Background: an optimization exercise with open tools, aiming at a short achievable clock period and few clock cycles per item. Do not read the settings as production practice. In this exercise RTL edits were held to simulation tests only and were not proved equivalent to the original. Not every run is shown, and edits may drop behaviour that the tests do not exercise. Power and IR drop assume default switching activity.

==> run_1/clock_map.png <==
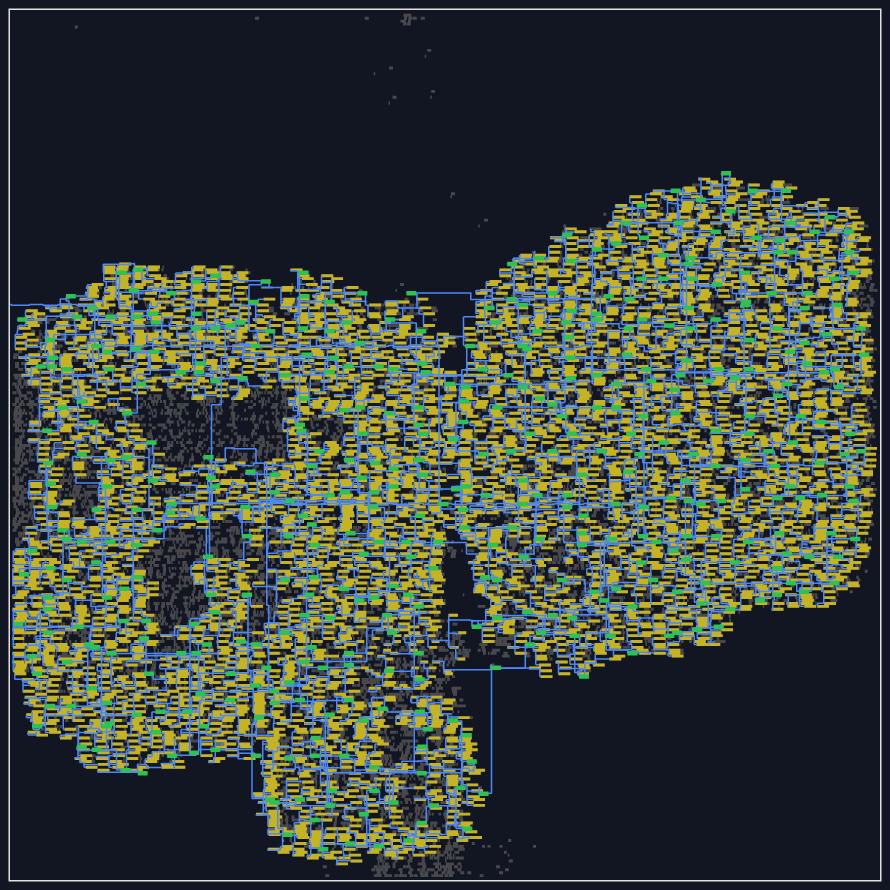
==> run_1/layout.png <==
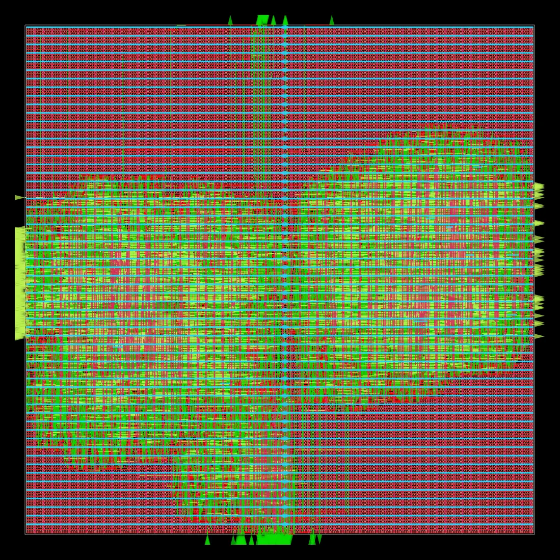
==> run_1/met1.png <==
Bar = 200 µm.
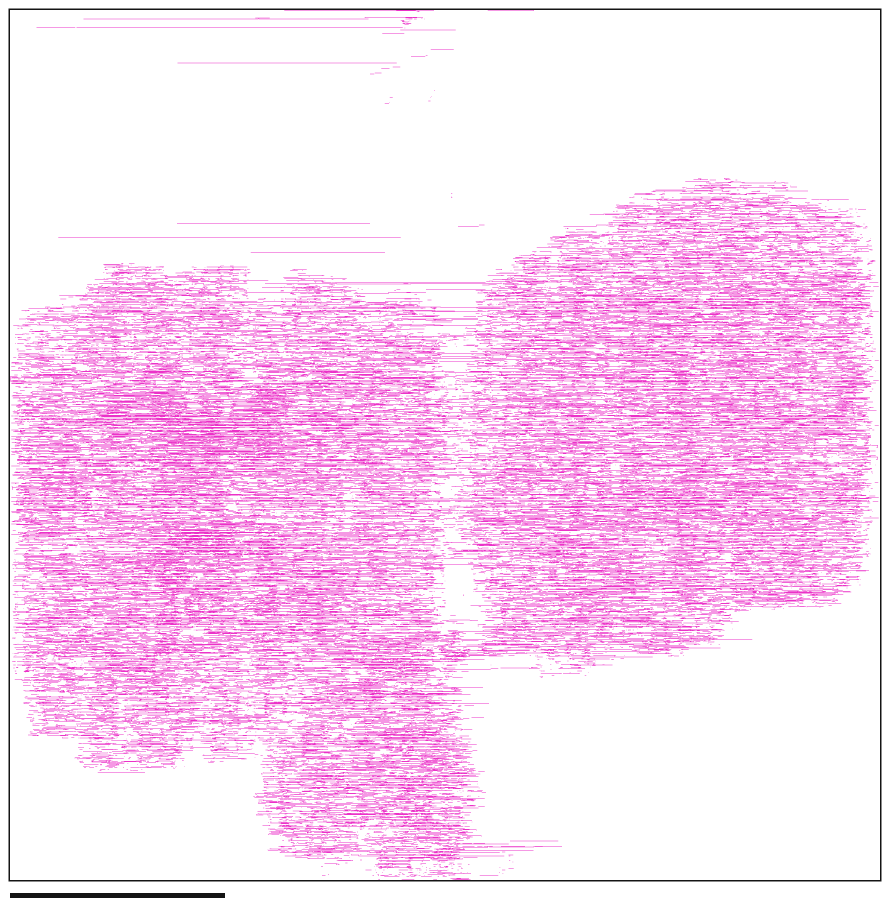
--- design/flow/design.v ---
module CacheController (
    input logic clk,
    input logic reset,
    input logic re_imem,
    input logic hit_imem,
    input logic dmem_access,
    input logic hit_dmem,
    input logic dirty_dmem,
    input logic full_cl,
    input logic mem_valid_mm,
    output logic clr,
    output logic memValid1,
    output logic memValid2,
    output logic [1:0] sel_cl,
    output logic we_imem,
    output logic we_dmem,
    output logic we_cl,
    output logic next_cl,
    output logic re_mm,
    output logic we_mm  
    );
    typedef enum logic [2:0] {
        INIT,
        CHECK_L1,
        FETCH_IMEM,
        FILL_IMEM,
        WB_DMEM,
        FILL_MM,
        FETCH_DMEM,
        FILL_DMEM
    } state_t;
    state_t state, next_state;
    always_ff @(posedge clk) begin
        if (reset == 1) 
            state <= INIT;
        else
            state <= next_state;
    end
    always_comb begin
        clr = 1'b0; memValid1 = 1'b0; memValid2 = 1'b0; sel_cl = 2'b0; 
        we_imem = 1'b0; we_dmem = 1'b0; we_cl = 1'b0; next_cl = 1'b0; re_mm = 1'b0; we_mm = 1'b0;
        case (state)
            INIT: begin
                clr = 1'b1;
                next_state = CHECK_L1;
            end
            CHECK_L1: begin
                memValid1 = hit_imem & re_imem;
                memValid2 = hit_dmem & dmem_access;
                if (hit_imem && re_imem && ~dmem_access) begin
                    next_state = CHECK_L1;
                end
                else if (!hit_imem && re_imem) begin
                    next_state = FETCH_IMEM;
                end
                else if (hit_dmem && dmem_access) begin
                    next_state = CHECK_L1;
                end
                else if (!hit_dmem && dmem_access && dirty_dmem) begin
                    next_state = WB_DMEM;
                end
                else if (!hit_dmem && dmem_access && !dirty_dmem) begin
                    next_state = FETCH_DMEM;
                end
                else begin
                    next_state = CHECK_L1;
                end
            end
            FETCH_IMEM: begin
                we_cl = 1'b1;
                next_cl = mem_valid_mm;
                sel_cl = 2'b00;
                re_mm = 1'b1;
                if (full_cl & mem_valid_mm)
                    next_state = FILL_IMEM;
                else 
                    next_state = FETCH_IMEM;
            end
            FILL_IMEM: begin
                we_imem = 1'b1;
                sel_cl = 2'b00;
                next_cl = 1'b1;
                if (full_cl)
                    next_state = CHECK_L1;
                else
                    next_state = FILL_IMEM;
            end
            WB_DMEM: begin
                we_cl = 1'b1;
                sel_cl = 2'b10;
                next_cl = 1'b1;
                if (full_cl)
                    next_state = FILL_MM;
                else
                    next_state = WB_DMEM;
            end
            FILL_MM: begin
                we_mm = 1'b1;
                next_cl = mem_valid_mm;
                sel_cl = 2'b10;
                if (full_cl & mem_valid_mm)
                    next_state = FETCH_DMEM;
                else
                    next_state = FILL_MM;
            end
            FETCH_DMEM: begin
                we_cl = 1'b1;
                sel_cl = 2'b01;
                next_cl = mem_valid_mm;
                re_mm = 1'b1;
                if (full_cl & mem_valid_mm)
                    next_state = FILL_DMEM;
                else
                    next_state = FETCH_DMEM;
            end
            FILL_DMEM: begin
                we_dmem = 1'b1;
                sel_cl = 2'b01;
                next_cl = 1'b1;
                if (full_cl)
                    next_state = CHECK_L1;
                else
                    next_state = FILL_DMEM;
            end
        default: next_state = INIT;
        endcase
    end
endmodule
module CacheLineAdapter #(
    parameter WORD_SIZE = 32,
    parameter WORDS_PER_LINE = 8
    ) (
    input clk,
    input clr,
    input [WORD_SIZE - 1:0] addr_i,
    input [WORD_SIZE - 1:0] data_i,
    input we,
    input next,
    output logic [WORD_SIZE - 1:0] addr_o,
    output logic [WORD_SIZE - 1:0] data_o,
    output logic full
    );
    localparam LINE_BITS = $clog2(WORDS_PER_LINE);
    localparam BYTE_BITS = 2;
    logic [LINE_BITS - 1:0] counter;
    always_ff @(posedge clk) begin
        if (clr == 1) begin
            counter <= 0;
        end
        else if (next == 1)
            counter <= counter + 1;
    end
    logic [WORD_SIZE - 1:0] line_buffer [WORDS_PER_LINE - 1:0];
    always_comb begin
        full = (counter == WORDS_PER_LINE - 1);
        addr_o = {addr_i[WORD_SIZE - 1:LINE_BITS + BYTE_BITS], counter, {BYTE_BITS{1'b0}}};
        data_o = line_buffer[counter]; 
    end
    always_ff @(posedge clk) begin
        if (we) 
            line_buffer[counter] <= data_i;
    end
endmodule
module DataL1 #(
    parameter WORD_SIZE = 32,
    parameter ADDR_SIZE = 32,
    parameter LINES_PER_SET = 32,
    parameter WORDS_PER_LINE = 8
    ) (
    input logic clk,
    input logic reset,
    input logic we,
    input logic we_cache,
    input logic sign,
    input logic [1:0] size,
    input logic [ADDR_SIZE - 1:0] addr,
    input logic [WORD_SIZE - 1:0] data,
    output logic [ADDR_SIZE - 1:0] aout,
    output logic [WORD_SIZE - 1:0] dout,
    output logic hit,
    output logic dirty
    );
    localparam BYTE_SIZE = 8;
    localparam BYTE_OFFSET_BITS = 2;
    localparam SET_LINE_BITS = $clog2(LINES_PER_SET);
    localparam WORD_OFFSET_BITS = $clog2(WORDS_PER_LINE);
    localparam TAG_BITS = ADDR_SIZE - SET_LINE_BITS - WORD_OFFSET_BITS - BYTE_OFFSET_BITS;
    localparam SET_SIZE = WORDS_PER_LINE * WORD_SIZE;
    logic [SET_SIZE - 1:0] set0 [LINES_PER_SET - 1:0];
    logic [SET_SIZE - 1:0] set1 [LINES_PER_SET - 1:0];
    logic [TAG_BITS - 1:0] tag0 [LINES_PER_SET - 1:0];
    logic [TAG_BITS - 1:0] tag1 [LINES_PER_SET - 1:0];
    logic [LINES_PER_SET - 1:0] dirty0, dirty1;
    logic [LINES_PER_SET - 1:0] valid0, valid1;
    logic [LINES_PER_SET - 1:0] lru_bits;    
    logic [WORD_SIZE * WORDS_PER_LINE - 1:0] line_buffer;
    logic [WORD_SIZE - 1:0] word_buffer;
    logic [WORD_OFFSET_BITS - 1:0] word_offset;
    logic [SET_LINE_BITS - 1:0] set_index;
    logic [TAG_BITS:0] tag;
    logic [BYTE_OFFSET_BITS - 1:0] byte_offset;
    logic hit0, hit1;
    always_comb begin
        byte_offset = addr[BYTE_OFFSET_BITS - 1:0];
        word_offset = addr[WORD_OFFSET_BITS + BYTE_OFFSET_BITS - 1:BYTE_OFFSET_BITS];
        set_index = addr[SET_LINE_BITS + WORD_OFFSET_BITS + BYTE_OFFSET_BITS - 1:WORD_OFFSET_BITS + BYTE_OFFSET_BITS];
        tag = addr[ADDR_SIZE - 1:SET_LINE_BITS + WORD_OFFSET_BITS + BYTE_OFFSET_BITS];
    end
    always_comb begin
        if (valid0[set_index] && tag0[set_index] == tag) begin
            hit0 = 1'b1;
            hit1 = 1'b0;
            line_buffer = set0[set_index];
        end else if (valid1[set_index] && tag1[set_index] == tag) begin
            hit1 = 1'b1;
            hit0 = 1'b0;
            line_buffer = set1[set_index];
        end else begin
            hit0 = 1'b0;
            hit1 = 1'b0;
            line_buffer = lru_bits[set_index] ? set1[set_index] : set0[set_index];
        end
        dirty = lru_bits[set_index] ? dirty1[set_index] : dirty0[set_index];
        hit = hit0 ^ hit1;
        word_buffer = line_buffer[WORD_SIZE * (word_offset + 1) - 1 -: WORD_SIZE];
        aout = lru_bits[set_index] ? {tag1[set_index], set_index} << (WORD_OFFSET_BITS + BYTE_OFFSET_BITS) : {tag0[set_index], set_index} << (WORD_OFFSET_BITS + BYTE_OFFSET_BITS);
    end
    always_comb begin
        case({sign, size, byte_offset})
            5'b00011: dout = {{24{word_buffer[31]}},word_buffer[31:24]};     
            5'b00010: dout = {{24{word_buffer[23]}},word_buffer[23:16]};
            5'b00001: dout = {{24{word_buffer[15]}},word_buffer[15:8]};
            5'b00000: dout = {{24{word_buffer[7]}},word_buffer[7:0]};
            5'b00110: dout = {{16{word_buffer[31]}},word_buffer[31:16]};     
            5'b00101: dout = {{16{word_buffer[23]}},word_buffer[23:8]};
            5'b00100: dout = {{16{word_buffer[15]}},word_buffer[15:0]};
            5'b01000: dout = word_buffer;                    
            5'b10011: dout = {24'd0,word_buffer[31:24]};     
            5'b10010: dout = {24'd0,word_buffer[23:16]};
            5'b10001: dout = {24'd0,word_buffer[15:8]};
            5'b10000: dout = {24'd0,word_buffer[7:0]};
            5'b10110: dout = {16'd0,word_buffer[31:16]};     
            5'b10101: dout = {16'd0,word_buffer[23:8]};
            5'b10100: dout = {16'd0,word_buffer[15:0]};
            default:  dout = word_buffer;      
        endcase
    end
    always_ff @( posedge clk ) begin
        if (reset) begin
            for (int i = 0; i < LINES_PER_SET; i++) begin
                valid0[i] <= 0;
                valid1[i] <= 0;
                lru_bits[i] <= 0;
                dirty0[i] <= 0;
                dirty1[i] <= 0;
            end
        end
        else begin
            if (we_cache) begin  
                if (lru_bits[set_index] == 0) begin  
                    set0[set_index][WORD_SIZE * word_offset +: WORD_SIZE] <= data;
                    if (word_offset == 2 ** WORD_OFFSET_BITS - 1) begin   
                        valid0[set_index] <= 1;
                        tag0[set_index] <= tag;
                        dirty0[set_index] <= 0;
                    end
                end
                else begin    
                    set1[set_index][WORD_SIZE * word_offset +: WORD_SIZE] <= data;
                    if (word_offset == 2 ** WORD_OFFSET_BITS - 1) begin   
                        valid1[set_index] <= 1;
                        tag1[set_index] <= tag;
                        dirty1[set_index] <= 0;
                    end
                end
            end
            else if (we) begin  
                if (hit0) begin
                    case (size)
                        2'b00: set0[set_index][WORD_SIZE * word_offset + (BYTE_SIZE * byte_offset) +: WORD_SIZE / 4] <= data[WORD_SIZE / 2 - 1:0];  
                        2'b01: set0[set_index][WORD_SIZE * word_offset + (BYTE_SIZE * byte_offset) +: WORD_SIZE / 2] <= data[WORD_SIZE / 2 - 1:0];  
                        2'b10: set0[set_index][WORD_SIZE * word_offset +: WORD_SIZE] <= data;  
                    endcase
                    dirty0[set_index] <= 1;
                end
                else if (hit1) begin
                    case (size)
                        2'b00: set1[set_index][WORD_SIZE * word_offset + (BYTE_SIZE * byte_offset) +: WORD_SIZE / 4] <= data[WORD_SIZE / 4 - 1:0];  
                        2'b01: set1[set_index][WORD_SIZE * word_offset + (BYTE_SIZE * byte_offset) +: WORD_SIZE / 2] <= data[WORD_SIZE / 2 - 1:0];  
                        2'b10: set1[set_index][WORD_SIZE * word_offset +: WORD_SIZE] <= data;  
                    endcase
                    dirty1[set_index] <= 1;
                end
            end
            if (hit0) begin
                lru_bits[set_index] <= 1;
            end
            else if (hit1) begin
                lru_bits[set_index] <= 0;
            end
        end
    end
endmodule
module InstrL1 #(
    parameter WORD_SIZE = 32,
    parameter ADDR_SIZE = 14,
    parameter LINES_PER_SET = 32,
    parameter WORDS_PER_LINE = 8
    ) (
    input logic clk,
    input logic reset,
    input logic we,
    input logic [ADDR_SIZE - 1:0] addr,
    input logic [WORD_SIZE - 1:0] data,
    output logic [WORD_SIZE - 1:0] dout,
    output logic hit
    );
    localparam SET_LINE_BITS = $clog2(LINES_PER_SET);
    localparam WORD_OFFSET_BITS = $clog2(WORDS_PER_LINE);
    localparam TAG_BITS = ADDR_SIZE - SET_LINE_BITS - WORD_OFFSET_BITS;
    localparam SET_SIZE = WORDS_PER_LINE * WORD_SIZE;
    logic [SET_SIZE - 1:0] set0 [LINES_PER_SET - 1:0];
    logic [SET_SIZE - 1:0] set1 [LINES_PER_SET - 1:0];
    logic [TAG_BITS - 1:0] tag0 [LINES_PER_SET - 1:0];
    logic [TAG_BITS - 1:0] tag1 [LINES_PER_SET - 1:0];
    logic [LINES_PER_SET - 1:0] valid0, valid1;
    logic [LINES_PER_SET - 1:0] lru_bits;
    logic [WORD_SIZE * WORDS_PER_LINE - 1:0] line_buffer;
    logic [WORD_OFFSET_BITS - 1:0] word_offset;
    logic [SET_LINE_BITS - 1:0] set_index;
    logic [TAG_BITS:0] tag;
    logic hit0, hit1;
    always_comb begin
        word_offset = addr[WORD_OFFSET_BITS - 1:0];
        set_index = addr[SET_LINE_BITS + WORD_OFFSET_BITS - 1:WORD_OFFSET_BITS];
        tag = addr[ADDR_SIZE - 1:SET_LINE_BITS + WORD_OFFSET_BITS];
    end
    always_comb begin
        if (valid0[set_index] && tag0[set_index] == tag) begin
            hit0 = 1'b1;
            hit1 = 1'b0;
            line_buffer = set0[set_index];
        end else if (valid1[set_index] && tag1[set_index] == tag) begin
            hit1 = 1'b1;
            hit0 = 1'b0;
            line_buffer = set1[set_index];
        end else begin
            hit0 = 1'b0;
            hit1 = 1'b0;
            line_buffer = -1;
        end
        hit = hit0 ^ hit1;
        dout = line_buffer[WORD_SIZE * (word_offset + 1) - 1 -: WORD_SIZE];
    end
    always_ff @( posedge clk ) begin
        if (reset) begin
            for (int i = 0; i < LINES_PER_SET; i++) begin
                valid0[i] <= 0;
                valid1[i] <= 0;
                lru_bits[i] <= 0;
            end
        end
        else begin
            if (we) begin
                if (lru_bits[set_index] == 0) begin  
                    set0[set_index][WORD_SIZE * word_offset +: WORD_SIZE] <= data;
                    if (word_offset == 2 ** WORD_OFFSET_BITS - 1) begin   
                        valid0[set_index] <= 1;
                        tag0[set_index] <= tag;
                    end
                end
                else begin    
                    set1[set_index][WORD_SIZE * word_offset +: WORD_SIZE] <= data;
                    if (word_offset == 2 ** WORD_OFFSET_BITS - 1) begin   
                        valid1[set_index] <= 1;
                        tag1[set_index] <= tag;
                    end
                end
            end
            if (hit0) begin
                lru_bits[set_index] <= 1;
            end
            else if (hit1) begin
                lru_bits[set_index] <= 0;
            end
        end
    end
endmodule
module OtterMemory (
    input MEM_RST,
    input MEM_CLK,
    input MEM_RDEN1,                 
    input MEM_RDEN2,                 
    input MEM_WE2,                   
    input [13:0] MEM_ADDR1,          
    input [31:0] MEM_ADDR2,          
    input [31:0] MEM_DIN2,           
    input [1:0] MEM_SIZE,            
    input MEM_SIGN,                  
    input [31:0] IO_IN,              
    output logic IO_WR,              
    output logic [31:0] MEM_DOUT1,   
    output logic [31:0] MEM_DOUT2,   
    output logic MEM_VALID1,
    output logic MEM_VALID2,
    output logic MM_RE,
    output logic MM_WE,
    output logic [13:0] MM_ADDR,
    output logic [31:0] MM_DIN,
    input [31:0] MM_DOUT,
    input MM_VALID
    );
    localparam INSTR_ADDR_BITS = 14;
    localparam DATA_ADDR_BITS = 32;
    localparam WORD_SIZE = 32;
    localparam WORDS_PER_LINE = 4;
    localparam LINES_PER_SET = 8;
    localparam WORD_OFFSET_BITS = $clog2(WORDS_PER_LINE);
    localparam BYTE_OFFSET_BITS = 2;
    logic imem_hit;
    logic [31:0] instr_buffer;
    logic dmem_hit, dmem_dirty;
    logic [31:0] wb_addr, data_buffer, dmem_addr_i;
    logic cl_full;
    logic [31:0] line_data, line_addr, cl_addr_i, cl_data_i;
    logic mm_mem_valid;
    logic [31:0] mm_data;
    logic clr, imem_we, dmem_we, cl_we, cl_next, mm_re, mm_we, memValid2_control;
    logic [1:0] cl_sel;
    logic mem_addr_valid1, mem_addr_valid2, mem_map_io;
    always_comb begin
        mem_addr_valid1 = MEM_ADDR1 < (16'h6000 >> 2);
        mem_addr_valid2 = MEM_ADDR2 >= (16'h6000 >> 2);
        mem_map_io = MEM_ADDR2 >= (17'h1_0000);
    end
    InstrL1 #(
        .ADDR_SIZE      (INSTR_ADDR_BITS),
        .WORD_SIZE      (WORD_SIZE),
        .LINES_PER_SET  (LINES_PER_SET),
        .WORDS_PER_LINE (WORDS_PER_LINE)
    ) instr_mem (
        .clk            (MEM_CLK),
        .reset          (clr),
        .we             (imem_we),
        .addr           (imem_we ? line_addr[15:2] : MEM_ADDR1),
        .data           (line_data),
        .dout           (instr_buffer),
        .hit            (imem_hit)
    );
    always_comb begin
       case (cl_sel)
            2'b00: dmem_addr_i = MEM_ADDR2;
            2'b01: dmem_addr_i = {MEM_ADDR2[31:WORD_OFFSET_BITS + BYTE_OFFSET_BITS], line_addr[WORD_OFFSET_BITS + BYTE_OFFSET_BITS - 1:0]};
            2'b10: dmem_addr_i = {MEM_ADDR2[31:WORD_OFFSET_BITS + BYTE_OFFSET_BITS], line_addr[WORD_OFFSET_BITS + BYTE_OFFSET_BITS - 1:0]};
            default: dmem_addr_i = 32'hdead_beef;
        endcase
    end
    DataL1 #(
        .ADDR_SIZE      (DATA_ADDR_BITS),
        .WORD_SIZE      (WORD_SIZE),
        .LINES_PER_SET  (LINES_PER_SET),
        .WORDS_PER_LINE (WORDS_PER_LINE)
    ) data_mem (
        .clk            (MEM_CLK),
        .reset          (clr),
        .we             (MEM_WE2),
        .we_cache       (dmem_we),
        .sign           (cl_sel != 2'b00 ? 1'b0 : MEM_SIGN),
        .size           (cl_sel != 2'b00 ? 2'b10 : MEM_SIZE),
        .addr           (dmem_addr_i),
        .data           (cl_sel[0] ? line_data : MEM_DIN2),
        .aout           (wb_addr),
        .dout           (data_buffer),
        .hit            (dmem_hit),
        .dirty          (dmem_dirty)
    );
    always_comb begin
        case (cl_sel)
            2'b00: cl_addr_i = {16'h0, MEM_ADDR1, 2'b0};
            2'b01: cl_addr_i = MEM_ADDR2;
            2'b10: cl_addr_i = {wb_addr[31:WORD_OFFSET_BITS + BYTE_OFFSET_BITS], line_addr[WORD_OFFSET_BITS + BYTE_OFFSET_BITS - 1:0]};
            default: cl_addr_i = 32'hdead_beef;
        endcase
    end
    CacheLineAdapter #(
        .WORD_SIZE      (WORD_SIZE),
        .WORDS_PER_LINE (WORDS_PER_LINE)
    ) cache_line_adapter (
        .clk            (MEM_CLK),
        .clr            (clr),
        .addr_i         (cl_addr_i),
        .data_i         (cl_sel[1] ? data_buffer : mm_data),
        .we             (cl_we),
        .next           (cl_next),
        .addr_o         (line_addr),
        .data_o         (line_data),
        .full           (cl_full)
    );
    always_comb begin
        MM_RE = mm_re;
        MM_WE = mm_we;
        MM_ADDR = line_addr[15:2];
        MM_DIN = line_data;
        mm_data = MM_DOUT;
        mm_mem_valid = MM_VALID;
    end
    CacheController cache_controller (
        .clk            (MEM_CLK),
        .reset          (MEM_RST),
        .re_imem        (MEM_RDEN1),
        .hit_imem       (imem_hit),
        .dmem_access    ((MEM_RDEN2 | MEM_WE2) & ~mem_map_io),
        .hit_dmem       (dmem_hit),
        .dirty_dmem     (dmem_dirty),
        .full_cl        (cl_full),
        .mem_valid_mm   (mm_mem_valid),
        .clr            (clr),
        .memValid1      (MEM_VALID1),
        .memValid2      (memValid2_control),
        .sel_cl         (cl_sel),
        .we_imem        (imem_we),
        .we_dmem        (dmem_we),
        .we_cl          (cl_we),
        .next_cl        (cl_next),
        .re_mm          (mm_re),
        .we_mm          (mm_we)
    );
    always_comb begin
        if (mem_map_io) begin  
            IO_WR = MEM_WE2;
            MEM_DOUT2 = MEM_RDEN2 ? IO_IN : 32'hdead_beef;
        end
        else begin
            IO_WR = 1'b0;
            MEM_DOUT2 = memValid2_control & mem_addr_valid2 ? data_buffer : 32'hdead_beef;
        end
        MEM_DOUT1 = MEM_VALID1 & mem_addr_valid1 ? instr_buffer : 32'hdead_beef;
        MEM_VALID2 = (MEM_WE2 || MEM_RDEN2) && ~mem_map_io ? memValid2_control : 1'b1;
    end
endmodule
--- design/flow/run.sh ---
#!/bin/bash
# synth_recipe.tcl (not shown) runs the flow's synth.tcl, then flattens the netlist and writes it again
# the make line also repeats each setting of config.mk as NAME=value (left out here)
make -C /OpenROAD-flow-scripts/flow DESIGN_CONFIG=/design/flow/config.mk WORK_HOME=/design/flow/orfs CLKGATE_MAP_FILE= SYNTH_SCRIPT=/design/flow/synth_recipe.tcl finish
--- design/flow/config.mk ---
export PLATFORM = sky130hd
export DESIGN_NAME = OtterMemory
export DESIGN_NICKNAME = OtterMemory
export VERILOG_FILES = /design/flow/design.v
export SDC_FILE = /design/flow/constraint.sdc
export NUM_CORES = 4
export LEC_CHECK = 0
export ABC_CLOCK_PERIOD_IN_PS = 9000
export CAP_MARGIN = 20
export CORE_MARGIN = 2
export CORE_UTILIZATION = 30
export SETUP_SLACK_MARGIN = 0.3
export SLEW_MARGIN = 20
--- design/flow/constraint.sdc ---
create_clock -name core_clock -period 12.0 [get_ports {MEM_CLK}]
set_input_delay 2.4000 -clock core_clock [delete_from_list [all_inputs] [get_ports {MEM_CLK}]]
set_output_delay 2.4000 -clock core_clock [all_outputs]
set_load 0.01 [all_outputs]
==> results.cfg, run 1 <==
[sta]
slew_headroom = 0.118
whs_ps = 456
slew_viol_final = 0
period_share = 0.968
setup_tns_ps = 0
clock.fmax_ghz = 0.0861
worst_pin_slew_ps = 1290
setup_viol = 0
clock_skew_ps = 96.7
finalHoldViolCount = 0

[synth]
ys_async_sr_fraction = 0
synth-edff-count = 4768
synth.top_cell.area_share = 0.737
synth_top_area_cell = edfxtp_1
yosys-top-cells-count = edfxtp_1 (4,768), nand2_1 (2,043), nor2_1 (1,159)
yosysWarningCount = 5

[die]
num_rows = 295
die_area_um2 = 654000
start_util = 0.301

[clock_network]
path_clk_slew_ps = 60
cts_hold_buf = 0
clock_sinks = 4839

[worst_setup_path]
start_kind = primary input
worstPathMaxFanout = 56
r2r_setup_slack_ps = 3360
worst_ep_arrival_time_ps = 9220

[final_layout]
fill_cells = 61900
multi_input_comb_area_um2 = 47300
syn2layout_area_growth_pct = 16.8
register_area_um2 = 145000
drive_above_1_share = 0.120

[placed_design]
placed_cell_area_um2 = 211000

[drt]
viasPerCell = 5.80
vias = 137000
routed_wl_mm = 749
drc = 0

[outcome]
status = no timing/DRC/antenna violations

[power_and_ir_drop]
peakVddDrop_mv = 0.161
p_total_w = 0.0374

[global_route]
grt_overflow = 0
grt_pass1_wl_mm = 1020
Testbench counts for the RTL of run 1, summed over its fixed seeds: cycles 593,015, instrs 80,000.
Notes on clock_map.png above:
- yellow: flip-flops (count 4,839)
- green: cells driving clock nets (count 463)
- blue: clock wires (length 55.5 mm)
- routed clock nets: 464
Clk pwr share: 0.397
Clock Latency Late Sink: 1100 ps

Notes on layout.png above:
boundary pin count: 266
non-filler cells, final: 23,600

Notes on met1.png above:
- nets with wire on the layer: 13,977
- main direction: horizontal
- wire length on this layer: 275 mm

run 1: cell families after synthesis:
kind of cell	count (synthesis)	share of synthesized area
AO/OA/AOI/OAI	3398	0.114
buffers and inverters	1052	0.0211
XOR/XNOR	49	0.00221
flip-flops	4839	0.744
adder cells (fa/ha/maj)	21	0.00135
multiplexers	355	0.0213
AND/OR/NAND/NOR	4358	0.0956
run 1: final timing paths:
path / to / cells past startpoint / from
hold / removal: instr_mem.valid1[5] / 2 / instr_mem.valid1[5]
hold reg to reg: instr_mem.valid1[5] / 2 / instr_mem.valid1[5]
setup reg to reg: instr_mem.set0[4][112] / 19 / cache_controller.state[2]
setup / recovery: MEM_DOUT2[1] / 21 / MEM_ADDR2[6]
run 1: cell type report:
| class | instances | share of cell area |
|---|---|---|
| Tap cell | 8613 | 0.0475 |
| Multi-Input combinational cell | 8181 | 0.208 |
| Clock inverter | 271 | 0.0128 |
| Timing Repair Buffer | 917 | 0.0377 |
| Sequential cell | 4839 | 0.637 |
| Antenna cell | 74 | 0.000816 |
| Inverter | 74 | 0.00136 |
| Clock buffer | 586 | 0.0540 |
run 1: report_power, final:
part / switching [W] / total, W / internal (W)
registers: 0.0000188 / 0.0187 / 0.0187
logic: 0.00301 / 0.00388 / 0.000870
clock network: 0.00661 / 0.0149 / 0.00825
run 1: stage by stage:
step | instances | utilization
finish | 23600 | 0.352
global route | 23500 | 0.351
CTS | 23500 | 0.351
detailed placement | 22600 | 0.327
global placement | 22600 | 0.327
floorplan | 14100 | -
run 1: worst max-delay path: stages:
cell and delay, ps:
clkdlybuf4s50_1 730, nor2b_1 240, nand3_1 100, buf_4 270, buf_4 240, a211oi_1 410
or3_1 220, nand4_1 110, nor4_1 570, nand4_1 310, buf_4 260, a2bb2oi_4 400
buf_12 340, buf_4 310, mux2_2 350, o22ai_1 220, a41oi_2 290, a2111oi_1 580
buf_4 210, nor2_1 40, clkdlybuf4s50_1 480
run 1: metal layers:
| layer | track usage | wire length (µm) | vias up |
|---|---|---|---|
| li1 | - | - | 55500 |
| met1 | 0.288 | 275000 | 68900 |
| met2 | 0.327 | 326000 | 10300 |
| met3 | 0.0686 | 106000 | 1830 |
| met4 | 0.106 | 42600 | 18 |
| met5 | 0 | 119 | - |
run 1: state kept, by name, indices dropped and copies added, names as in the netlist, 72 cells and up, named ones only:
name                            cells
data_mem.set0                    1024
instr_mem.tag1                     72
instr_mem.set1                   1024
data_mem.tag1                     200
instr_mem.set0                   1024
cache_line_adapter.line_buffer    128
data_mem.tag0                     200
data_mem.set1                    1024
instr_mem.tag0                     72
run 1: cells in the final DEF (no fill, tap or decap), types with 36 or more instances in the layout:
| master | n |
|---|---|
| a2111oi_0 | 42 |
| a211oi_1 | 223 |
| a21oi_1 | 603 |
| a221oi_1 | 107 |
| a22oi_1 | 92 |
| a311oi_1 | 69 |
| a31oi_1 | 273 |
| and3_1 | 125 |
| buf_12 | 77 |
| buf_4 | 569 |
| bufinv_16 | 47 |
| clkbuf_1 | 108 |
| clkbuf_16 | 467 |
| clkdlybuf4s50_1 | 259 |
| clkinv_1 | 101 |
| clkinv_2 | 73 |
| dfxtp_1 | 68 |
| diode_2 | 74 |
| edfxtp_1 | 4768 |
| inv_1 | 65 |
| mux2_2 | 106 |
| mux2i_1 | 211 |
| mux4_2 | 36 |
| nand2_1 | 2024 |
| nand3_1 | 416 |
| nand4_1 | 74 |
| nor2_1 | 1028 |
| nor2_2 | 36 |
| nor2_4 | 95 |
| nor2b_1 | 38 |
| nor3_1 | 235 |
| nor4_1 | 72 |
| o211ai_1 | 85 |
| o21ai_0 | 598 |
| o21ai_1 | 60 |
| o221ai_1 | 252 |
| o22ai_1 | 597 |
| o31ai_1 | 51 |
| or3_1 | 38 |
run 1: repair_timing:
item | 4_1_cts | 5_1_grt
setup endpoints to repair | 18 | 18
cloned | 0 | 0
pin swaps | 1 | 4
setup buffers | 2 | 8
gates resized for setup | 5 | 5
==> run_1/met3.png <==
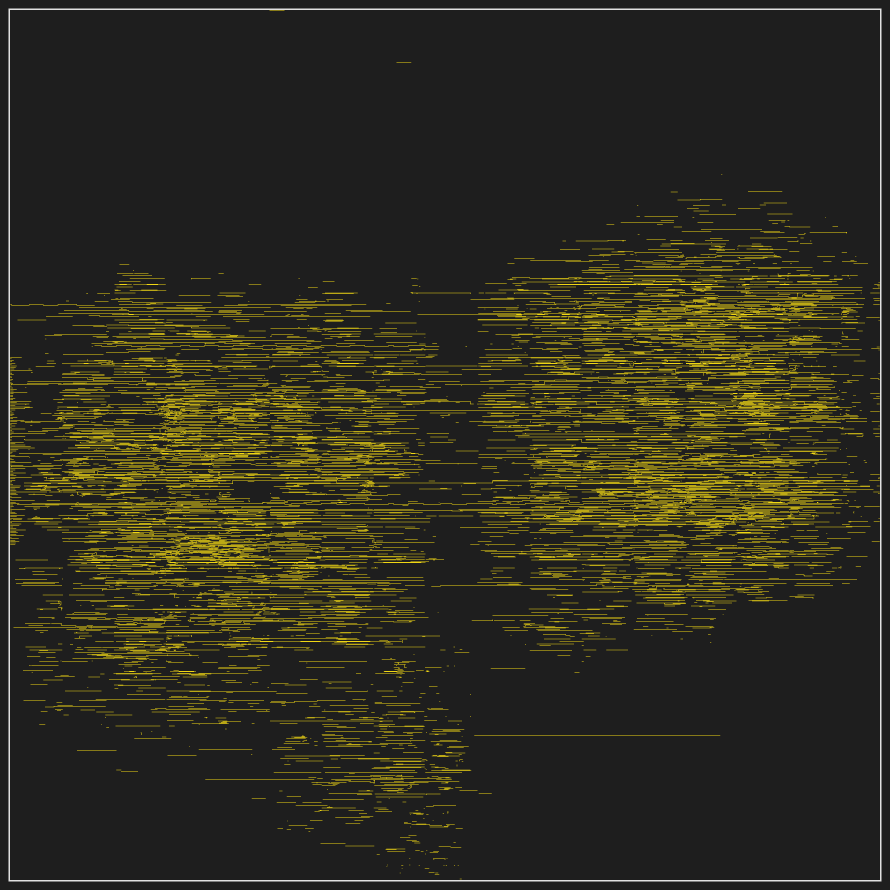

## Run 2: files that changed since run 1, shown whole
==> design/flow/design.v <==
module OtterMemory (
    input MEM_RST,
    input MEM_CLK,
    input MEM_RDEN1,                 
    input MEM_RDEN2,                 
    input MEM_WE2,                   
    input [13:0] MEM_ADDR1,          
    input [31:0] MEM_ADDR2,          
    input [31:0] MEM_DIN2,           
    input [1:0] MEM_SIZE,            
    input MEM_SIGN,                  
    input [31:0] IO_IN,              
    output logic IO_WR,              
    output logic [31:0] MEM_DOUT1,   
    output logic [31:0] MEM_DOUT2,   
    output logic MEM_VALID1,
    output logic MEM_VALID2,
    output logic MM_RE,
    output logic MM_WE,
    output logic [13:0] MM_ADDR,
    output logic [31:0] MM_DIN,
    input [31:0] MM_DOUT,
    input MM_VALID
    );
    localparam K_I  = 2'd0;          
    localparam K_D  = 2'd1;
    localparam K_WB = 2'd2;
    logic [31:0] idat [0:63];
    logic [8:0]  itag [0:15];
    logic [15:0] ilv;                
    logic [63:0] iwv;                
    logic [7:0]  ilru;               
    logic [31:0] ddat [0:63];
    logic [8:0]  dtag [0:15];
    logic [15:0] dlv;
    logic [63:0] dwv;
    logic [15:0] ddirty;
    logic [7:0]  dlru;
    logic [127:0] wbuf;              
    logic        mb;                 
    logic [1:0]  mk;
    logic [11:0] mline;
    logic [1:0]  mctr, mcnt;
    logic        mway;
    logic        xfer;               
    logic [13:0] m_addr;             
    assign m_addr = {mline, mctr};
    assign xfer = MM_VALID && mb;
    logic [13:0] P;                  
    logic        ph, pway, pmiss;    
    logic [31:0] pw;                 
    logic        dact;               
    logic [15:0] dq_addr;
    logic        dq_we, dq_sign;
    logic [1:0]  dq_size;
    logic [31:0] dq_din;
    logic        dk_h0, dk_h1, dk_miss;
    logic        dk_vway, dk_vdirty;    
    logic [8:0]  dk_vtag;
    logic [31:0] dk_load;           
    function automatic logic [34:0] ilookup(input logic [13:0] a, input logic fwd, input logic fway,
                                     input logic [31:0] fword);
        logic [34:0] r;
        logic [2:0] s;
        logic m0, m1, h0, h1;
        s  = a[4:2];
        m0 = ilv[{1'b0, s}] && itag[{1'b0, s}] == a[13:5];
        m1 = ilv[{1'b1, s}] && itag[{1'b1, s}] == a[13:5];
        h0 = m0 && iwv[{1'b0, s, a[1:0]}];
        h1 = m1 && iwv[{1'b1, s, a[1:0]}];
        r[32] = !(m0 || m1);
        if (fwd) begin
            r[34] = 1'b1; r[33] = fway; r[31:0] = fword;
        end else begin
            r[34] = h0 || h1;
            r[33] = !h0;
            r[31:0] = h0 ? idat[{1'b0, s, a[1:0]}] : idat[{1'b1, s, a[1:0]}];
        end
        ilookup = r;
    endfunction
    function automatic logic [31:0] align(input logic [31:0] w, input logic [1:0] off,
                                          input logic [1:0] size, input logic uns);
        logic [31:0] r;
        case (size)
            2'd0: begin
                case (off)
                    2'd0: r = {{24{!uns && w[7]}},  w[7:0]};
                    2'd1: r = {{24{!uns && w[15]}}, w[15:8]};
                    2'd2: r = {{24{!uns && w[23]}}, w[23:16]};
                    default: r = {{24{!uns && w[31]}}, w[31:24]};
                endcase
            end
            2'd1: r = off[1] ? {{16{!uns && w[31]}}, w[31:16]} : {{16{!uns && w[15]}}, w[15:0]};
            default: r = w;
        endcase
        align = r;
    endfunction
    logic        i_mm, i_done, a_eq_p;
    logic [13:0] P1;
    logic [34:0] lk_p, lk_p1, lk_a, lk_n;
    always_comb begin
        a_eq_p = MEM_ADDR1 == P;
        i_mm   = MM_VALID && mb && mk == K_I && m_addr == P;
        i_done = MEM_RDEN1 && a_eq_p && (ph || i_mm);
        MEM_VALID1 = i_done;
        MEM_DOUT1  = ph ? pw : MM_DOUT;
        P1 = P + 14'd1;
        lk_p  = ilookup(P,  xfer && mk == K_I && m_addr == P,  mway, MM_DOUT);
        lk_p1 = ilookup(P1, xfer && mk == K_I && m_addr == P1, mway, MM_DOUT);
        lk_a  = ilookup(MEM_ADDR1, xfer && mk == K_I && m_addr == MEM_ADDR1, mway, MM_DOUT);
        if (i_done) lk_n = lk_p1;
        else if (MEM_RDEN1 && !a_eq_p) lk_n = lk_a;
        else lk_n = lk_p;
    end
    always_ff @(posedge MEM_CLK) begin
        if (i_done) P <= P1;
        else if (MEM_RDEN1 && !a_eq_p) P <= MEM_ADDR1;
        ph    <= lk_n[34] && !MEM_RST;
        pway  <= lk_n[33];
        pmiss <= lk_n[32];
        pw    <= lk_n[31:0];
    end
    logic        io, d_mm, d_hit, d_done, d_way;
    logic [2:0]  dsa;
    logic [1:0]  doa;
    logic        fwd_d;
    logic        h0n, h1n, m0n, m1n;
    logic [31:0] w0n, w1n;
    always_comb begin
        io = MEM_ADDR2[31:16] != 16'd0;
        IO_WR = MEM_WE2 && io;
        dsa = MEM_ADDR2[6:4];
        doa = MEM_ADDR2[3:2];
        fwd_d = xfer && mk == K_D && m_addr == MEM_ADDR2[15:2];
        m0n = dlv[{1'b0, dsa}] && dtag[{1'b0, dsa}] == MEM_ADDR2[15:7];
        m1n = dlv[{1'b1, dsa}] && dtag[{1'b1, dsa}] == MEM_ADDR2[15:7];
        h0n = m0n && dwv[{1'b0, dsa, doa}];
        h1n = m1n && dwv[{1'b1, dsa, doa}];
        w0n = ddat[{1'b0, dsa, doa}];
        w1n = ddat[{1'b1, dsa, doa}];
        if (fwd_d) begin
            if (mway) begin h1n = 1'b1; w1n = MM_DOUT; end
            else       begin h0n = 1'b1; w0n = MM_DOUT; end
        end
        d_hit  = dk_h0 || dk_h1;
        d_mm   = MM_VALID && dact && dq_we && mb && mk == K_D && m_addr == dq_addr[15:2];
        d_done = (dact && d_hit) || d_mm;
        d_way  = d_hit ? !dk_h0 : mway;
        MEM_VALID2 = io || d_done;
        MEM_DOUT2 = dact ? dk_load : IO_IN;
    end
    always_ff @(posedge MEM_CLK) begin
        dact    <= (MEM_RDEN2 || MEM_WE2) && !io && !d_done && !MEM_RST;
        dq_addr <= MEM_ADDR2[15:0];
        dq_we   <= MEM_WE2;
        dq_sign <= MEM_SIGN;
        dq_size <= MEM_SIZE;
        dq_din  <= MEM_DIN2;
        dk_h0   <= h0n;
        dk_h1   <= h1n;
        dk_miss <= !(m0n || m1n);
        dk_vway   <= dlru[dsa];
        dk_vdirty <= dlv[{dlru[dsa], dsa}] && ddirty[{dlru[dsa], dsa}];
        dk_vtag   <= dtag[{dlru[dsa], dsa}];
        dk_load <= align(h0n ? w0n : w1n, MEM_ADDR2[1:0], MEM_SIZE, MEM_SIGN);
    end
    logic [3:0]  st_be;
    logic [31:0] st_data;
    always_comb begin
        case (dq_size)
            2'd0: begin st_be = 4'b0001 << dq_addr[1:0]; st_data = {4{dq_din[7:0]}}; end
            2'd1: begin st_be = dq_addr[1] ? 4'b1100 : 4'b0011; st_data = {2{dq_din[15:0]}}; end
            default: begin st_be = 4'b1111; st_data = dq_din; end
        endcase
    end
    logic         d_need, i_need, d_go, i_go, w_go;
    logic [3:0]   dvl;               
    logic [2:0]   ms;                
    logic [127:0] wb_line;
    always_comb begin
        d_need = dact && dk_miss;
        i_need = pmiss && MEM_RDEN1 && a_eq_p;    
        dvl    = {dk_vway, dq_addr[6:4]};
        d_go   = !mb && d_need && !dk_vdirty;
        w_go   = !mb && d_need && dk_vdirty;
        i_go   = !mb && !d_need && i_need;
        MM_RE  = (mb ? mk != K_WB : d_go) || (!mb && !d_need && pmiss && MEM_RDEN1 && a_eq_p);
        MM_WE  = mb ? mk == K_WB : w_go;
        MM_ADDR = mb ? m_addr : d_go ? dq_addr[15:2] : w_go ? {dk_vtag, dq_addr[6:4], 2'b00} : P;
        MM_DIN = wbuf[32 * mctr +: 32];
        wb_line = {ddat[{dvl, 2'd3}], ddat[{dvl, 2'd2}], ddat[{dvl, 2'd1}], ddat[{dvl, 2'd0}]};
        ms = mline[2:0];
    end
    always_ff @(posedge MEM_CLK) begin
        if (MEM_RST) begin
            mb <= 1'b0;
        end else if (mb) begin
            if (xfer && mcnt == 2'd3) mb <= 1'b0;
        end else begin
            mb <= d_go || w_go || i_go;
        end
        if (mb) begin
            mctr <= mctr + {1'b0, xfer};
            mcnt <= mcnt + {1'b0, xfer};
        end else if (d_go) begin
            mk <= K_D; mline <= dq_addr[15:4]; mctr <= dq_addr[3:2]; mcnt <= 2'd0; mway <= dk_vway;
        end else if (w_go) begin
            mk <= K_WB; mline <= {dk_vtag, dq_addr[6:4]}; mctr <= 2'd0; mcnt <= 2'd0;
            wbuf <= wb_line;
        end else begin
            mk <= K_I; mline <= P[13:2]; mctr <= P[1:0]; mcnt <= 2'd0; mway <= ilru[P[4:2]];
        end
    end
    always_ff @(posedge MEM_CLK) begin
        if (MEM_RST) begin
            ilv  <= '0;
            ilru <= '0;
        end else begin
            if (i_go) begin
                ilv[{ilru[P[4:2]], P[4:2]}]  <= 1'b1;
                itag[{ilru[P[4:2]], P[4:2]}] <= P[13:5];
                for (int o = 0; o < 4; o++) iwv[{ilru[P[4:2]], P[4:2], o[1:0]}] <= 1'b0;
            end
            if (xfer && mk == K_I) begin
                idat[{mway, ms, mctr}] <= MM_DOUT;
                iwv[{mway, ms, mctr}]  <= 1'b1;
            end
            if (i_done) ilru[P[4:2]] <= ph ? !pway : !mway;
        end
    end
    always_ff @(posedge MEM_CLK) begin
        if (MEM_RST) begin
            dlv    <= '0;
            dlru   <= '0;
            ddirty <= '0;
        end else begin
            if (w_go) dlv[dvl] <= 1'b0;
            if (d_go) begin
                dlv[dvl]    <= 1'b1;
                dtag[dvl]   <= dq_addr[15:7];
                ddirty[dvl] <= 1'b0;
                for (int o = 0; o < 4; o++) dwv[{dvl, o[1:0]}] <= 1'b0;
            end
            if (xfer && mk == K_D) begin
                for (int b = 0; b < 4; b++)
                    ddat[{mway, ms, mctr}][8*b +: 8] <=
                        (d_mm && st_be[b]) ? st_data[8*b +: 8] : MM_DOUT[8*b +: 8];
                dwv[{mway, ms, mctr}] <= 1'b1;
            end
            if (d_done && d_hit && dq_we) begin
                for (int b = 0; b < 4; b++)
                    if (st_be[b]) ddat[{d_way, dq_addr[6:4], dq_addr[3:2]}][8*b +: 8] <= st_data[8*b +: 8];
            end
            if (d_done && dq_we) ddirty[{d_way, dq_addr[6:4]}] <= 1'b1;
            if (d_done) dlru[dq_addr[6:4]] <= !d_way;
        end
    end
endmodule
==> design/flow/config.mk <==
export PLATFORM = sky130hd
export DESIGN_NAME = OtterMemory
export DESIGN_NICKNAME = OtterMemory
export VERILOG_FILES = /design/flow/design.v
export SDC_FILE = /design/flow/constraint.sdc
export NUM_CORES = 4
export LEC_CHECK = 0
export ABC_CLOCK_PERIOD_IN_PS = 5000
export CAP_MARGIN = 20
export CORE_MARGIN = 2
export CORE_UTILIZATION = 40
export SETUP_SLACK_MARGIN = 5
export SLEW_MARGIN = 20
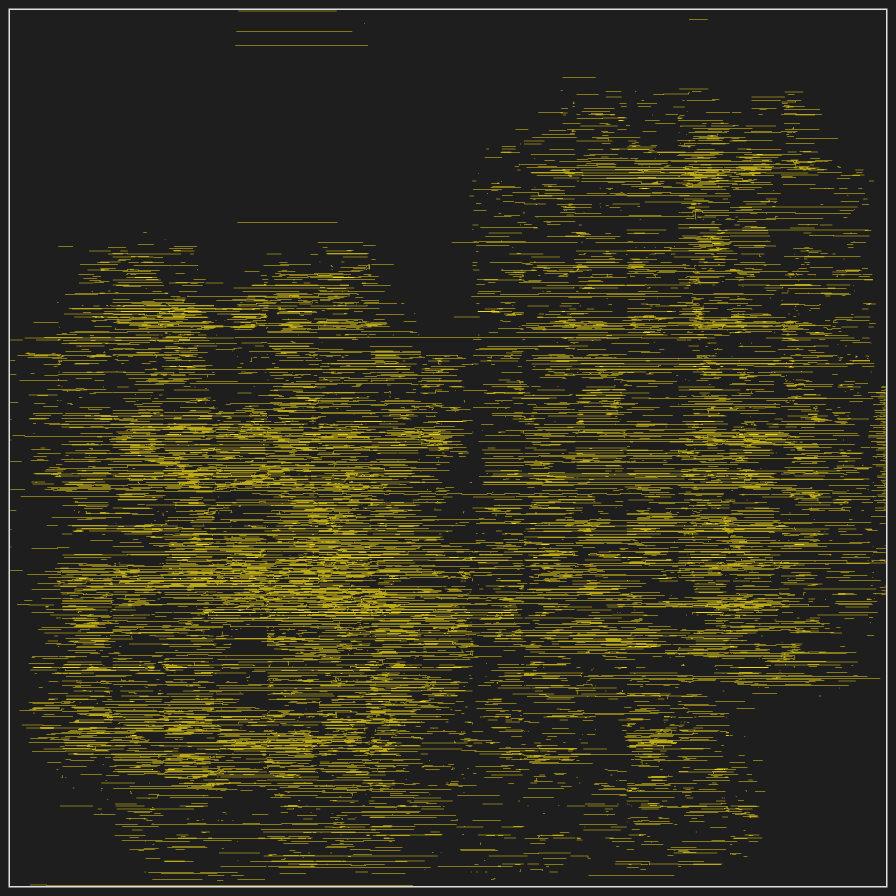
(run_2/met3.png)
- wire length on this layer: 155 mm
- main direction: horizontal
- nets with wire on the layer: 3,077
wire length reported by the detailed router: 1100 mm
vias: 177,000

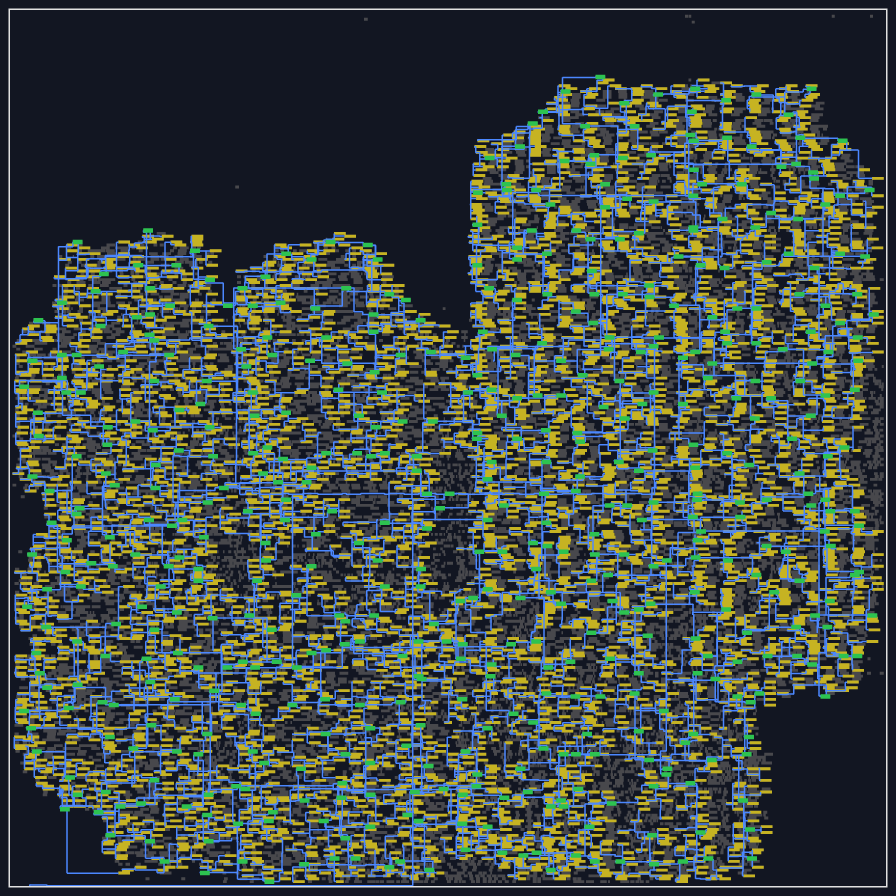
(run_2/clock_map.png)
- blue: clock wires (length 67.1 mm)
- yellow: flip-flops (count 4,876)
- green: cells driving clock nets (count 551)
- flops lie: all over the die
clock-net power: 0.0172 W
Clk pwr share: 0.413
Clock Skew: 41.0 ps

==> run 2 against run 1 <==
  * Sequential share of layout area decreased by 16 points
  * Via count increased by 30%
  * Still clean
  * Register-to-register slack improved by 1900 ps
  * Critical endpoint is now MM_RE
  * Global-route usage increased by 9.7 points
  * Largest cell class unchanged
  * Critical path depth decreased by 11
  * Power increased by 11%
  * Highest routed layer unchanged
  * Largest power group unchanged
  * Maximum frequency increased by 63%
  * Sequential cell count increased by 37
  * Count of clock-buffer cells in the layout increased by 112
==> results.cfg, run 2 <==
[clock_network]
cts_hold_buf = 0
path_clk_slew_ps = 60
clock_sinks = 4876
cts_tree = built
insertion_delay_ps = 1120

[worst_setup_path]
worstPathMaxFanout = 6
reg2reg_to = pw[14]
r2r_setup_slack_ps = 5260
start_kind = primary input
endpoint = MM_RE
cp-startpoint = MEM_ADDR1[10]
worst_ep_arrival_time_ps = 4750
r2r_cells = 14
rr_startpoint = P[3]

[drt]
viasPerCell = 7.10
drc = 0

[power_and_ir_drop]
intPower_w = 0.0307
p_switching_w = 0.0109
p_sw_frac = 0.263
p_comb_frac = 0.132
seq_power_share = 0.454

[sta]
setup_tns_ps = 0
clock.fmax_ghz = 0.140
slew_headroom = 0.0862
period_share = 0.596
worst_pin_slew_ps = 1370
slew_viol_final = 0
setup_viol = 0
finalHoldViolCount = 0

[synth]
yosysWarningCount = 1
synth-edff-count = 4669
ys.flop_type = edfxtp_1
synth_top_area_cell = edfxtp_1
synth.top_cell.area_share = 0.522
ys_async_sr_fraction = 0
yosys-top-cells-count = edfxtp_1 (4,669), mux4_2 (3,322), mux2i_1 (1,942)

[final_layout]
fin_util = 0.452
layout_commonest_cell = edfxtp_1
reg_top3 = ddat x2048, idat x2048
syn2layout_area_growth_pct = 12.4
layout_common_cells = edfxtp_1 (4,669), mux4_2 (3,322), mux2i_1 (1,907), nand2_1 (863), mux2_2 (623)
register_area_um2 = 144000
drive_above_1_share = 0.364
multi_input_comb_area_um2 = 120000
final_cells = 24900

[die]
num_rows = 300
die_area_um2 = 678000
start_util = 0.402
top_level_ports = 266

[global_route]
grt_pass1_vias = 168000
grt_pass1_wl_mm = 1480
grt_overflow = 0

[min_path]
hp-class = register to register

[outcome]
status = no timing/DRC/antenna violations

[placed_design]
dpl.cell_count = 23700
Testbench counts for the RTL of run 2, summed over its fixed seeds: cycles 414,706, instrs 80,000.
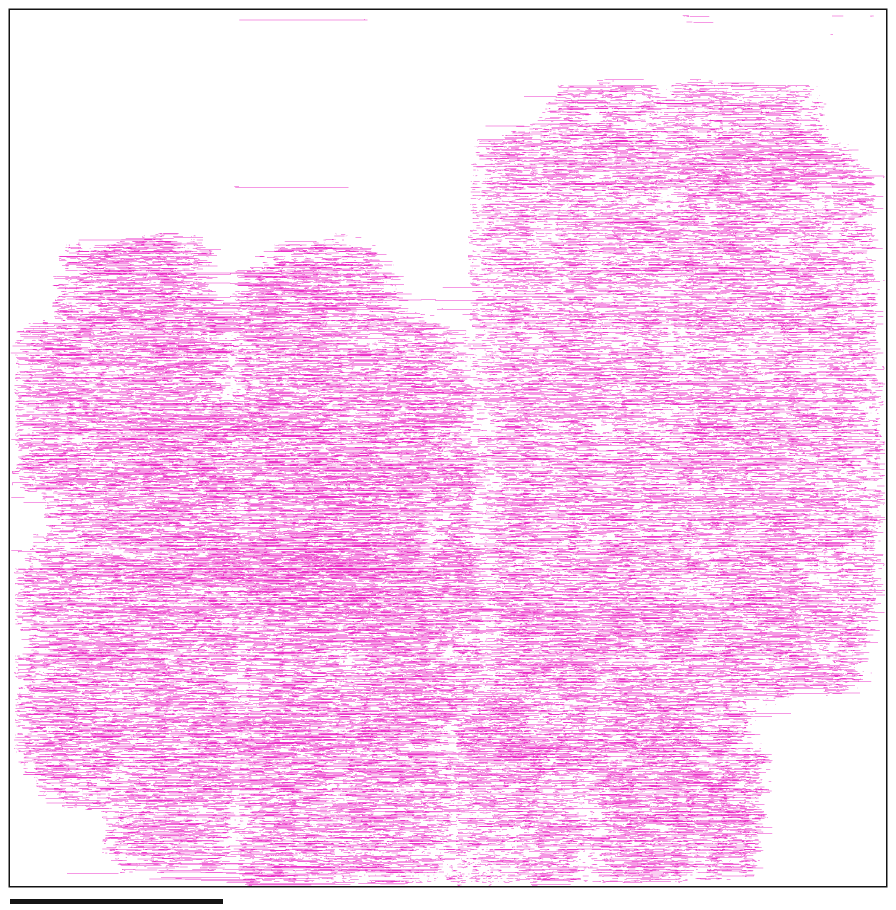
(run_2/met1.png)
Bar = 200 µm.
- longest straight run: 121 µm
- wire length on this layer: 380 mm

[run 2: cells by family (layout without fill, tap and decap cells)]
kind of cell | count (synthesis) | in the layout | share of synthesized area
adders and majority gates | 24 | 24 | 0.00112
DFF | 4876 | 4876 | 0.538
and+or+nand+nor | 1745 | 1745 | 0.0284
other | 0 | 176 | 0
AOI/OAI and AO/OA | 1143 | 1144 | 0.0267
buffers and inverters | 1573 | 1964 | 0.0228
muxes | 5900 | 5900 | 0.378
xor gates and xnor gates | 169 | 169 | 0.00551
[run 2: power groups by stage]
stage	combinational, W	sequential [W]	clock [W]
after global routing	0.00567	0.0189	0.0179
after global placement	0.00537	0.0193	0
after floorplan	0.00346	0.0191	0
after detailed placement	0.00538	0.0193	0
final	0.00552	0.0189	0.0172
after CTS	0.00540	0.0189	0.0173
[run 2: layout make-up]
| class | instances | share of cell area |
|---|---|---|
| sequential | 4876 | 0.479 |
| clock buffer | 698 | 0.0492 |
| tap | 8909 | 0.0369 |
| inverter | 52 | 0.000751 |
| timing repair buffer | 918 | 0.0264 |
| antenna | 176 | 0.00146 |
| clock inverter | 296 | 0.00993 |
| multi-input combinational | 8982 | 0.397 |
[run 2: per-stage QoR]
stage          hold slack (ps)  power [W]  setup WS, ps  instance area [µm²]
3_5_place_dp               454     0.0247          3670               283000
5_1_grt                    487     0.0425          4760               301000
6_report                   463     0.0417          4850               302000
3_3_place_gp               442     0.0246          3530               283000
2_1_floorplan              429     0.0226          5160               268000
4_1_cts                    464     0.0416          4820               301000
[run 2: how the worst min path moves through the flow]
stage,slack (ps),to,start,cells past startpoint
3_3_place_gp,440,ilru[5],ilru[5],2
5_1_grt,490,ilru[5],ilru[5],2
3_5_place_dp,450,ilru[5],ilru[5],2
2_1_floorplan,430,ilru[5],ilru[5],2
4_1_cts,460,ilru[5],ilru[5],2
6_report,460,ilru[5],ilru[5],2
[run 2: timing repair]
item	4_1_cts	5_1_grt
setup endpoints to repair	8	10
gates cloned	1	1
pin swaps	9	1
endpoints found under the hold margin	0	0
setup buffers	9	0
gates resized for setup	42	13
[run 2: critical path: stages]
cell,delay [ps]
clkdlybuf4s15_2,290
xor2_1,190
nor4_2,290
nand4_1,120
buf_4,180
nor2_4,130
nand2_2,100
nor3b_4,270
nand2b_4,210
clkdlybuf4s50_1,560
[run 2: layer usage]
metal / GRT usage / routed length (µm) / part of all wire / vias up
met5: 0 / 533 / 0.00048 / -
met4: 0.196 / 80500 / 0.073 / 82
met3: 0.116 / 155000 / 0.14 / 3042
met2: 0.467 / 487000 / 0.44 / 14900
met1: 0.397 / 380000 / 0.34 / 93600
li1: - / - / - / 65200
==> run_2/layout.png <==
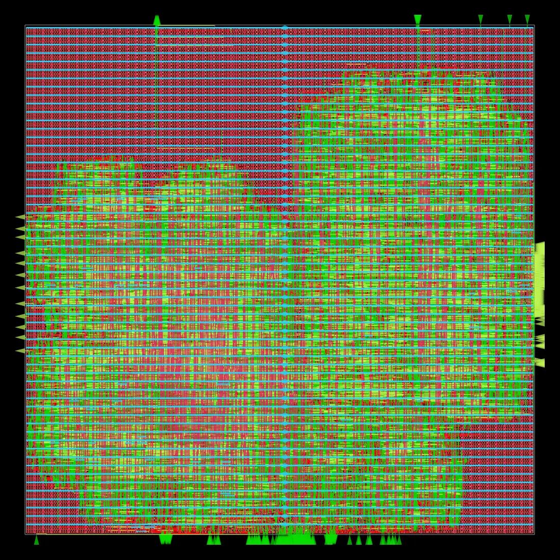

==> run 3, diff against run 2 <==
==> design/flow/flow/run.sh (new file) <==
#!/bin/bash
set -euo pipefail
bash standard.sh SETUP_SLACK_MARGIN=6.5 finish > make_finish.log 2>&1
==> design/flow/standard.sh (new file) <==
#!/bin/bash
# synth_recipe.tcl (not shown) runs the flow's synth.tcl, then flattens the netlist and writes it again
# the make line also repeats each setting of config.mk as NAME=value (left out here)
make -C /OpenROAD-flow-scripts/flow DESIGN_CONFIG=/design/flow/config.mk WORK_HOME=/design/flow/orfs CLKGATE_MAP_FILE= SYNTH_SCRIPT=/design/flow/synth_recipe.tcl "${@:-finish}"
--- a/design/flow/config.mk
+++ b/design/flow/config.mk
@@ -9,5 +9,4 @@
 export CAP_MARGIN = 20
 export CORE_MARGIN = 2
 export CORE_UTILIZATION = 40
-export SETUP_SLACK_MARGIN = 5
 export SLEW_MARGIN = 20
removed: design/flow/run.sh
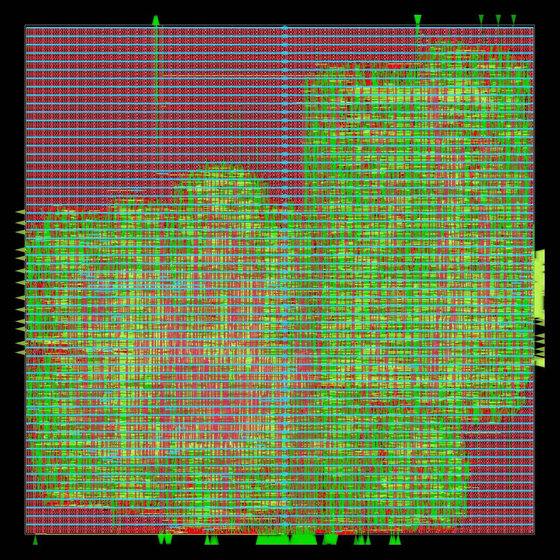
(run_3/layout.png)
non-filler cells, final: 24,900
Die Wd: 823 µm
wire length reported by the detailed router: 1100 mm
Chip Height: 823 µm
fin area: 305,000 µm²

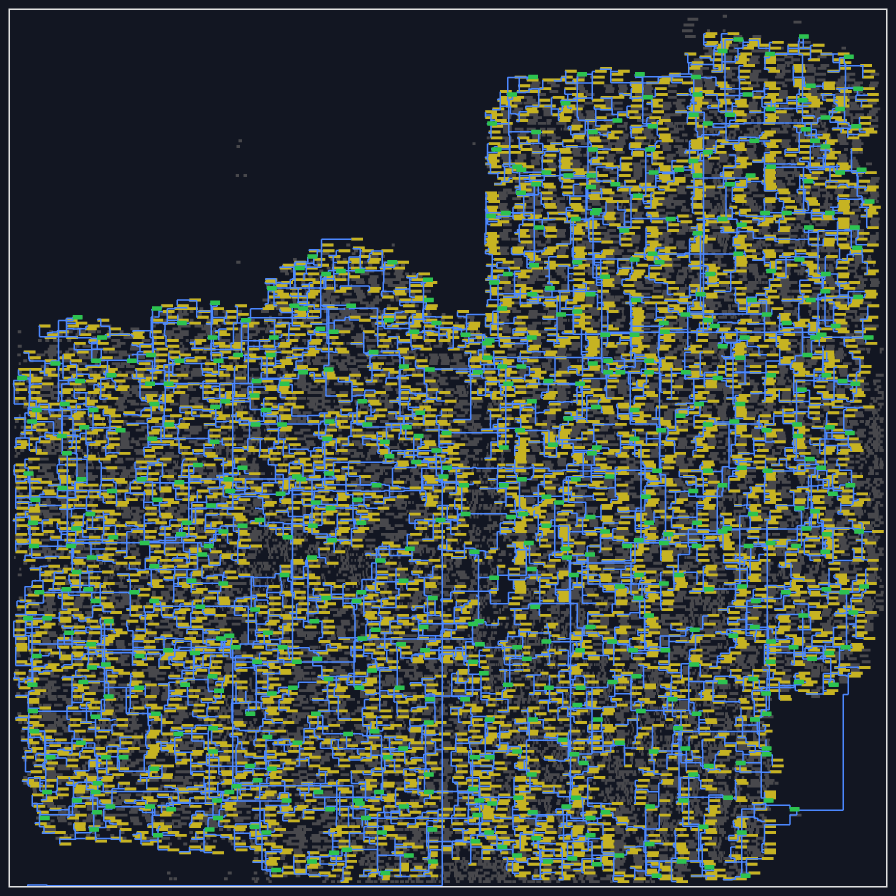
(run_3/clock_map.png)
- blue: clock wires (length 66.9 mm)
- yellow: flip-flops (count 4,876)
- green: cells driving clock nets (count 559)
- flops lie: all over the die
- routed clock nets: 560

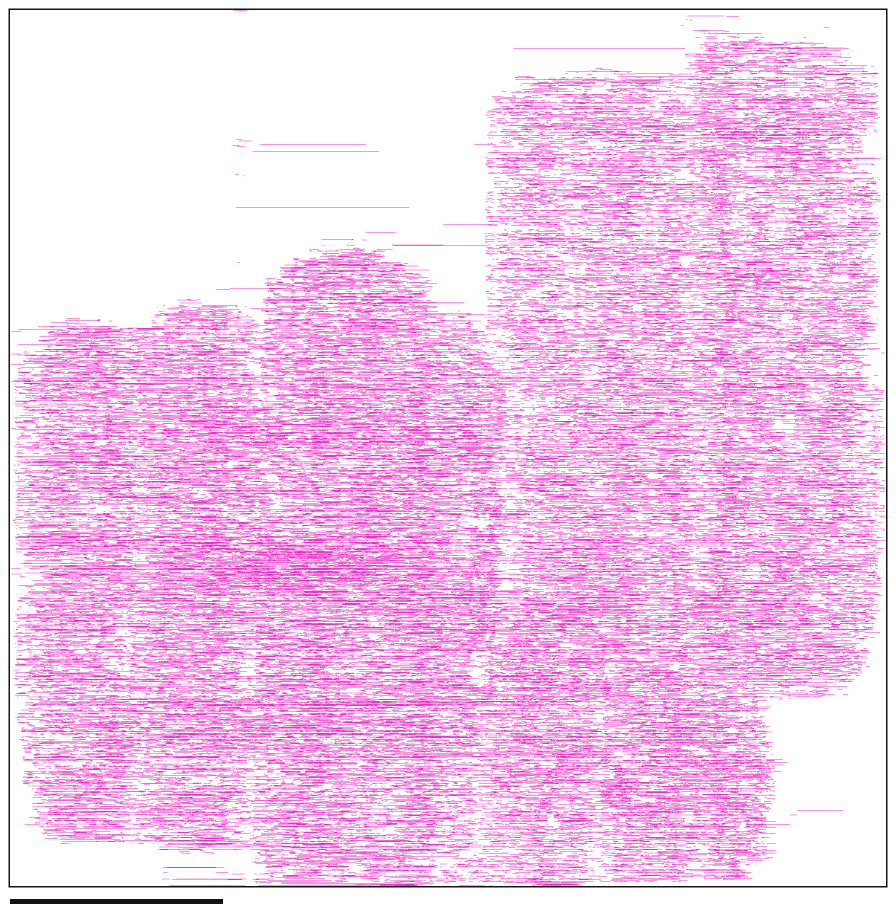
(run_3/met1.png)
Bar = 200 µm.
- wire length on this layer: 379 mm
- nets with wire on the layer: 15,186
GR Util met1: 0.394
vias: 176,000

==> run 3 against run 2 <==
  * Maximum frequency increased by 9.3%
  * Hold slack improved by 12 ps
  * Die area unchanged
  * Area after synthesis unchanged
  * Non-clock buffer count increased by 73
  * Wire length about the same
  * Power increased by 0.89%
  * Core utilization increased by 0.43 points
  * Sequential power about the same
  * Still clean on timing, DRC and antenna
  * Sequential share of layout area decreased by 0.45 points
==> results.cfg, run 3 <==
[clock_network]
clockBufferDepth = 4
cts-htree-levels = 6
cts_tree = built
insertion_delay_ps = 1120
path_clk_slew_ps = 60
cts_hold_buf = 0
clock_sinks = 4876
cts_buffers = 559
root_buffer = clkbuf_16

[worst_setup_path]
critPathRequiredTime_ps = 9600
cp-end-kind = output port
start_kind = primary input
crit_type = primary input to output port
worstPathMaxFanout = 31
worst_ep_arrival_time_ps = 4140
r2r_setup_slack_ps = 6220

[final_layout]
fill_cells = 57200
multi_input_comb_area_um2 = 120000
register_area_um2 = 144000
drive_above_1_share = 0.377
fin_util = 0.456
reg_top3 = ddat x2048, idat x2048
layout_common_cells = edfxtp_1 (4,669), mux4_2 (3,322), mux2i_1 (1,886), nand2_1 (859), buf_4 (600)
layout_commonest_cell = edfxtp_1
syn2layout_area_growth_pct = 13.5
final_nets = 15600

[power_and_ir_drop]
seq_power_share = 0.449
p_comb_frac = 0.134
p_switching_w = 0.0110
clock_power_share = 0.416
peakVddDrop_mv = 0.163
p_sw_frac = 0.261
p_leak_nw = 100
intPower_w = 0.0311
power_density_nw_per_um2 = 138

[drt]
viasPerCell = 7.07
ant_nets = 0
drt_iter0_drc = 28600
drt-wirelength-per-cell_um = 44.2
drc = 0
firstDrtPassIters = 8

[job]
drv_cap = 0

[synth]
synth_fp_nets = 15600
ys_async_sr_fraction = 0
yosys-top-cells-area = edfxtp_1 (52%), mux4_2 (28%), mux2i_1 (7.2%)
syn_inst = 15400
synth-edff-count = 4669
yosysWarningCount = 1
yosysUniqueCellTypes = 83
ys.flop_type = edfxtp_1
ys_seq_area_frac = 0.538
synth.most_common_cell = edfxtp_1
avgSynthCellArea_um2 = 17.4
synth-seq-cells = 4876
syn_area_um2 = 268000
synth.top_cell.area_share = 0.522
yosys-top-cells-count = edfxtp_1 (4,669), mux4_2 (3,322), mux2i_1 (1,942)
synth_top_area_cell = edfxtp_1

[sta]
period_minus_slack_ps = 6540
clock_skew_ps = 62.1
period_share = 0.545
setup_tns_ps = 0
worst_pin_slew_ps = 1340
finalHoldViolCount = 0
whs_ps = 475
setup_viol = 0
slew_viol_final = 0
rsz0062_at_grt = yes
clock.fmax_ghz = 0.153
slew_headroom = 0.104

[global_route]
antenna_found_initial = 145
grt_pass1_vias = 168000
grt_overflow = 0
grt_max_degree = 119
grt_pass1_wl_mm = 1480
grt_usage = 0.316

[die]
coreArea_um2 = 668000
start_util = 0.402
top_level_ports = 266
num_rows = 300
die_area_um2 = 678000

[placed_design]
post-dp-hpwl_mm = 709
gp_congestion = 0.980
numPortBuffers = 265

[outcome]
status = no timing/DRC/antenna violations

[min_path]
hp-class = register to register
[run 3: worst max-delay path, cell delays in order]
cell	delay (ps)
clkbuf_8	260
xor2_1	210
nor2_1	100
nand4_1	150
buf_6	180
nor2_4	150
nand2_4	80
nor3b_4	250
nand2b_4	200
buf_6	120
[run 3: per-stage QoR]
step                      cell area [µm²]  worst slack, ps  total power, W  std cells
after floorplan                    269000             5640          0.0226      15400
after global placement             283000             3630          0.0246      23700
after detailed placement           283000             3650          0.0246      23700
after CTS                          304000             5510          0.0420      24800
after global routing               304000             5380          0.0429      24800
final                              305000             5460          0.0420      24900
[run 3: logic make-up after synthesis]
kind of cell,after synthesis,synth area share
compound gates,1143,0.0267
xor+xnor,169,0.00551
fa+ha+maj,24,0.00112
buf+inv,1573,0.0228
flops,4876,0.538
mux,5900,0.378
simple gates,1745,0.0284
[run 3: power groups by stage]
stage / logic, W / registers, W / clock network (W)
after CTS: 0.00550 / 0.0189 / 0.0176
after global routing: 0.00581 / 0.0189 / 0.0182
after floorplan: 0.00346 / 0.0191 / 0
after detailed placement: 0.00537 / 0.0192 / 0
after global placement: 0.00536 / 0.0192 / 0
final: 0.00564 / 0.0189 / 0.0175
[run 3: worst paths after layout]
check,endpoint,start,cells after the start
max,MM_RE,MEM_ADDR1[3],10
min,ilru[5],ilru[5],2
max reg2reg,ddat[55][13],mway,8
min reg2reg,ilru[5],ilru[5],2
[run 3: routing by layer]
layer / global-route usage / part of all wire / vias to the layer above / routed length [µm]
li1: - / - / 65400 / -
met1: 0.394 / 0.34 / 93800 / 379000
met2: 0.474 / 0.45 / 13900 / 493000
met3: 0.114 / 0.14 / 3040 / 149000
met4: 0.190 / 0.073 / 98 / 80000
met5: 0.000282 / 0.00079 / - / 866
[run 3: area by class of cell]
class | instances | share of cell area
Tap cell | 8909 | 0.0366
Timing Repair inverter | 1 | 0.0000164
Multi-Input combinational cell | 8983 | 0.395
Antenna cell | 118 | 0.000969
Timing Repair Buffer | 991 | 0.0324
Inverter | 52 | 0.000879
Sequential cell | 4876 | 0.474
Clock inverter | 297 | 0.0109
Clock buffer | 713 | 0.0490
[run 3: timing repair]
item,CTS,global route
setup endpoints to repair,4049,132
pin swaps,27,10
resized for setup,827,138
cloned,23,3
buffers inserted,69,3
==> run_3/met3.png <==
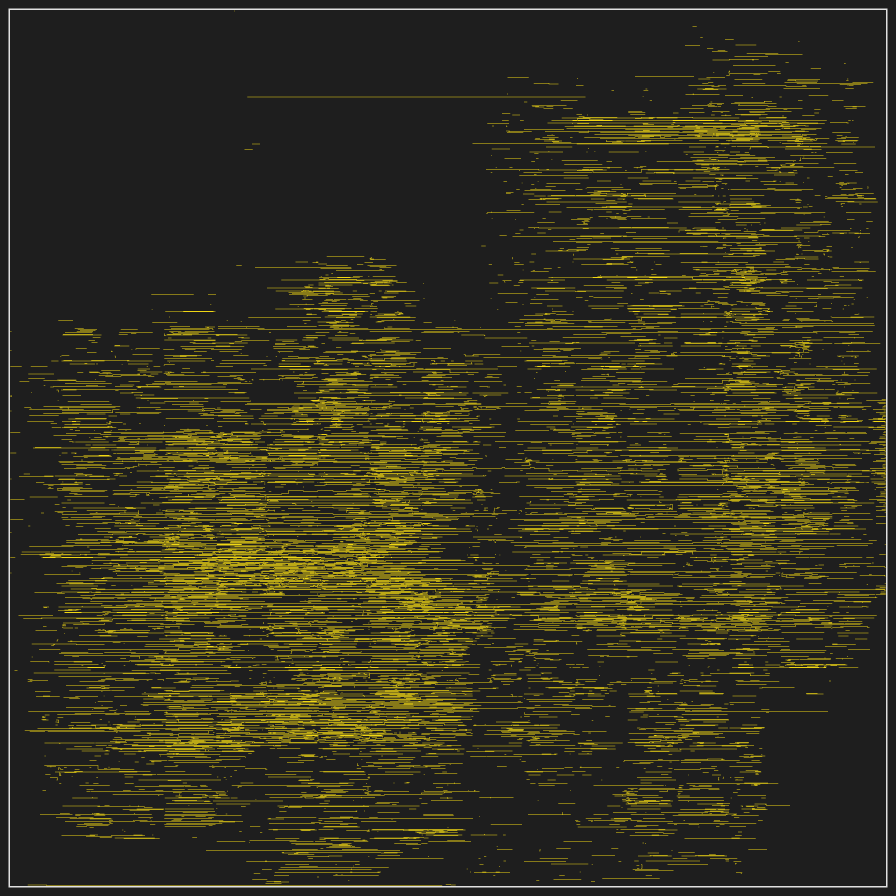

==> run 4, diff against run 3 <==
--- a/design/flow/design.v
+++ b/design/flow/design.v
@@ -37,6 +37,7 @@
     logic [15:0] ddirty;
     logic [7:0]  dlru;
     logic [127:0] wbuf;              
+    logic [31:0]  mdin;              
     logic        mb;                 
     logic [1:0]  mk;
     logic [11:0] mline;
@@ -47,14 +48,20 @@
     assign m_addr = {mline, mctr};
     assign xfer = MM_VALID && mb;
     logic [13:0] P;                  
+    logic        preq;               
+    logic        i_pre, d_pre;       
     logic        ph, pway, pmiss;    
     logic [31:0] pw;                 
+    logic        sel;                
+    logic [13:0] Pa, Pb;
+    logic [34:0] lkA, lkB;           
+    logic        ipa, ipb;           
     logic        dact;               
     logic [15:0] dq_addr;
     logic        dq_we, dq_sign;
     logic [1:0]  dq_size;
     logic [31:0] dq_din;
-    logic        dk_h0, dk_h1, dk_miss;
+    logic        dk_h0, dk_hit, dk_miss;
     logic        dk_vway, dk_vdirty;    
     logic [8:0]  dk_vtag;
     logic [31:0] dk_load;           
@@ -96,29 +103,33 @@
         align = r;
     endfunction
     logic        i_mm, i_done, a_eq_p;
-    logic [13:0] P1;
-    logic [34:0] lk_p, lk_p1, lk_a, lk_n;
-    always_comb begin
+    logic [13:0] P1, PB;
+    logic [34:0] lk_cur, lk_p1, lk_b;
+    always_comb begin
+        P      = sel ? Pa : Pb;
+        lk_cur = sel ? lkA : lkB;
+        ph     = lk_cur[34];
+        pway   = lk_cur[33];
+        pmiss  = lk_cur[32];
+        pw     = lk_cur[31:0];
+        i_pre  = sel ? ipa : ipb;
         a_eq_p = MEM_ADDR1 == P;
-        i_mm   = MM_VALID && mb && mk == K_I && m_addr == P;
+        i_mm   = MM_VALID && i_pre;
         i_done = MEM_RDEN1 && a_eq_p && (ph || i_mm);
         MEM_VALID1 = i_done;
         MEM_DOUT1  = ph ? pw : MM_DOUT;
         P1 = P + 14'd1;
-        lk_p  = ilookup(P,  xfer && mk == K_I && m_addr == P,  mway, MM_DOUT);
+        PB = MEM_RDEN1 ? MEM_ADDR1 : P;
         lk_p1 = ilookup(P1, xfer && mk == K_I && m_addr == P1, mway, MM_DOUT);
-        lk_a  = ilookup(MEM_ADDR1, xfer && mk == K_I && m_addr == MEM_ADDR1, mway, MM_DOUT);
-        if (i_done) lk_n = lk_p1;
-        else if (MEM_RDEN1 && !a_eq_p) lk_n = lk_a;
-        else lk_n = lk_p;
-    end
-    always_ff @(posedge MEM_CLK) begin
-        if (i_done) P <= P1;
-        else if (MEM_RDEN1 && !a_eq_p) P <= MEM_ADDR1;
-        ph    <= lk_n[34] && !MEM_RST;
-        pway  <= lk_n[33];
-        pmiss <= lk_n[32];
-        pw    <= lk_n[31:0];
+        lk_b  = ilookup(PB, xfer && mk == K_I && m_addr == PB, mway, MM_DOUT);
+    end
+    always_ff @(posedge MEM_CLK) begin
+        sel  <= i_done;
+        Pa   <= P1;
+        Pb   <= PB;
+        lkA  <= {lk_p1[34] && !MEM_RST, lk_p1[33:0]};
+        lkB  <= {lk_b[34] && !MEM_RST, lk_b[33:0]};
+        preq <= MEM_RDEN1 && !i_done && !MEM_RST;
     end
     logic        io, d_mm, d_hit, d_done, d_way;
     logic [2:0]  dsa;
@@ -142,9 +153,9 @@
             if (mway) begin h1n = 1'b1; w1n = MM_DOUT; end
             else       begin h0n = 1'b1; w0n = MM_DOUT; end
         end
-        d_hit  = dk_h0 || dk_h1;
-        d_mm   = MM_VALID && dact && dq_we && mb && mk == K_D && m_addr == dq_addr[15:2];
-        d_done = (dact && d_hit) || d_mm;
+        d_hit  = dk_hit;
+        d_mm   = MM_VALID && d_pre;
+        d_done = d_hit || d_mm;              
         d_way  = d_hit ? !dk_h0 : mway;
         MEM_VALID2 = io || d_done;
         MEM_DOUT2 = dact ? dk_load : IO_IN;
@@ -156,8 +167,8 @@
         dq_sign <= MEM_SIGN;
         dq_size <= MEM_SIZE;
         dq_din  <= MEM_DIN2;
-        dk_h0   <= h0n;
-        dk_h1   <= h1n;
+        dk_h0   <= h0n;    
+        dk_hit  <= (h0n || h1n) && (MEM_RDEN2 || MEM_WE2) && !io && !d_done && !MEM_RST;
         dk_miss <= !(m0n || m1n);
         dk_vway   <= dlru[dsa];
         dk_vdirty <= dlv[{dlru[dsa], dsa}] && ddirty[{dlru[dsa], dsa}];
@@ -177,39 +188,47 @@
     logic [3:0]   dvl;               
     logic [2:0]   ms;                
     logic [127:0] wb_line;
+    logic        mb_n, mway_n;
+    logic [1:0]  mk_n, mctr_n, mcnt_n;
+    logic [11:0] mline_n;
     always_comb begin
         d_need = dact && dk_miss;
-        i_need = pmiss && MEM_RDEN1 && a_eq_p;    
+        i_need = preq && pmiss;
         dvl    = {dk_vway, dq_addr[6:4]};
         d_go   = !mb && d_need && !dk_vdirty;
         w_go   = !mb && d_need && dk_vdirty;
         i_go   = !mb && !d_need && i_need;
-        MM_RE  = (mb ? mk != K_WB : d_go) || (!mb && !d_need && pmiss && MEM_RDEN1 && a_eq_p);
+        MM_RE  = mb ? mk != K_WB : (d_go || i_go);
         MM_WE  = mb ? mk == K_WB : w_go;
         MM_ADDR = mb ? m_addr : d_go ? dq_addr[15:2] : w_go ? {dk_vtag, dq_addr[6:4], 2'b00} : P;
-        MM_DIN = wbuf[32 * mctr +: 32];
+        MM_DIN = mdin;
         wb_line = {ddat[{dvl, 2'd3}], ddat[{dvl, 2'd2}], ddat[{dvl, 2'd1}], ddat[{dvl, 2'd0}]};
         ms = mline[2:0];
-    end
-    always_ff @(posedge MEM_CLK) begin
-        if (MEM_RST) begin
-            mb <= 1'b0;
-        end else if (mb) begin
-            if (xfer && mcnt == 2'd3) mb <= 1'b0;
-        end else begin
-            mb <= d_go || w_go || i_go;
-        end
-        if (mb) begin
-            mctr <= mctr + {1'b0, xfer};
-            mcnt <= mcnt + {1'b0, xfer};
-        end else if (d_go) begin
-            mk <= K_D; mline <= dq_addr[15:4]; mctr <= dq_addr[3:2]; mcnt <= 2'd0; mway <= dk_vway;
-        end else if (w_go) begin
-            mk <= K_WB; mline <= {dk_vtag, dq_addr[6:4]}; mctr <= 2'd0; mcnt <= 2'd0;
-            wbuf <= wb_line;
-        end else begin
-            mk <= K_I; mline <= P[13:2]; mctr <= P[1:0]; mcnt <= 2'd0; mway <= ilru[P[4:2]];
-        end
+        mk_n = mk; mline_n = mline; mway_n = mway;
+        mctr_n = mctr + {1'b0, xfer};
+        mcnt_n = mcnt + {1'b0, xfer};
+        if (MEM_RST)  mb_n = 1'b0;
+        else if (mb)  mb_n = !(xfer && mcnt == 2'd3);
+        else          mb_n = d_go || w_go || i_go;
+        if (!mb) begin
+            mcnt_n = 2'd0;
+            if (d_go) begin
+                mk_n = K_D; mline_n = dq_addr[15:4]; mctr_n = dq_addr[3:2]; mway_n = dk_vway;
+            end else if (w_go) begin
+                mk_n = K_WB; mline_n = {dk_vtag, dq_addr[6:4]}; mctr_n = 2'd0;
+            end else begin
+                mk_n = K_I; mline_n = P[13:2]; mctr_n = P[1:0]; mway_n = ilru[P[4:2]];
+            end
+        end
+    end
+    always_ff @(posedge MEM_CLK) begin
+        mb <= mb_n; mk <= mk_n; mline <= mline_n; mctr <= mctr_n; mcnt <= mcnt_n; mway <= mway_n;
+        if (w_go) wbuf <= wb_line;
+        mdin <= w_go ? wb_line[31:0] : wbuf[32 * mctr_n +: 32];
+        ipa   <= mb_n && mk_n == K_I && {mline_n, mctr_n} == P1;
+        ipb   <= mb_n && mk_n == K_I && {mline_n, mctr_n} == PB;
+        d_pre <= mb_n && mk_n == K_D && {mline_n, mctr_n} == MEM_ADDR2[15:2] && MEM_WE2
+                 && !io && !d_done && !MEM_RST;
     end
     always_ff @(posedge MEM_CLK) begin
         if (MEM_RST) begin
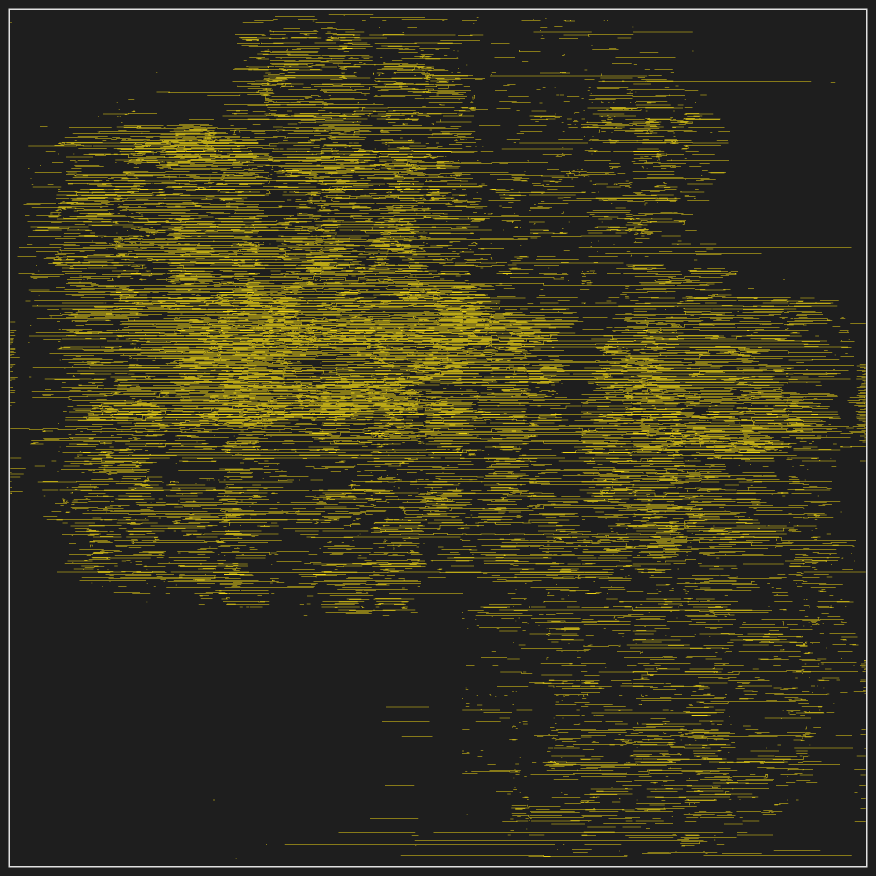
(run_4/met3.png)
- longest straight run: 396 µm
- nets with wire on the layer: 3,082
met3 usage: 0.131
wire length reported by the detailed router: 1080 mm
vias: 179,000

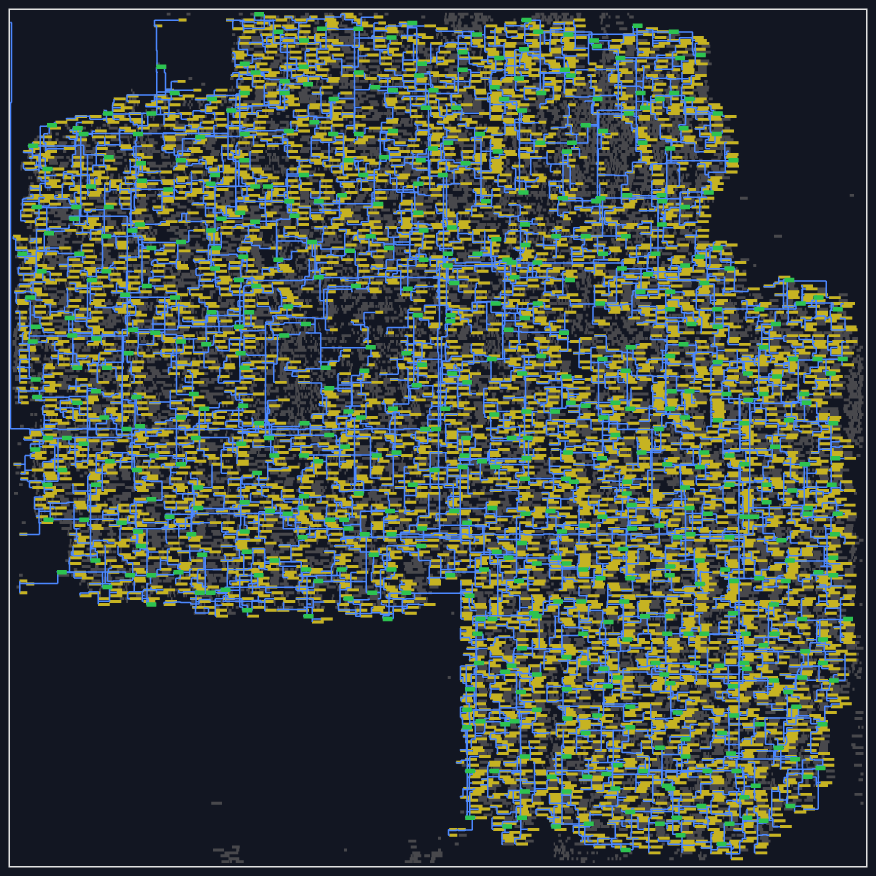
(run_4/clock_map.png)
- green: cells driving clock nets (count 559)
- blue: clock wires (length 66.0 mm)
- yellow: flip-flops (count 4,957)
- routed clock nets: 560

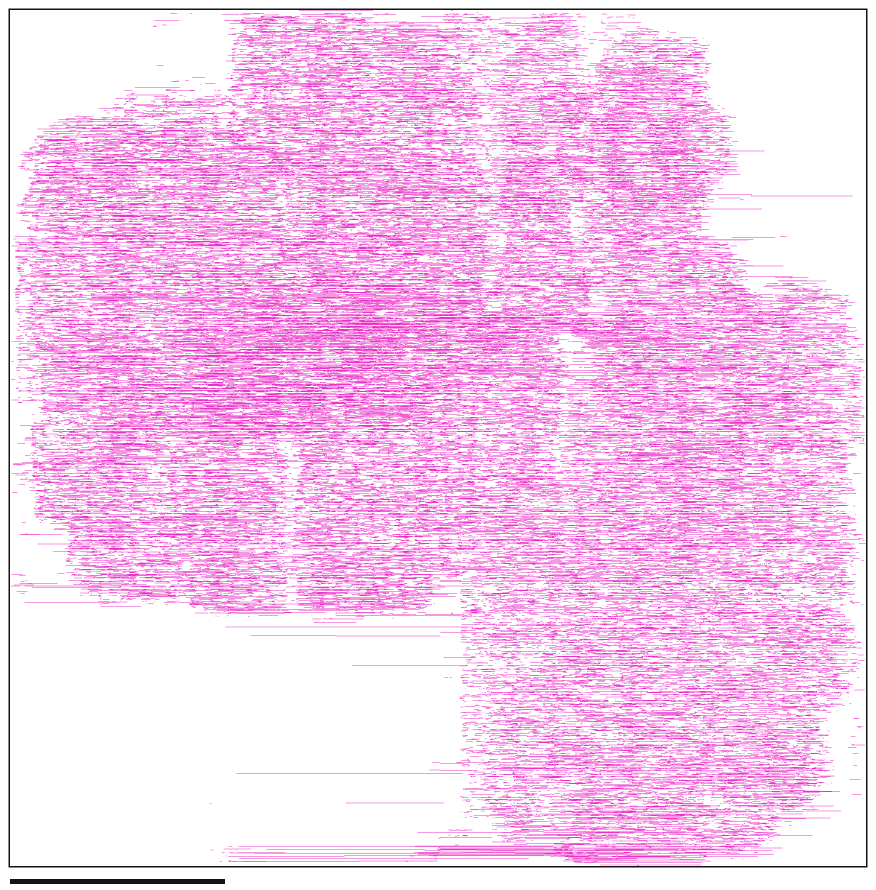
(run_4/met1.png)
Bar = 200 µm.
- main direction: horizontal
- wire length on this layer: 356 mm
- nets with wire on the layer: 16,980
- longest straight run: 270 µm
- share of all routed wire: 33%

==> run 4 against run 3 <==
  * Non-clock buffer count rose by 71
  * Still clean
  * Via count rose by 1.7%
  * Sequential power rose by 2%
  * Combinational power rose by 9.4%
  * Wire length fell by 2.1%
  * Final cell count rose by 5.8%
  * Maximum frequency rose by 12%
==> results.cfg, run 4 <==
[global_route]
grt_max_degree = 138
grt_pass1_vias = 167000
grt_usage = 0.328
grt_pass1_wl_mm = 1440
grt_overflow = 0

[die]
die_h_um = 797
top_level_ports = 266
num_rows = 291
coreArea_um2 = 627000
die_area_um2 = 635000

[worst_setup_path]
reg2reg_to = lkA[3]
crit_path_frequent_cell = buf_6
cp-end-kind = output port
cp.depth = 6
start_kind = primary input
endpoint = MEM_VALID1
rr_startpoint = sel
slowest_stage = a2111oi_4
max_stage_delay_ps = 370
crit_type = primary input to output port
critPathRequiredTime_ps = 9600
worstPathMaxFanout = 7
path_cells = buf_6, nand2_2, a2111oi_4, nand3_2, inv_4, buf_6
cp-startpoint = MM_VALID

[sta]
setup_tns_ps = 0
slew_viol_final = 0
fin_ws_ps = 6150
clock.fmax_ghz = 0.171
slew_headroom = 0.137
period_minus_slack_ps = 5850
period_share = 0.487
setup_viol = 0
rsz0062_at_grt = yes
worst_pin_slew_ps = 1290
finalHoldViolCount = 0
clock_skew_ps = 103

[clock_network]
root_buffer = clkbuf_16
cts_buffers = 559
cts_hold_buf = 0
clockBufferDepth = 4
clock_sinks = 4957
insertion_delay_ps = 1160
path_clk_slew_ps = 60
cts-htree-levels = 6
cts_tree = built

[synth]
syn_area_um2 = 251000
yosysUniqueCellTypes = 80
yosys-top-cells-count = edfxtp_1 (4,641), mux4_2 (2,558), nand2_1 (2,373)
synth.most_common_cell = edfxtp_1
synth-edff-count = 4641
synth-adder-area-share = 0.00119
synth_top_area_cell = edfxtp_1
synth-simple-area-share = 0.0735
synthXorXnorAreaFrac = 0.00599
synth-seq-cells = 4957
synth_fp_nets = 17700
ys_seq_area_frac = 0.580
ys.flop_type = edfxtp_1
synth_top_family_by_area = multiplexers
synth_compound_area_frac = 0.0695
synth.top_cell.area_share = 0.554
yosys-top-cells-area = edfxtp_1 (55%), mux4_2 (23%), nand2_1 (3.5%)
synthMuxAreaShare = 0.243

[drt]
firstDrtPassIters = 9
drt-wirelength-per-cell_um = 40.9
drt_iter0_drc = 32700
drc = 0
viasPerCell = 6.79
ant_nets = 0

[placed_design]
post-dp-hpwl_mm = 677
dpl.cell_count = 25100
placed_cell_area_um2 = 265000
gp_congestion = 1.00
numPortBuffers = 265

[final_layout]
finalInstanceArea_um2 = 288000
drive_above_1_share = 0.276
syn2layout_area_growth_pct = 14.7
reg_top3 = ddat x2048, idat x2048
final_nets = 17700
layout_commonest_cell = edfxtp_1
final_cells = 26400
layout_common_cells = edfxtp_1 (4,641), mux4_2 (2,558), nand2_1 (2,327), nor2_1 (1,383), o21ai_0 (1,286)

[job]
drv_cap = 0

[power_and_ir_drop]
peakVddDrop_mv = 0.160
p_leak_nw = 92.6
power_density_nw_per_um2 = 149

[min_path]
hp-class = register to register

[outcome]
status = no timing/DRC/antenna violations
Testbench counts for the RTL of run 4, summed over its fixed seeds: cycles 416,325, instrs 80,000.
## run 4: through the flow
| stage | utilization | total power [W] | hold slack, ps |
|---|---|---|---|
| floorplan | - | 0.0231 | 432 |
| global placement | 0.422 | 0.0254 | 444 |
| detailed placement | 0.423 | 0.0254 | 449 |
| CTS | 0.458 | 0.0428 | 457 |
| global route | 0.459 | 0.0438 | 484 |
| finish | 0.460 | 0.0430 | 459 |
## run 4: metal layers
layer,wire [µm],track usage
met1,356000,0.399
met3,162000,0.131
met4,87700,0.213
met5,1550,0.00832
met2,471000,0.486
## run 4: cells by family (layout without fill, tap and decap cells)
family	Yosys count	in the layout
flip-flops	4957	4957
buffers and inverters	1729	2175
AND/OR/NAND/NOR	4569	4571
adder cells (fa/ha/maj)	24	24
AO/OA/AOI/OAI	3141	3141
other	0	89
multiplexers	2899	2906
XOR/XNOR	168	168
## run 4: final cells by class
cell class	instances	area [µm²]
Tap cell	8350	10400
Clock inverter	290	3090
Inverter	98	478
Clock buffer	724	15200
Multi-Input combinational cell	10800	102000
Timing Repair inverter	1	8.76
Antenna cell	89	223
Sequential cell	4957	146000
Timing Repair Buffer	1062	10900
Fill cell	54300	339000
## run 4: worst register-to-register path: cells and delay by family, from the launching register on
kind            cells  cell delay [ps]
simple gates        5             1890
buf+inv             5             1290
compound gates      2             1130
xor+xnor            2              840
flops               1              380
## run 4: power breakdown
group	switching (W)	internal, W
registers	0.000244	0.0191
logic	0.00383	0.00234
clock network	0.00756	0.00999
total	0.0116	0.0314
## run 4: worst min-delay path by stage
stage | startpoint | end | slack [ps] | depth (start not counted)
6_report | dlru[1] | dlru[1] | 460 | 2
5_1_grt | dlru[0] | dlru[0] | 480 | 2
4_1_cts | dlru[1] | dlru[1] | 460 | 2
3_5_place_dp | dlru[1] | dlru[1] | 450 | 2
3_3_place_gp | dlru[1] | dlru[1] | 440 | 2
2_1_floorplan | ilv[8] | ilv[8] | 430 | 2
## run 4: repair_timing
action | 4_1_cts | 5_1_grt
endpoints found under the setup margin | 3037 | 349
pin swaps | 25 | 14
setup buffers | 96 | 38
resized for setup | 886 | 218
gates cloned | 39 | 12
==> run_4/layout.png <==
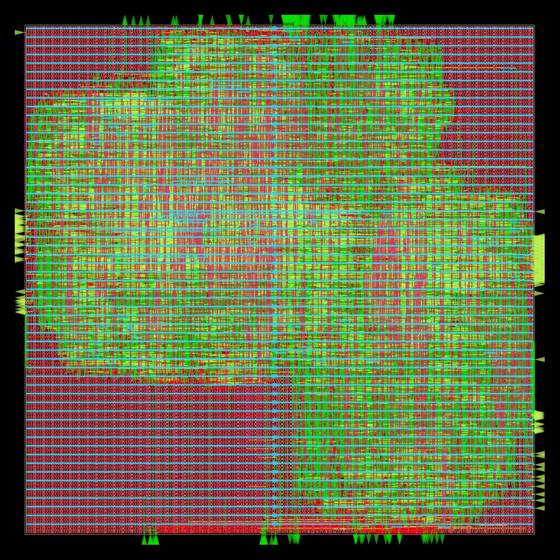

==> run 5, diff against run 4 <==
--- a/design/flow/design.v
+++ b/design/flow/design.v
@@ -65,6 +65,7 @@
     logic        dk_vway, dk_vdirty;    
     logic [8:0]  dk_vtag;
     logic [31:0] dk_load;           
+    logic        dm_w;
     function automatic logic [34:0] ilookup(input logic [13:0] a, input logic fwd, input logic fway,
                                      input logic [31:0] fword);
         logic [34:0] r;
@@ -158,7 +159,8 @@
         d_done = d_hit || d_mm;              
         d_way  = d_hit ? !dk_h0 : mway;
         MEM_VALID2 = io || d_done;
-        MEM_DOUT2 = dact ? dk_load : IO_IN;
+        for (int i = 0; i < 32; i++)
+            MEM_DOUT2[i] = (!dact && IO_IN[i]) || (dk_hit && dk_load[i]) || (dm_w && MM_DOUT[i]);
     end
     always_ff @(posedge MEM_CLK) begin
         dact    <= (MEM_RDEN2 || MEM_WE2) && !io && !d_done && !MEM_RST;
@@ -173,6 +175,8 @@
         dk_vway   <= dlru[dsa];
         dk_vdirty <= dlv[{dlru[dsa], dsa}] && ddirty[{dlru[dsa], dsa}];
         dk_vtag   <= dtag[{dlru[dsa], dsa}];
+        dm_w    <= (MEM_RDEN2 || MEM_WE2) && !io && !d_done && !MEM_RST && !(h0n || h1n)
+                   && MEM_SIZE == 2'd2;
         dk_load <= align(h0n ? w0n : w1n, MEM_ADDR2[1:0], MEM_SIZE, MEM_SIGN);
     end
     logic [3:0]  st_be;
@@ -227,8 +231,8 @@
         mdin <= w_go ? wb_line[31:0] : wbuf[32 * mctr_n +: 32];
         ipa   <= mb_n && mk_n == K_I && {mline_n, mctr_n} == P1;
         ipb   <= mb_n && mk_n == K_I && {mline_n, mctr_n} == PB;
-        d_pre <= mb_n && mk_n == K_D && {mline_n, mctr_n} == MEM_ADDR2[15:2] && MEM_WE2
-                 && !io && !d_done && !MEM_RST;
+        d_pre <= mb_n && mk_n == K_D && {mline_n, mctr_n} == MEM_ADDR2[15:2]
+                 && (MEM_WE2 || (MEM_RDEN2 && MEM_SIZE == 2'd2)) && !io && !d_done && !MEM_RST;
     end
     always_ff @(posedge MEM_CLK) begin
         if (MEM_RST) begin
@@ -263,7 +267,7 @@
             if (xfer && mk == K_D) begin
                 for (int b = 0; b < 4; b++)
                     ddat[{mway, ms, mctr}][8*b +: 8] <=
-                        (d_mm && st_be[b]) ? st_data[8*b +: 8] : MM_DOUT[8*b +: 8];
+                        (d_mm && dq_we && st_be[b]) ? st_data[8*b +: 8] : MM_DOUT[8*b +: 8];
                 dwv[{mway, ms, mctr}] <= 1'b1;
             end
             if (d_done && d_hit && dq_we) begin
--- a/design/flow/config.mk
+++ b/design/flow/config.mk
@@ -8,5 +8,5 @@
 export ABC_CLOCK_PERIOD_IN_PS = 5000
 export CAP_MARGIN = 20
 export CORE_MARGIN = 2
-export CORE_UTILIZATION = 40
+export CORE_UTILIZATION = 50
 export SLEW_MARGIN = 20
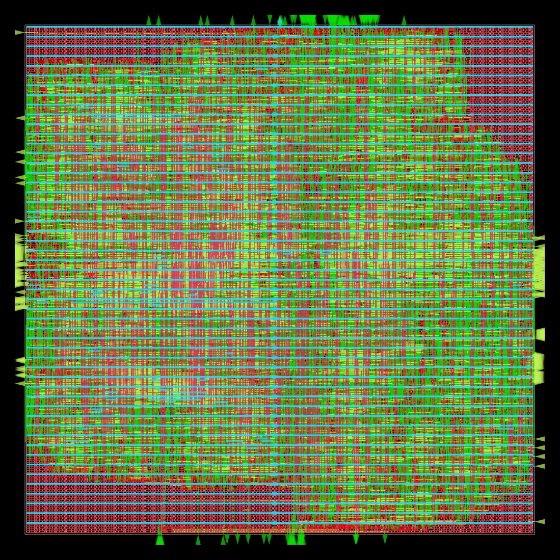
(run_5/layout.png)
Die ar.: 508,000 µm²
fin util: 0.573

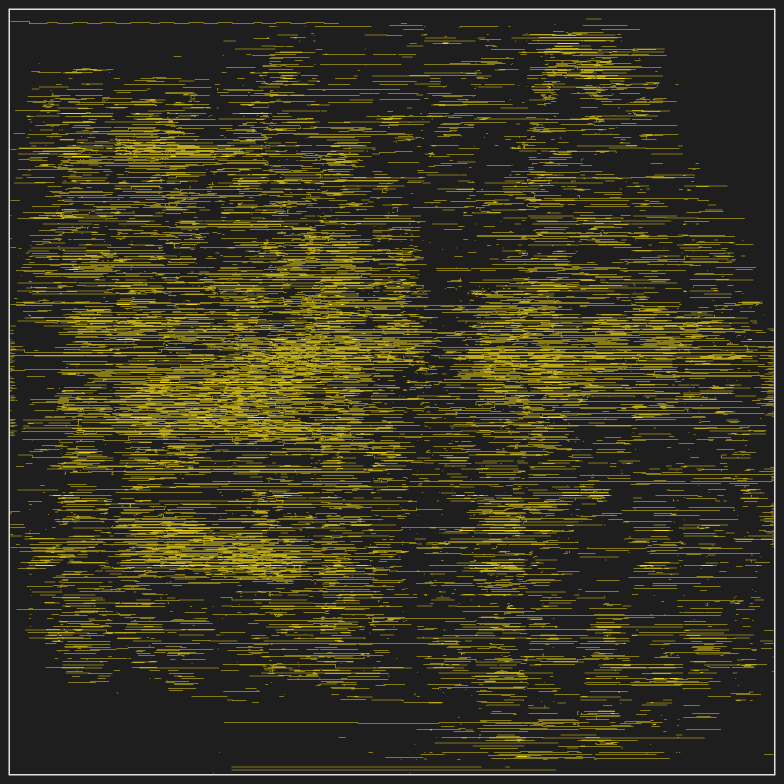
(run_5/met3.png)
- share of all routed wire: 14%
- wire length on this layer: 144 mm
- nets with wire on the layer: 2,934
- longest straight run: 302 µm
met3 usage: 0.136
wire length reported by the detailed router: 1000 mm
vias: 174,000

==> run 5 against run 4 <==
  * Sequential cell count up 1
  * Power is 1.4% lower
  * Sequential power about the same
  * Critical path type unchanged
==> results.cfg, run 5 <==
[synth]
ys_seq_area_frac = 0.580
yosysUniqueCellTypes = 81
synth_fp_nets = 17300
yosys-top-cells-count = edfxtp_1 (4,641), mux4_2 (2,610), nand2_1 (2,177)
ys.flop_type = edfxtp_1
synth.top_cell.area_share = 0.555
avgSynthCellArea_um2 = 14.6
yosys-top-cells-area = edfxtp_1 (56%), mux4_2 (23%), nand2_1 (3.3%)
synth-edff-count = 4641
synth.most_common_cell = edfxtp_1
synth_top_area_cell = edfxtp_1
synth-seq-cells = 4958
yosysWarningCount = 1
syn_area_um2 = 251000
ys_async_sr_fraction = 0
syn_inst = 17200

[drt]
ant_nets = 0
drt_iter0_drc = 29900
viasPerCell = 7.10
drc = 0
firstDrtPassIters = 8

[placed_design]
post-dp-hpwl_mm = 619
pre_cts_ws_ps = 3750
dpl.cell_count = 23100

[worst_setup_path]
max_stage_delay_ps = 660
path_delay_family = compound AO/OA/AOI/OAI gates
r2r_setup_slack_ps = 6370
crit_path_frequent_cell = buf_12
crit_type = primary input to output port
worst_ep_arrival_time_ps = 3620
slowest_stage = a22oi_2
critPathBufInv = 3
start_kind = primary input
path_cells = buf_12, buf_12, a22oi_2, o21ai_1, buf_2
critPathRequiredTime_ps = 9600
worstPathMaxFanout = 2
cp-end-kind = output port

[clock_network]
root_buffer = clkbuf_16
cts-htree-levels = 6
cts_hold_buf = 0
cts_buffers = 552
clock_sinks = 4958
clockBufferDepth = 4
path_clk_slew_ps = 60
insertion_delay_ps = 1120
cts_tree = built

[final_layout]
reg_top3 = ddat x2048, idat x2048
final_cells = 24500
fill_cells = 38800
final_nets = 17400
syn2layout_area_growth_pct = 14.2
drive_above_1_share = 0.283
layout_common_cells = edfxtp_1 (4,641), mux4_2 (2,610), nand2_1 (2,153), nor2_1 (1,357), o21ai_0 (1,196)
layout_commonest_cell = edfxtp_1

[global_route]
grt_pass1_vias = 163000
grt_pass1_wl_mm = 1360
grt_usage = 0.388
antenna_found_initial = 107
grt_overflow = 0
grt_max_degree = 146

[job]
drv_cap = 0

[sta]
finalHoldViolCount = 0
clock.fmax_ghz = 0.166
fin_ws_ps = 5980
setup_viol = 0
whs_ps = 461
slew_viol_final = 0
setup_tns_ps = 0
period_minus_slack_ps = 6020
slew_headroom = 0.161
period_share = 0.502
worst_pin_slew_ps = 1260

[die]
num_rows = 260
coreArea_um2 = 501000
die_w_um = 713
start_util = 0.501
top_level_ports = 266
die_h_um = 713

[power_and_ir_drop]
power_density_nw_per_um2 = 148

[outcome]
status = no timing/DRC/antenna violations
Testbench counts for the RTL of run 5, summed over its fixed seeds: cycles 412,779, instrs 80,000.
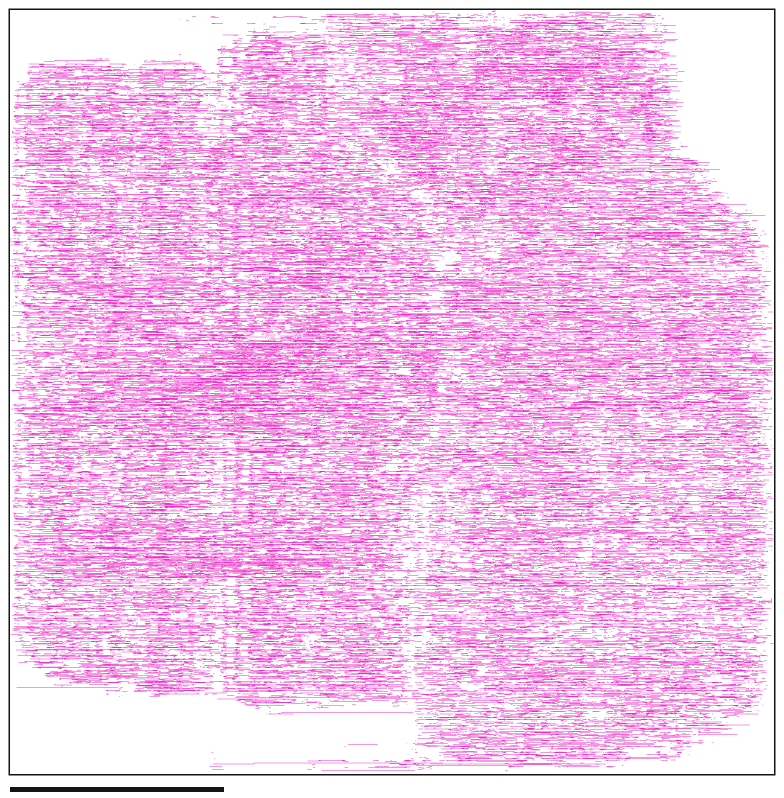
(run_5/met1.png)
Bar = 200 µm.
- wire length on this layer: 333 mm
- share of all routed wire: 33%
- nets with wire on the layer: 16,769
- longest straight run: 176 µm
- main direction: horizontal

## run 5: changes by cell type in the layout (fill, tap and decap cells not counted), sizes merged, moves of 35 or more
cell,delta
nand2,-196
nand3,-37
mux2i,+42
a211oi,-36
mux4,+52
nor2,-60
buf,+54
o21ai,-35
mux2,+47
## run 5: kinds of logic after synthesis
family,after synthesis,synth area share
DFF,4958,0.580
and+or+nand+nor,4219,0.0676
muxes,3038,0.252
AOI/OAI and AO/OA,3013,0.0654
buffers and inverters,1728,0.0273
xor gates and xnor gates,174,0.00607
adders and majority gates,24,0.00120
## run 5: final timing paths
path,start,endpoint,cells after the start
min,ilv[12],ilv[12],2
max,MM_DOUT[8],MEM_DOUT2[8],5
max reg2reg,mway,ddat[33][26],7
min reg2reg,ilv[12],ilv[12],2
## run 5: layout make-up
class | count | area (µm²) | area share
sequential | 4958 | 146000 | 0.509
multi-input combinational | 10500 | 101000 | 0.353
clock buffer | 732 | 15300 | 0.0532
timing repair buffer | 1139 | 12400 | 0.0432
tap | 6681 | 8360 | 0.0292
clock inverter | 265 | 2870 | 0.0100
inverter | 134 | 633 | 0.00221
antenna | 87 | 218 | 0.000759
## run 5: layer usage
metal | vias to the layer above | routed length (µm) | global-route usage
met5 | - | 1090 | 0.00179
met1 | 88300 | 333000 | 0.486
met2 | 14100 | 444000 | 0.574
met3 | 3012 | 144000 | 0.136
li1 | 68200 | - | -
met4 | 92 | 82400 | 0.254
## run 5: report_power, final
part / internal [W] / total (W) / switching [W]
sequential: 0.0191 / 0.0192 / 0.000159
clock: 0.0100 / 0.0174 / 0.00733
combinational: 0.00237 / 0.00583 / 0.00347
## run 5: worst min-delay path, cell delays in order (launching register included)
cell	delay [ps]
dfxtp_1	320
inv_1	50
a21oi_1	50
## run 5: what timing repair did
action / in CTS / in global routing
pin swaps: 46 / 29
gates resized for setup: 981 / 145
gates cloned: 63 / 15
hold endpoints to repair: 0 / 0
setup endpoints to repair: 3100 / 434
setup buffers: 124 / 41
## run 5: stage by stage
step,area (µm²),utilization
6_report,287000,0.573
4_1_cts,285000,0.570
2_1_floorplan,251000,-
3_5_place_dp,262000,0.524
3_3_place_gp,262000,0.523
5_1_grt,286000,0.572

==> re-timing with driven ports <==
How much do the figures lean on ideal ports? The routed layouts below were timed once more, with nothing changed but the port constraints. Step 1: set_driving_cell puts a clkbuf_16 on MEM_CLK and a buf_2 on each other input, an assumption about the parent block. Step 2 times the ports against the registers' clock, not the clock port: input delays grow and output delays shrink by t, the midpoint of the rising clock arrivals with the driver on. a / b / c = ideal / step 1 / step 2; a / b = the first two.
| run | shift t [ns] | slack for setup (ns) | hold WS [ns] |
|---|---|---|---|
| run 1 | 1.174 | 0.382 / 0.358 / 0.358 | 0.456 / 0.456 / 0.456 |
| run 2 | 1.234 | 4.851 / 4.703 / 4.065 | 0.463 / 0.463 / 0.463 |
| run 3 | 1.226 | 5.459 / 5.269 / 5.113 | 0.475 / 0.475 / 0.475 |
| run 4 | 1.242 | 6.151 / 6.081 / 5.132 | 0.459 / 0.459 / 0.459 |
| run 5 | 1.222 | 5.978 / 5.897 / 5.084 | 0.461 / 0.461 / 0.461 |
After both steps setup and hold are still met in every run listed. The setup slack of run 4, which loses most, moves by -0.070 ns with the drivers and by -1.019 ns with both steps.
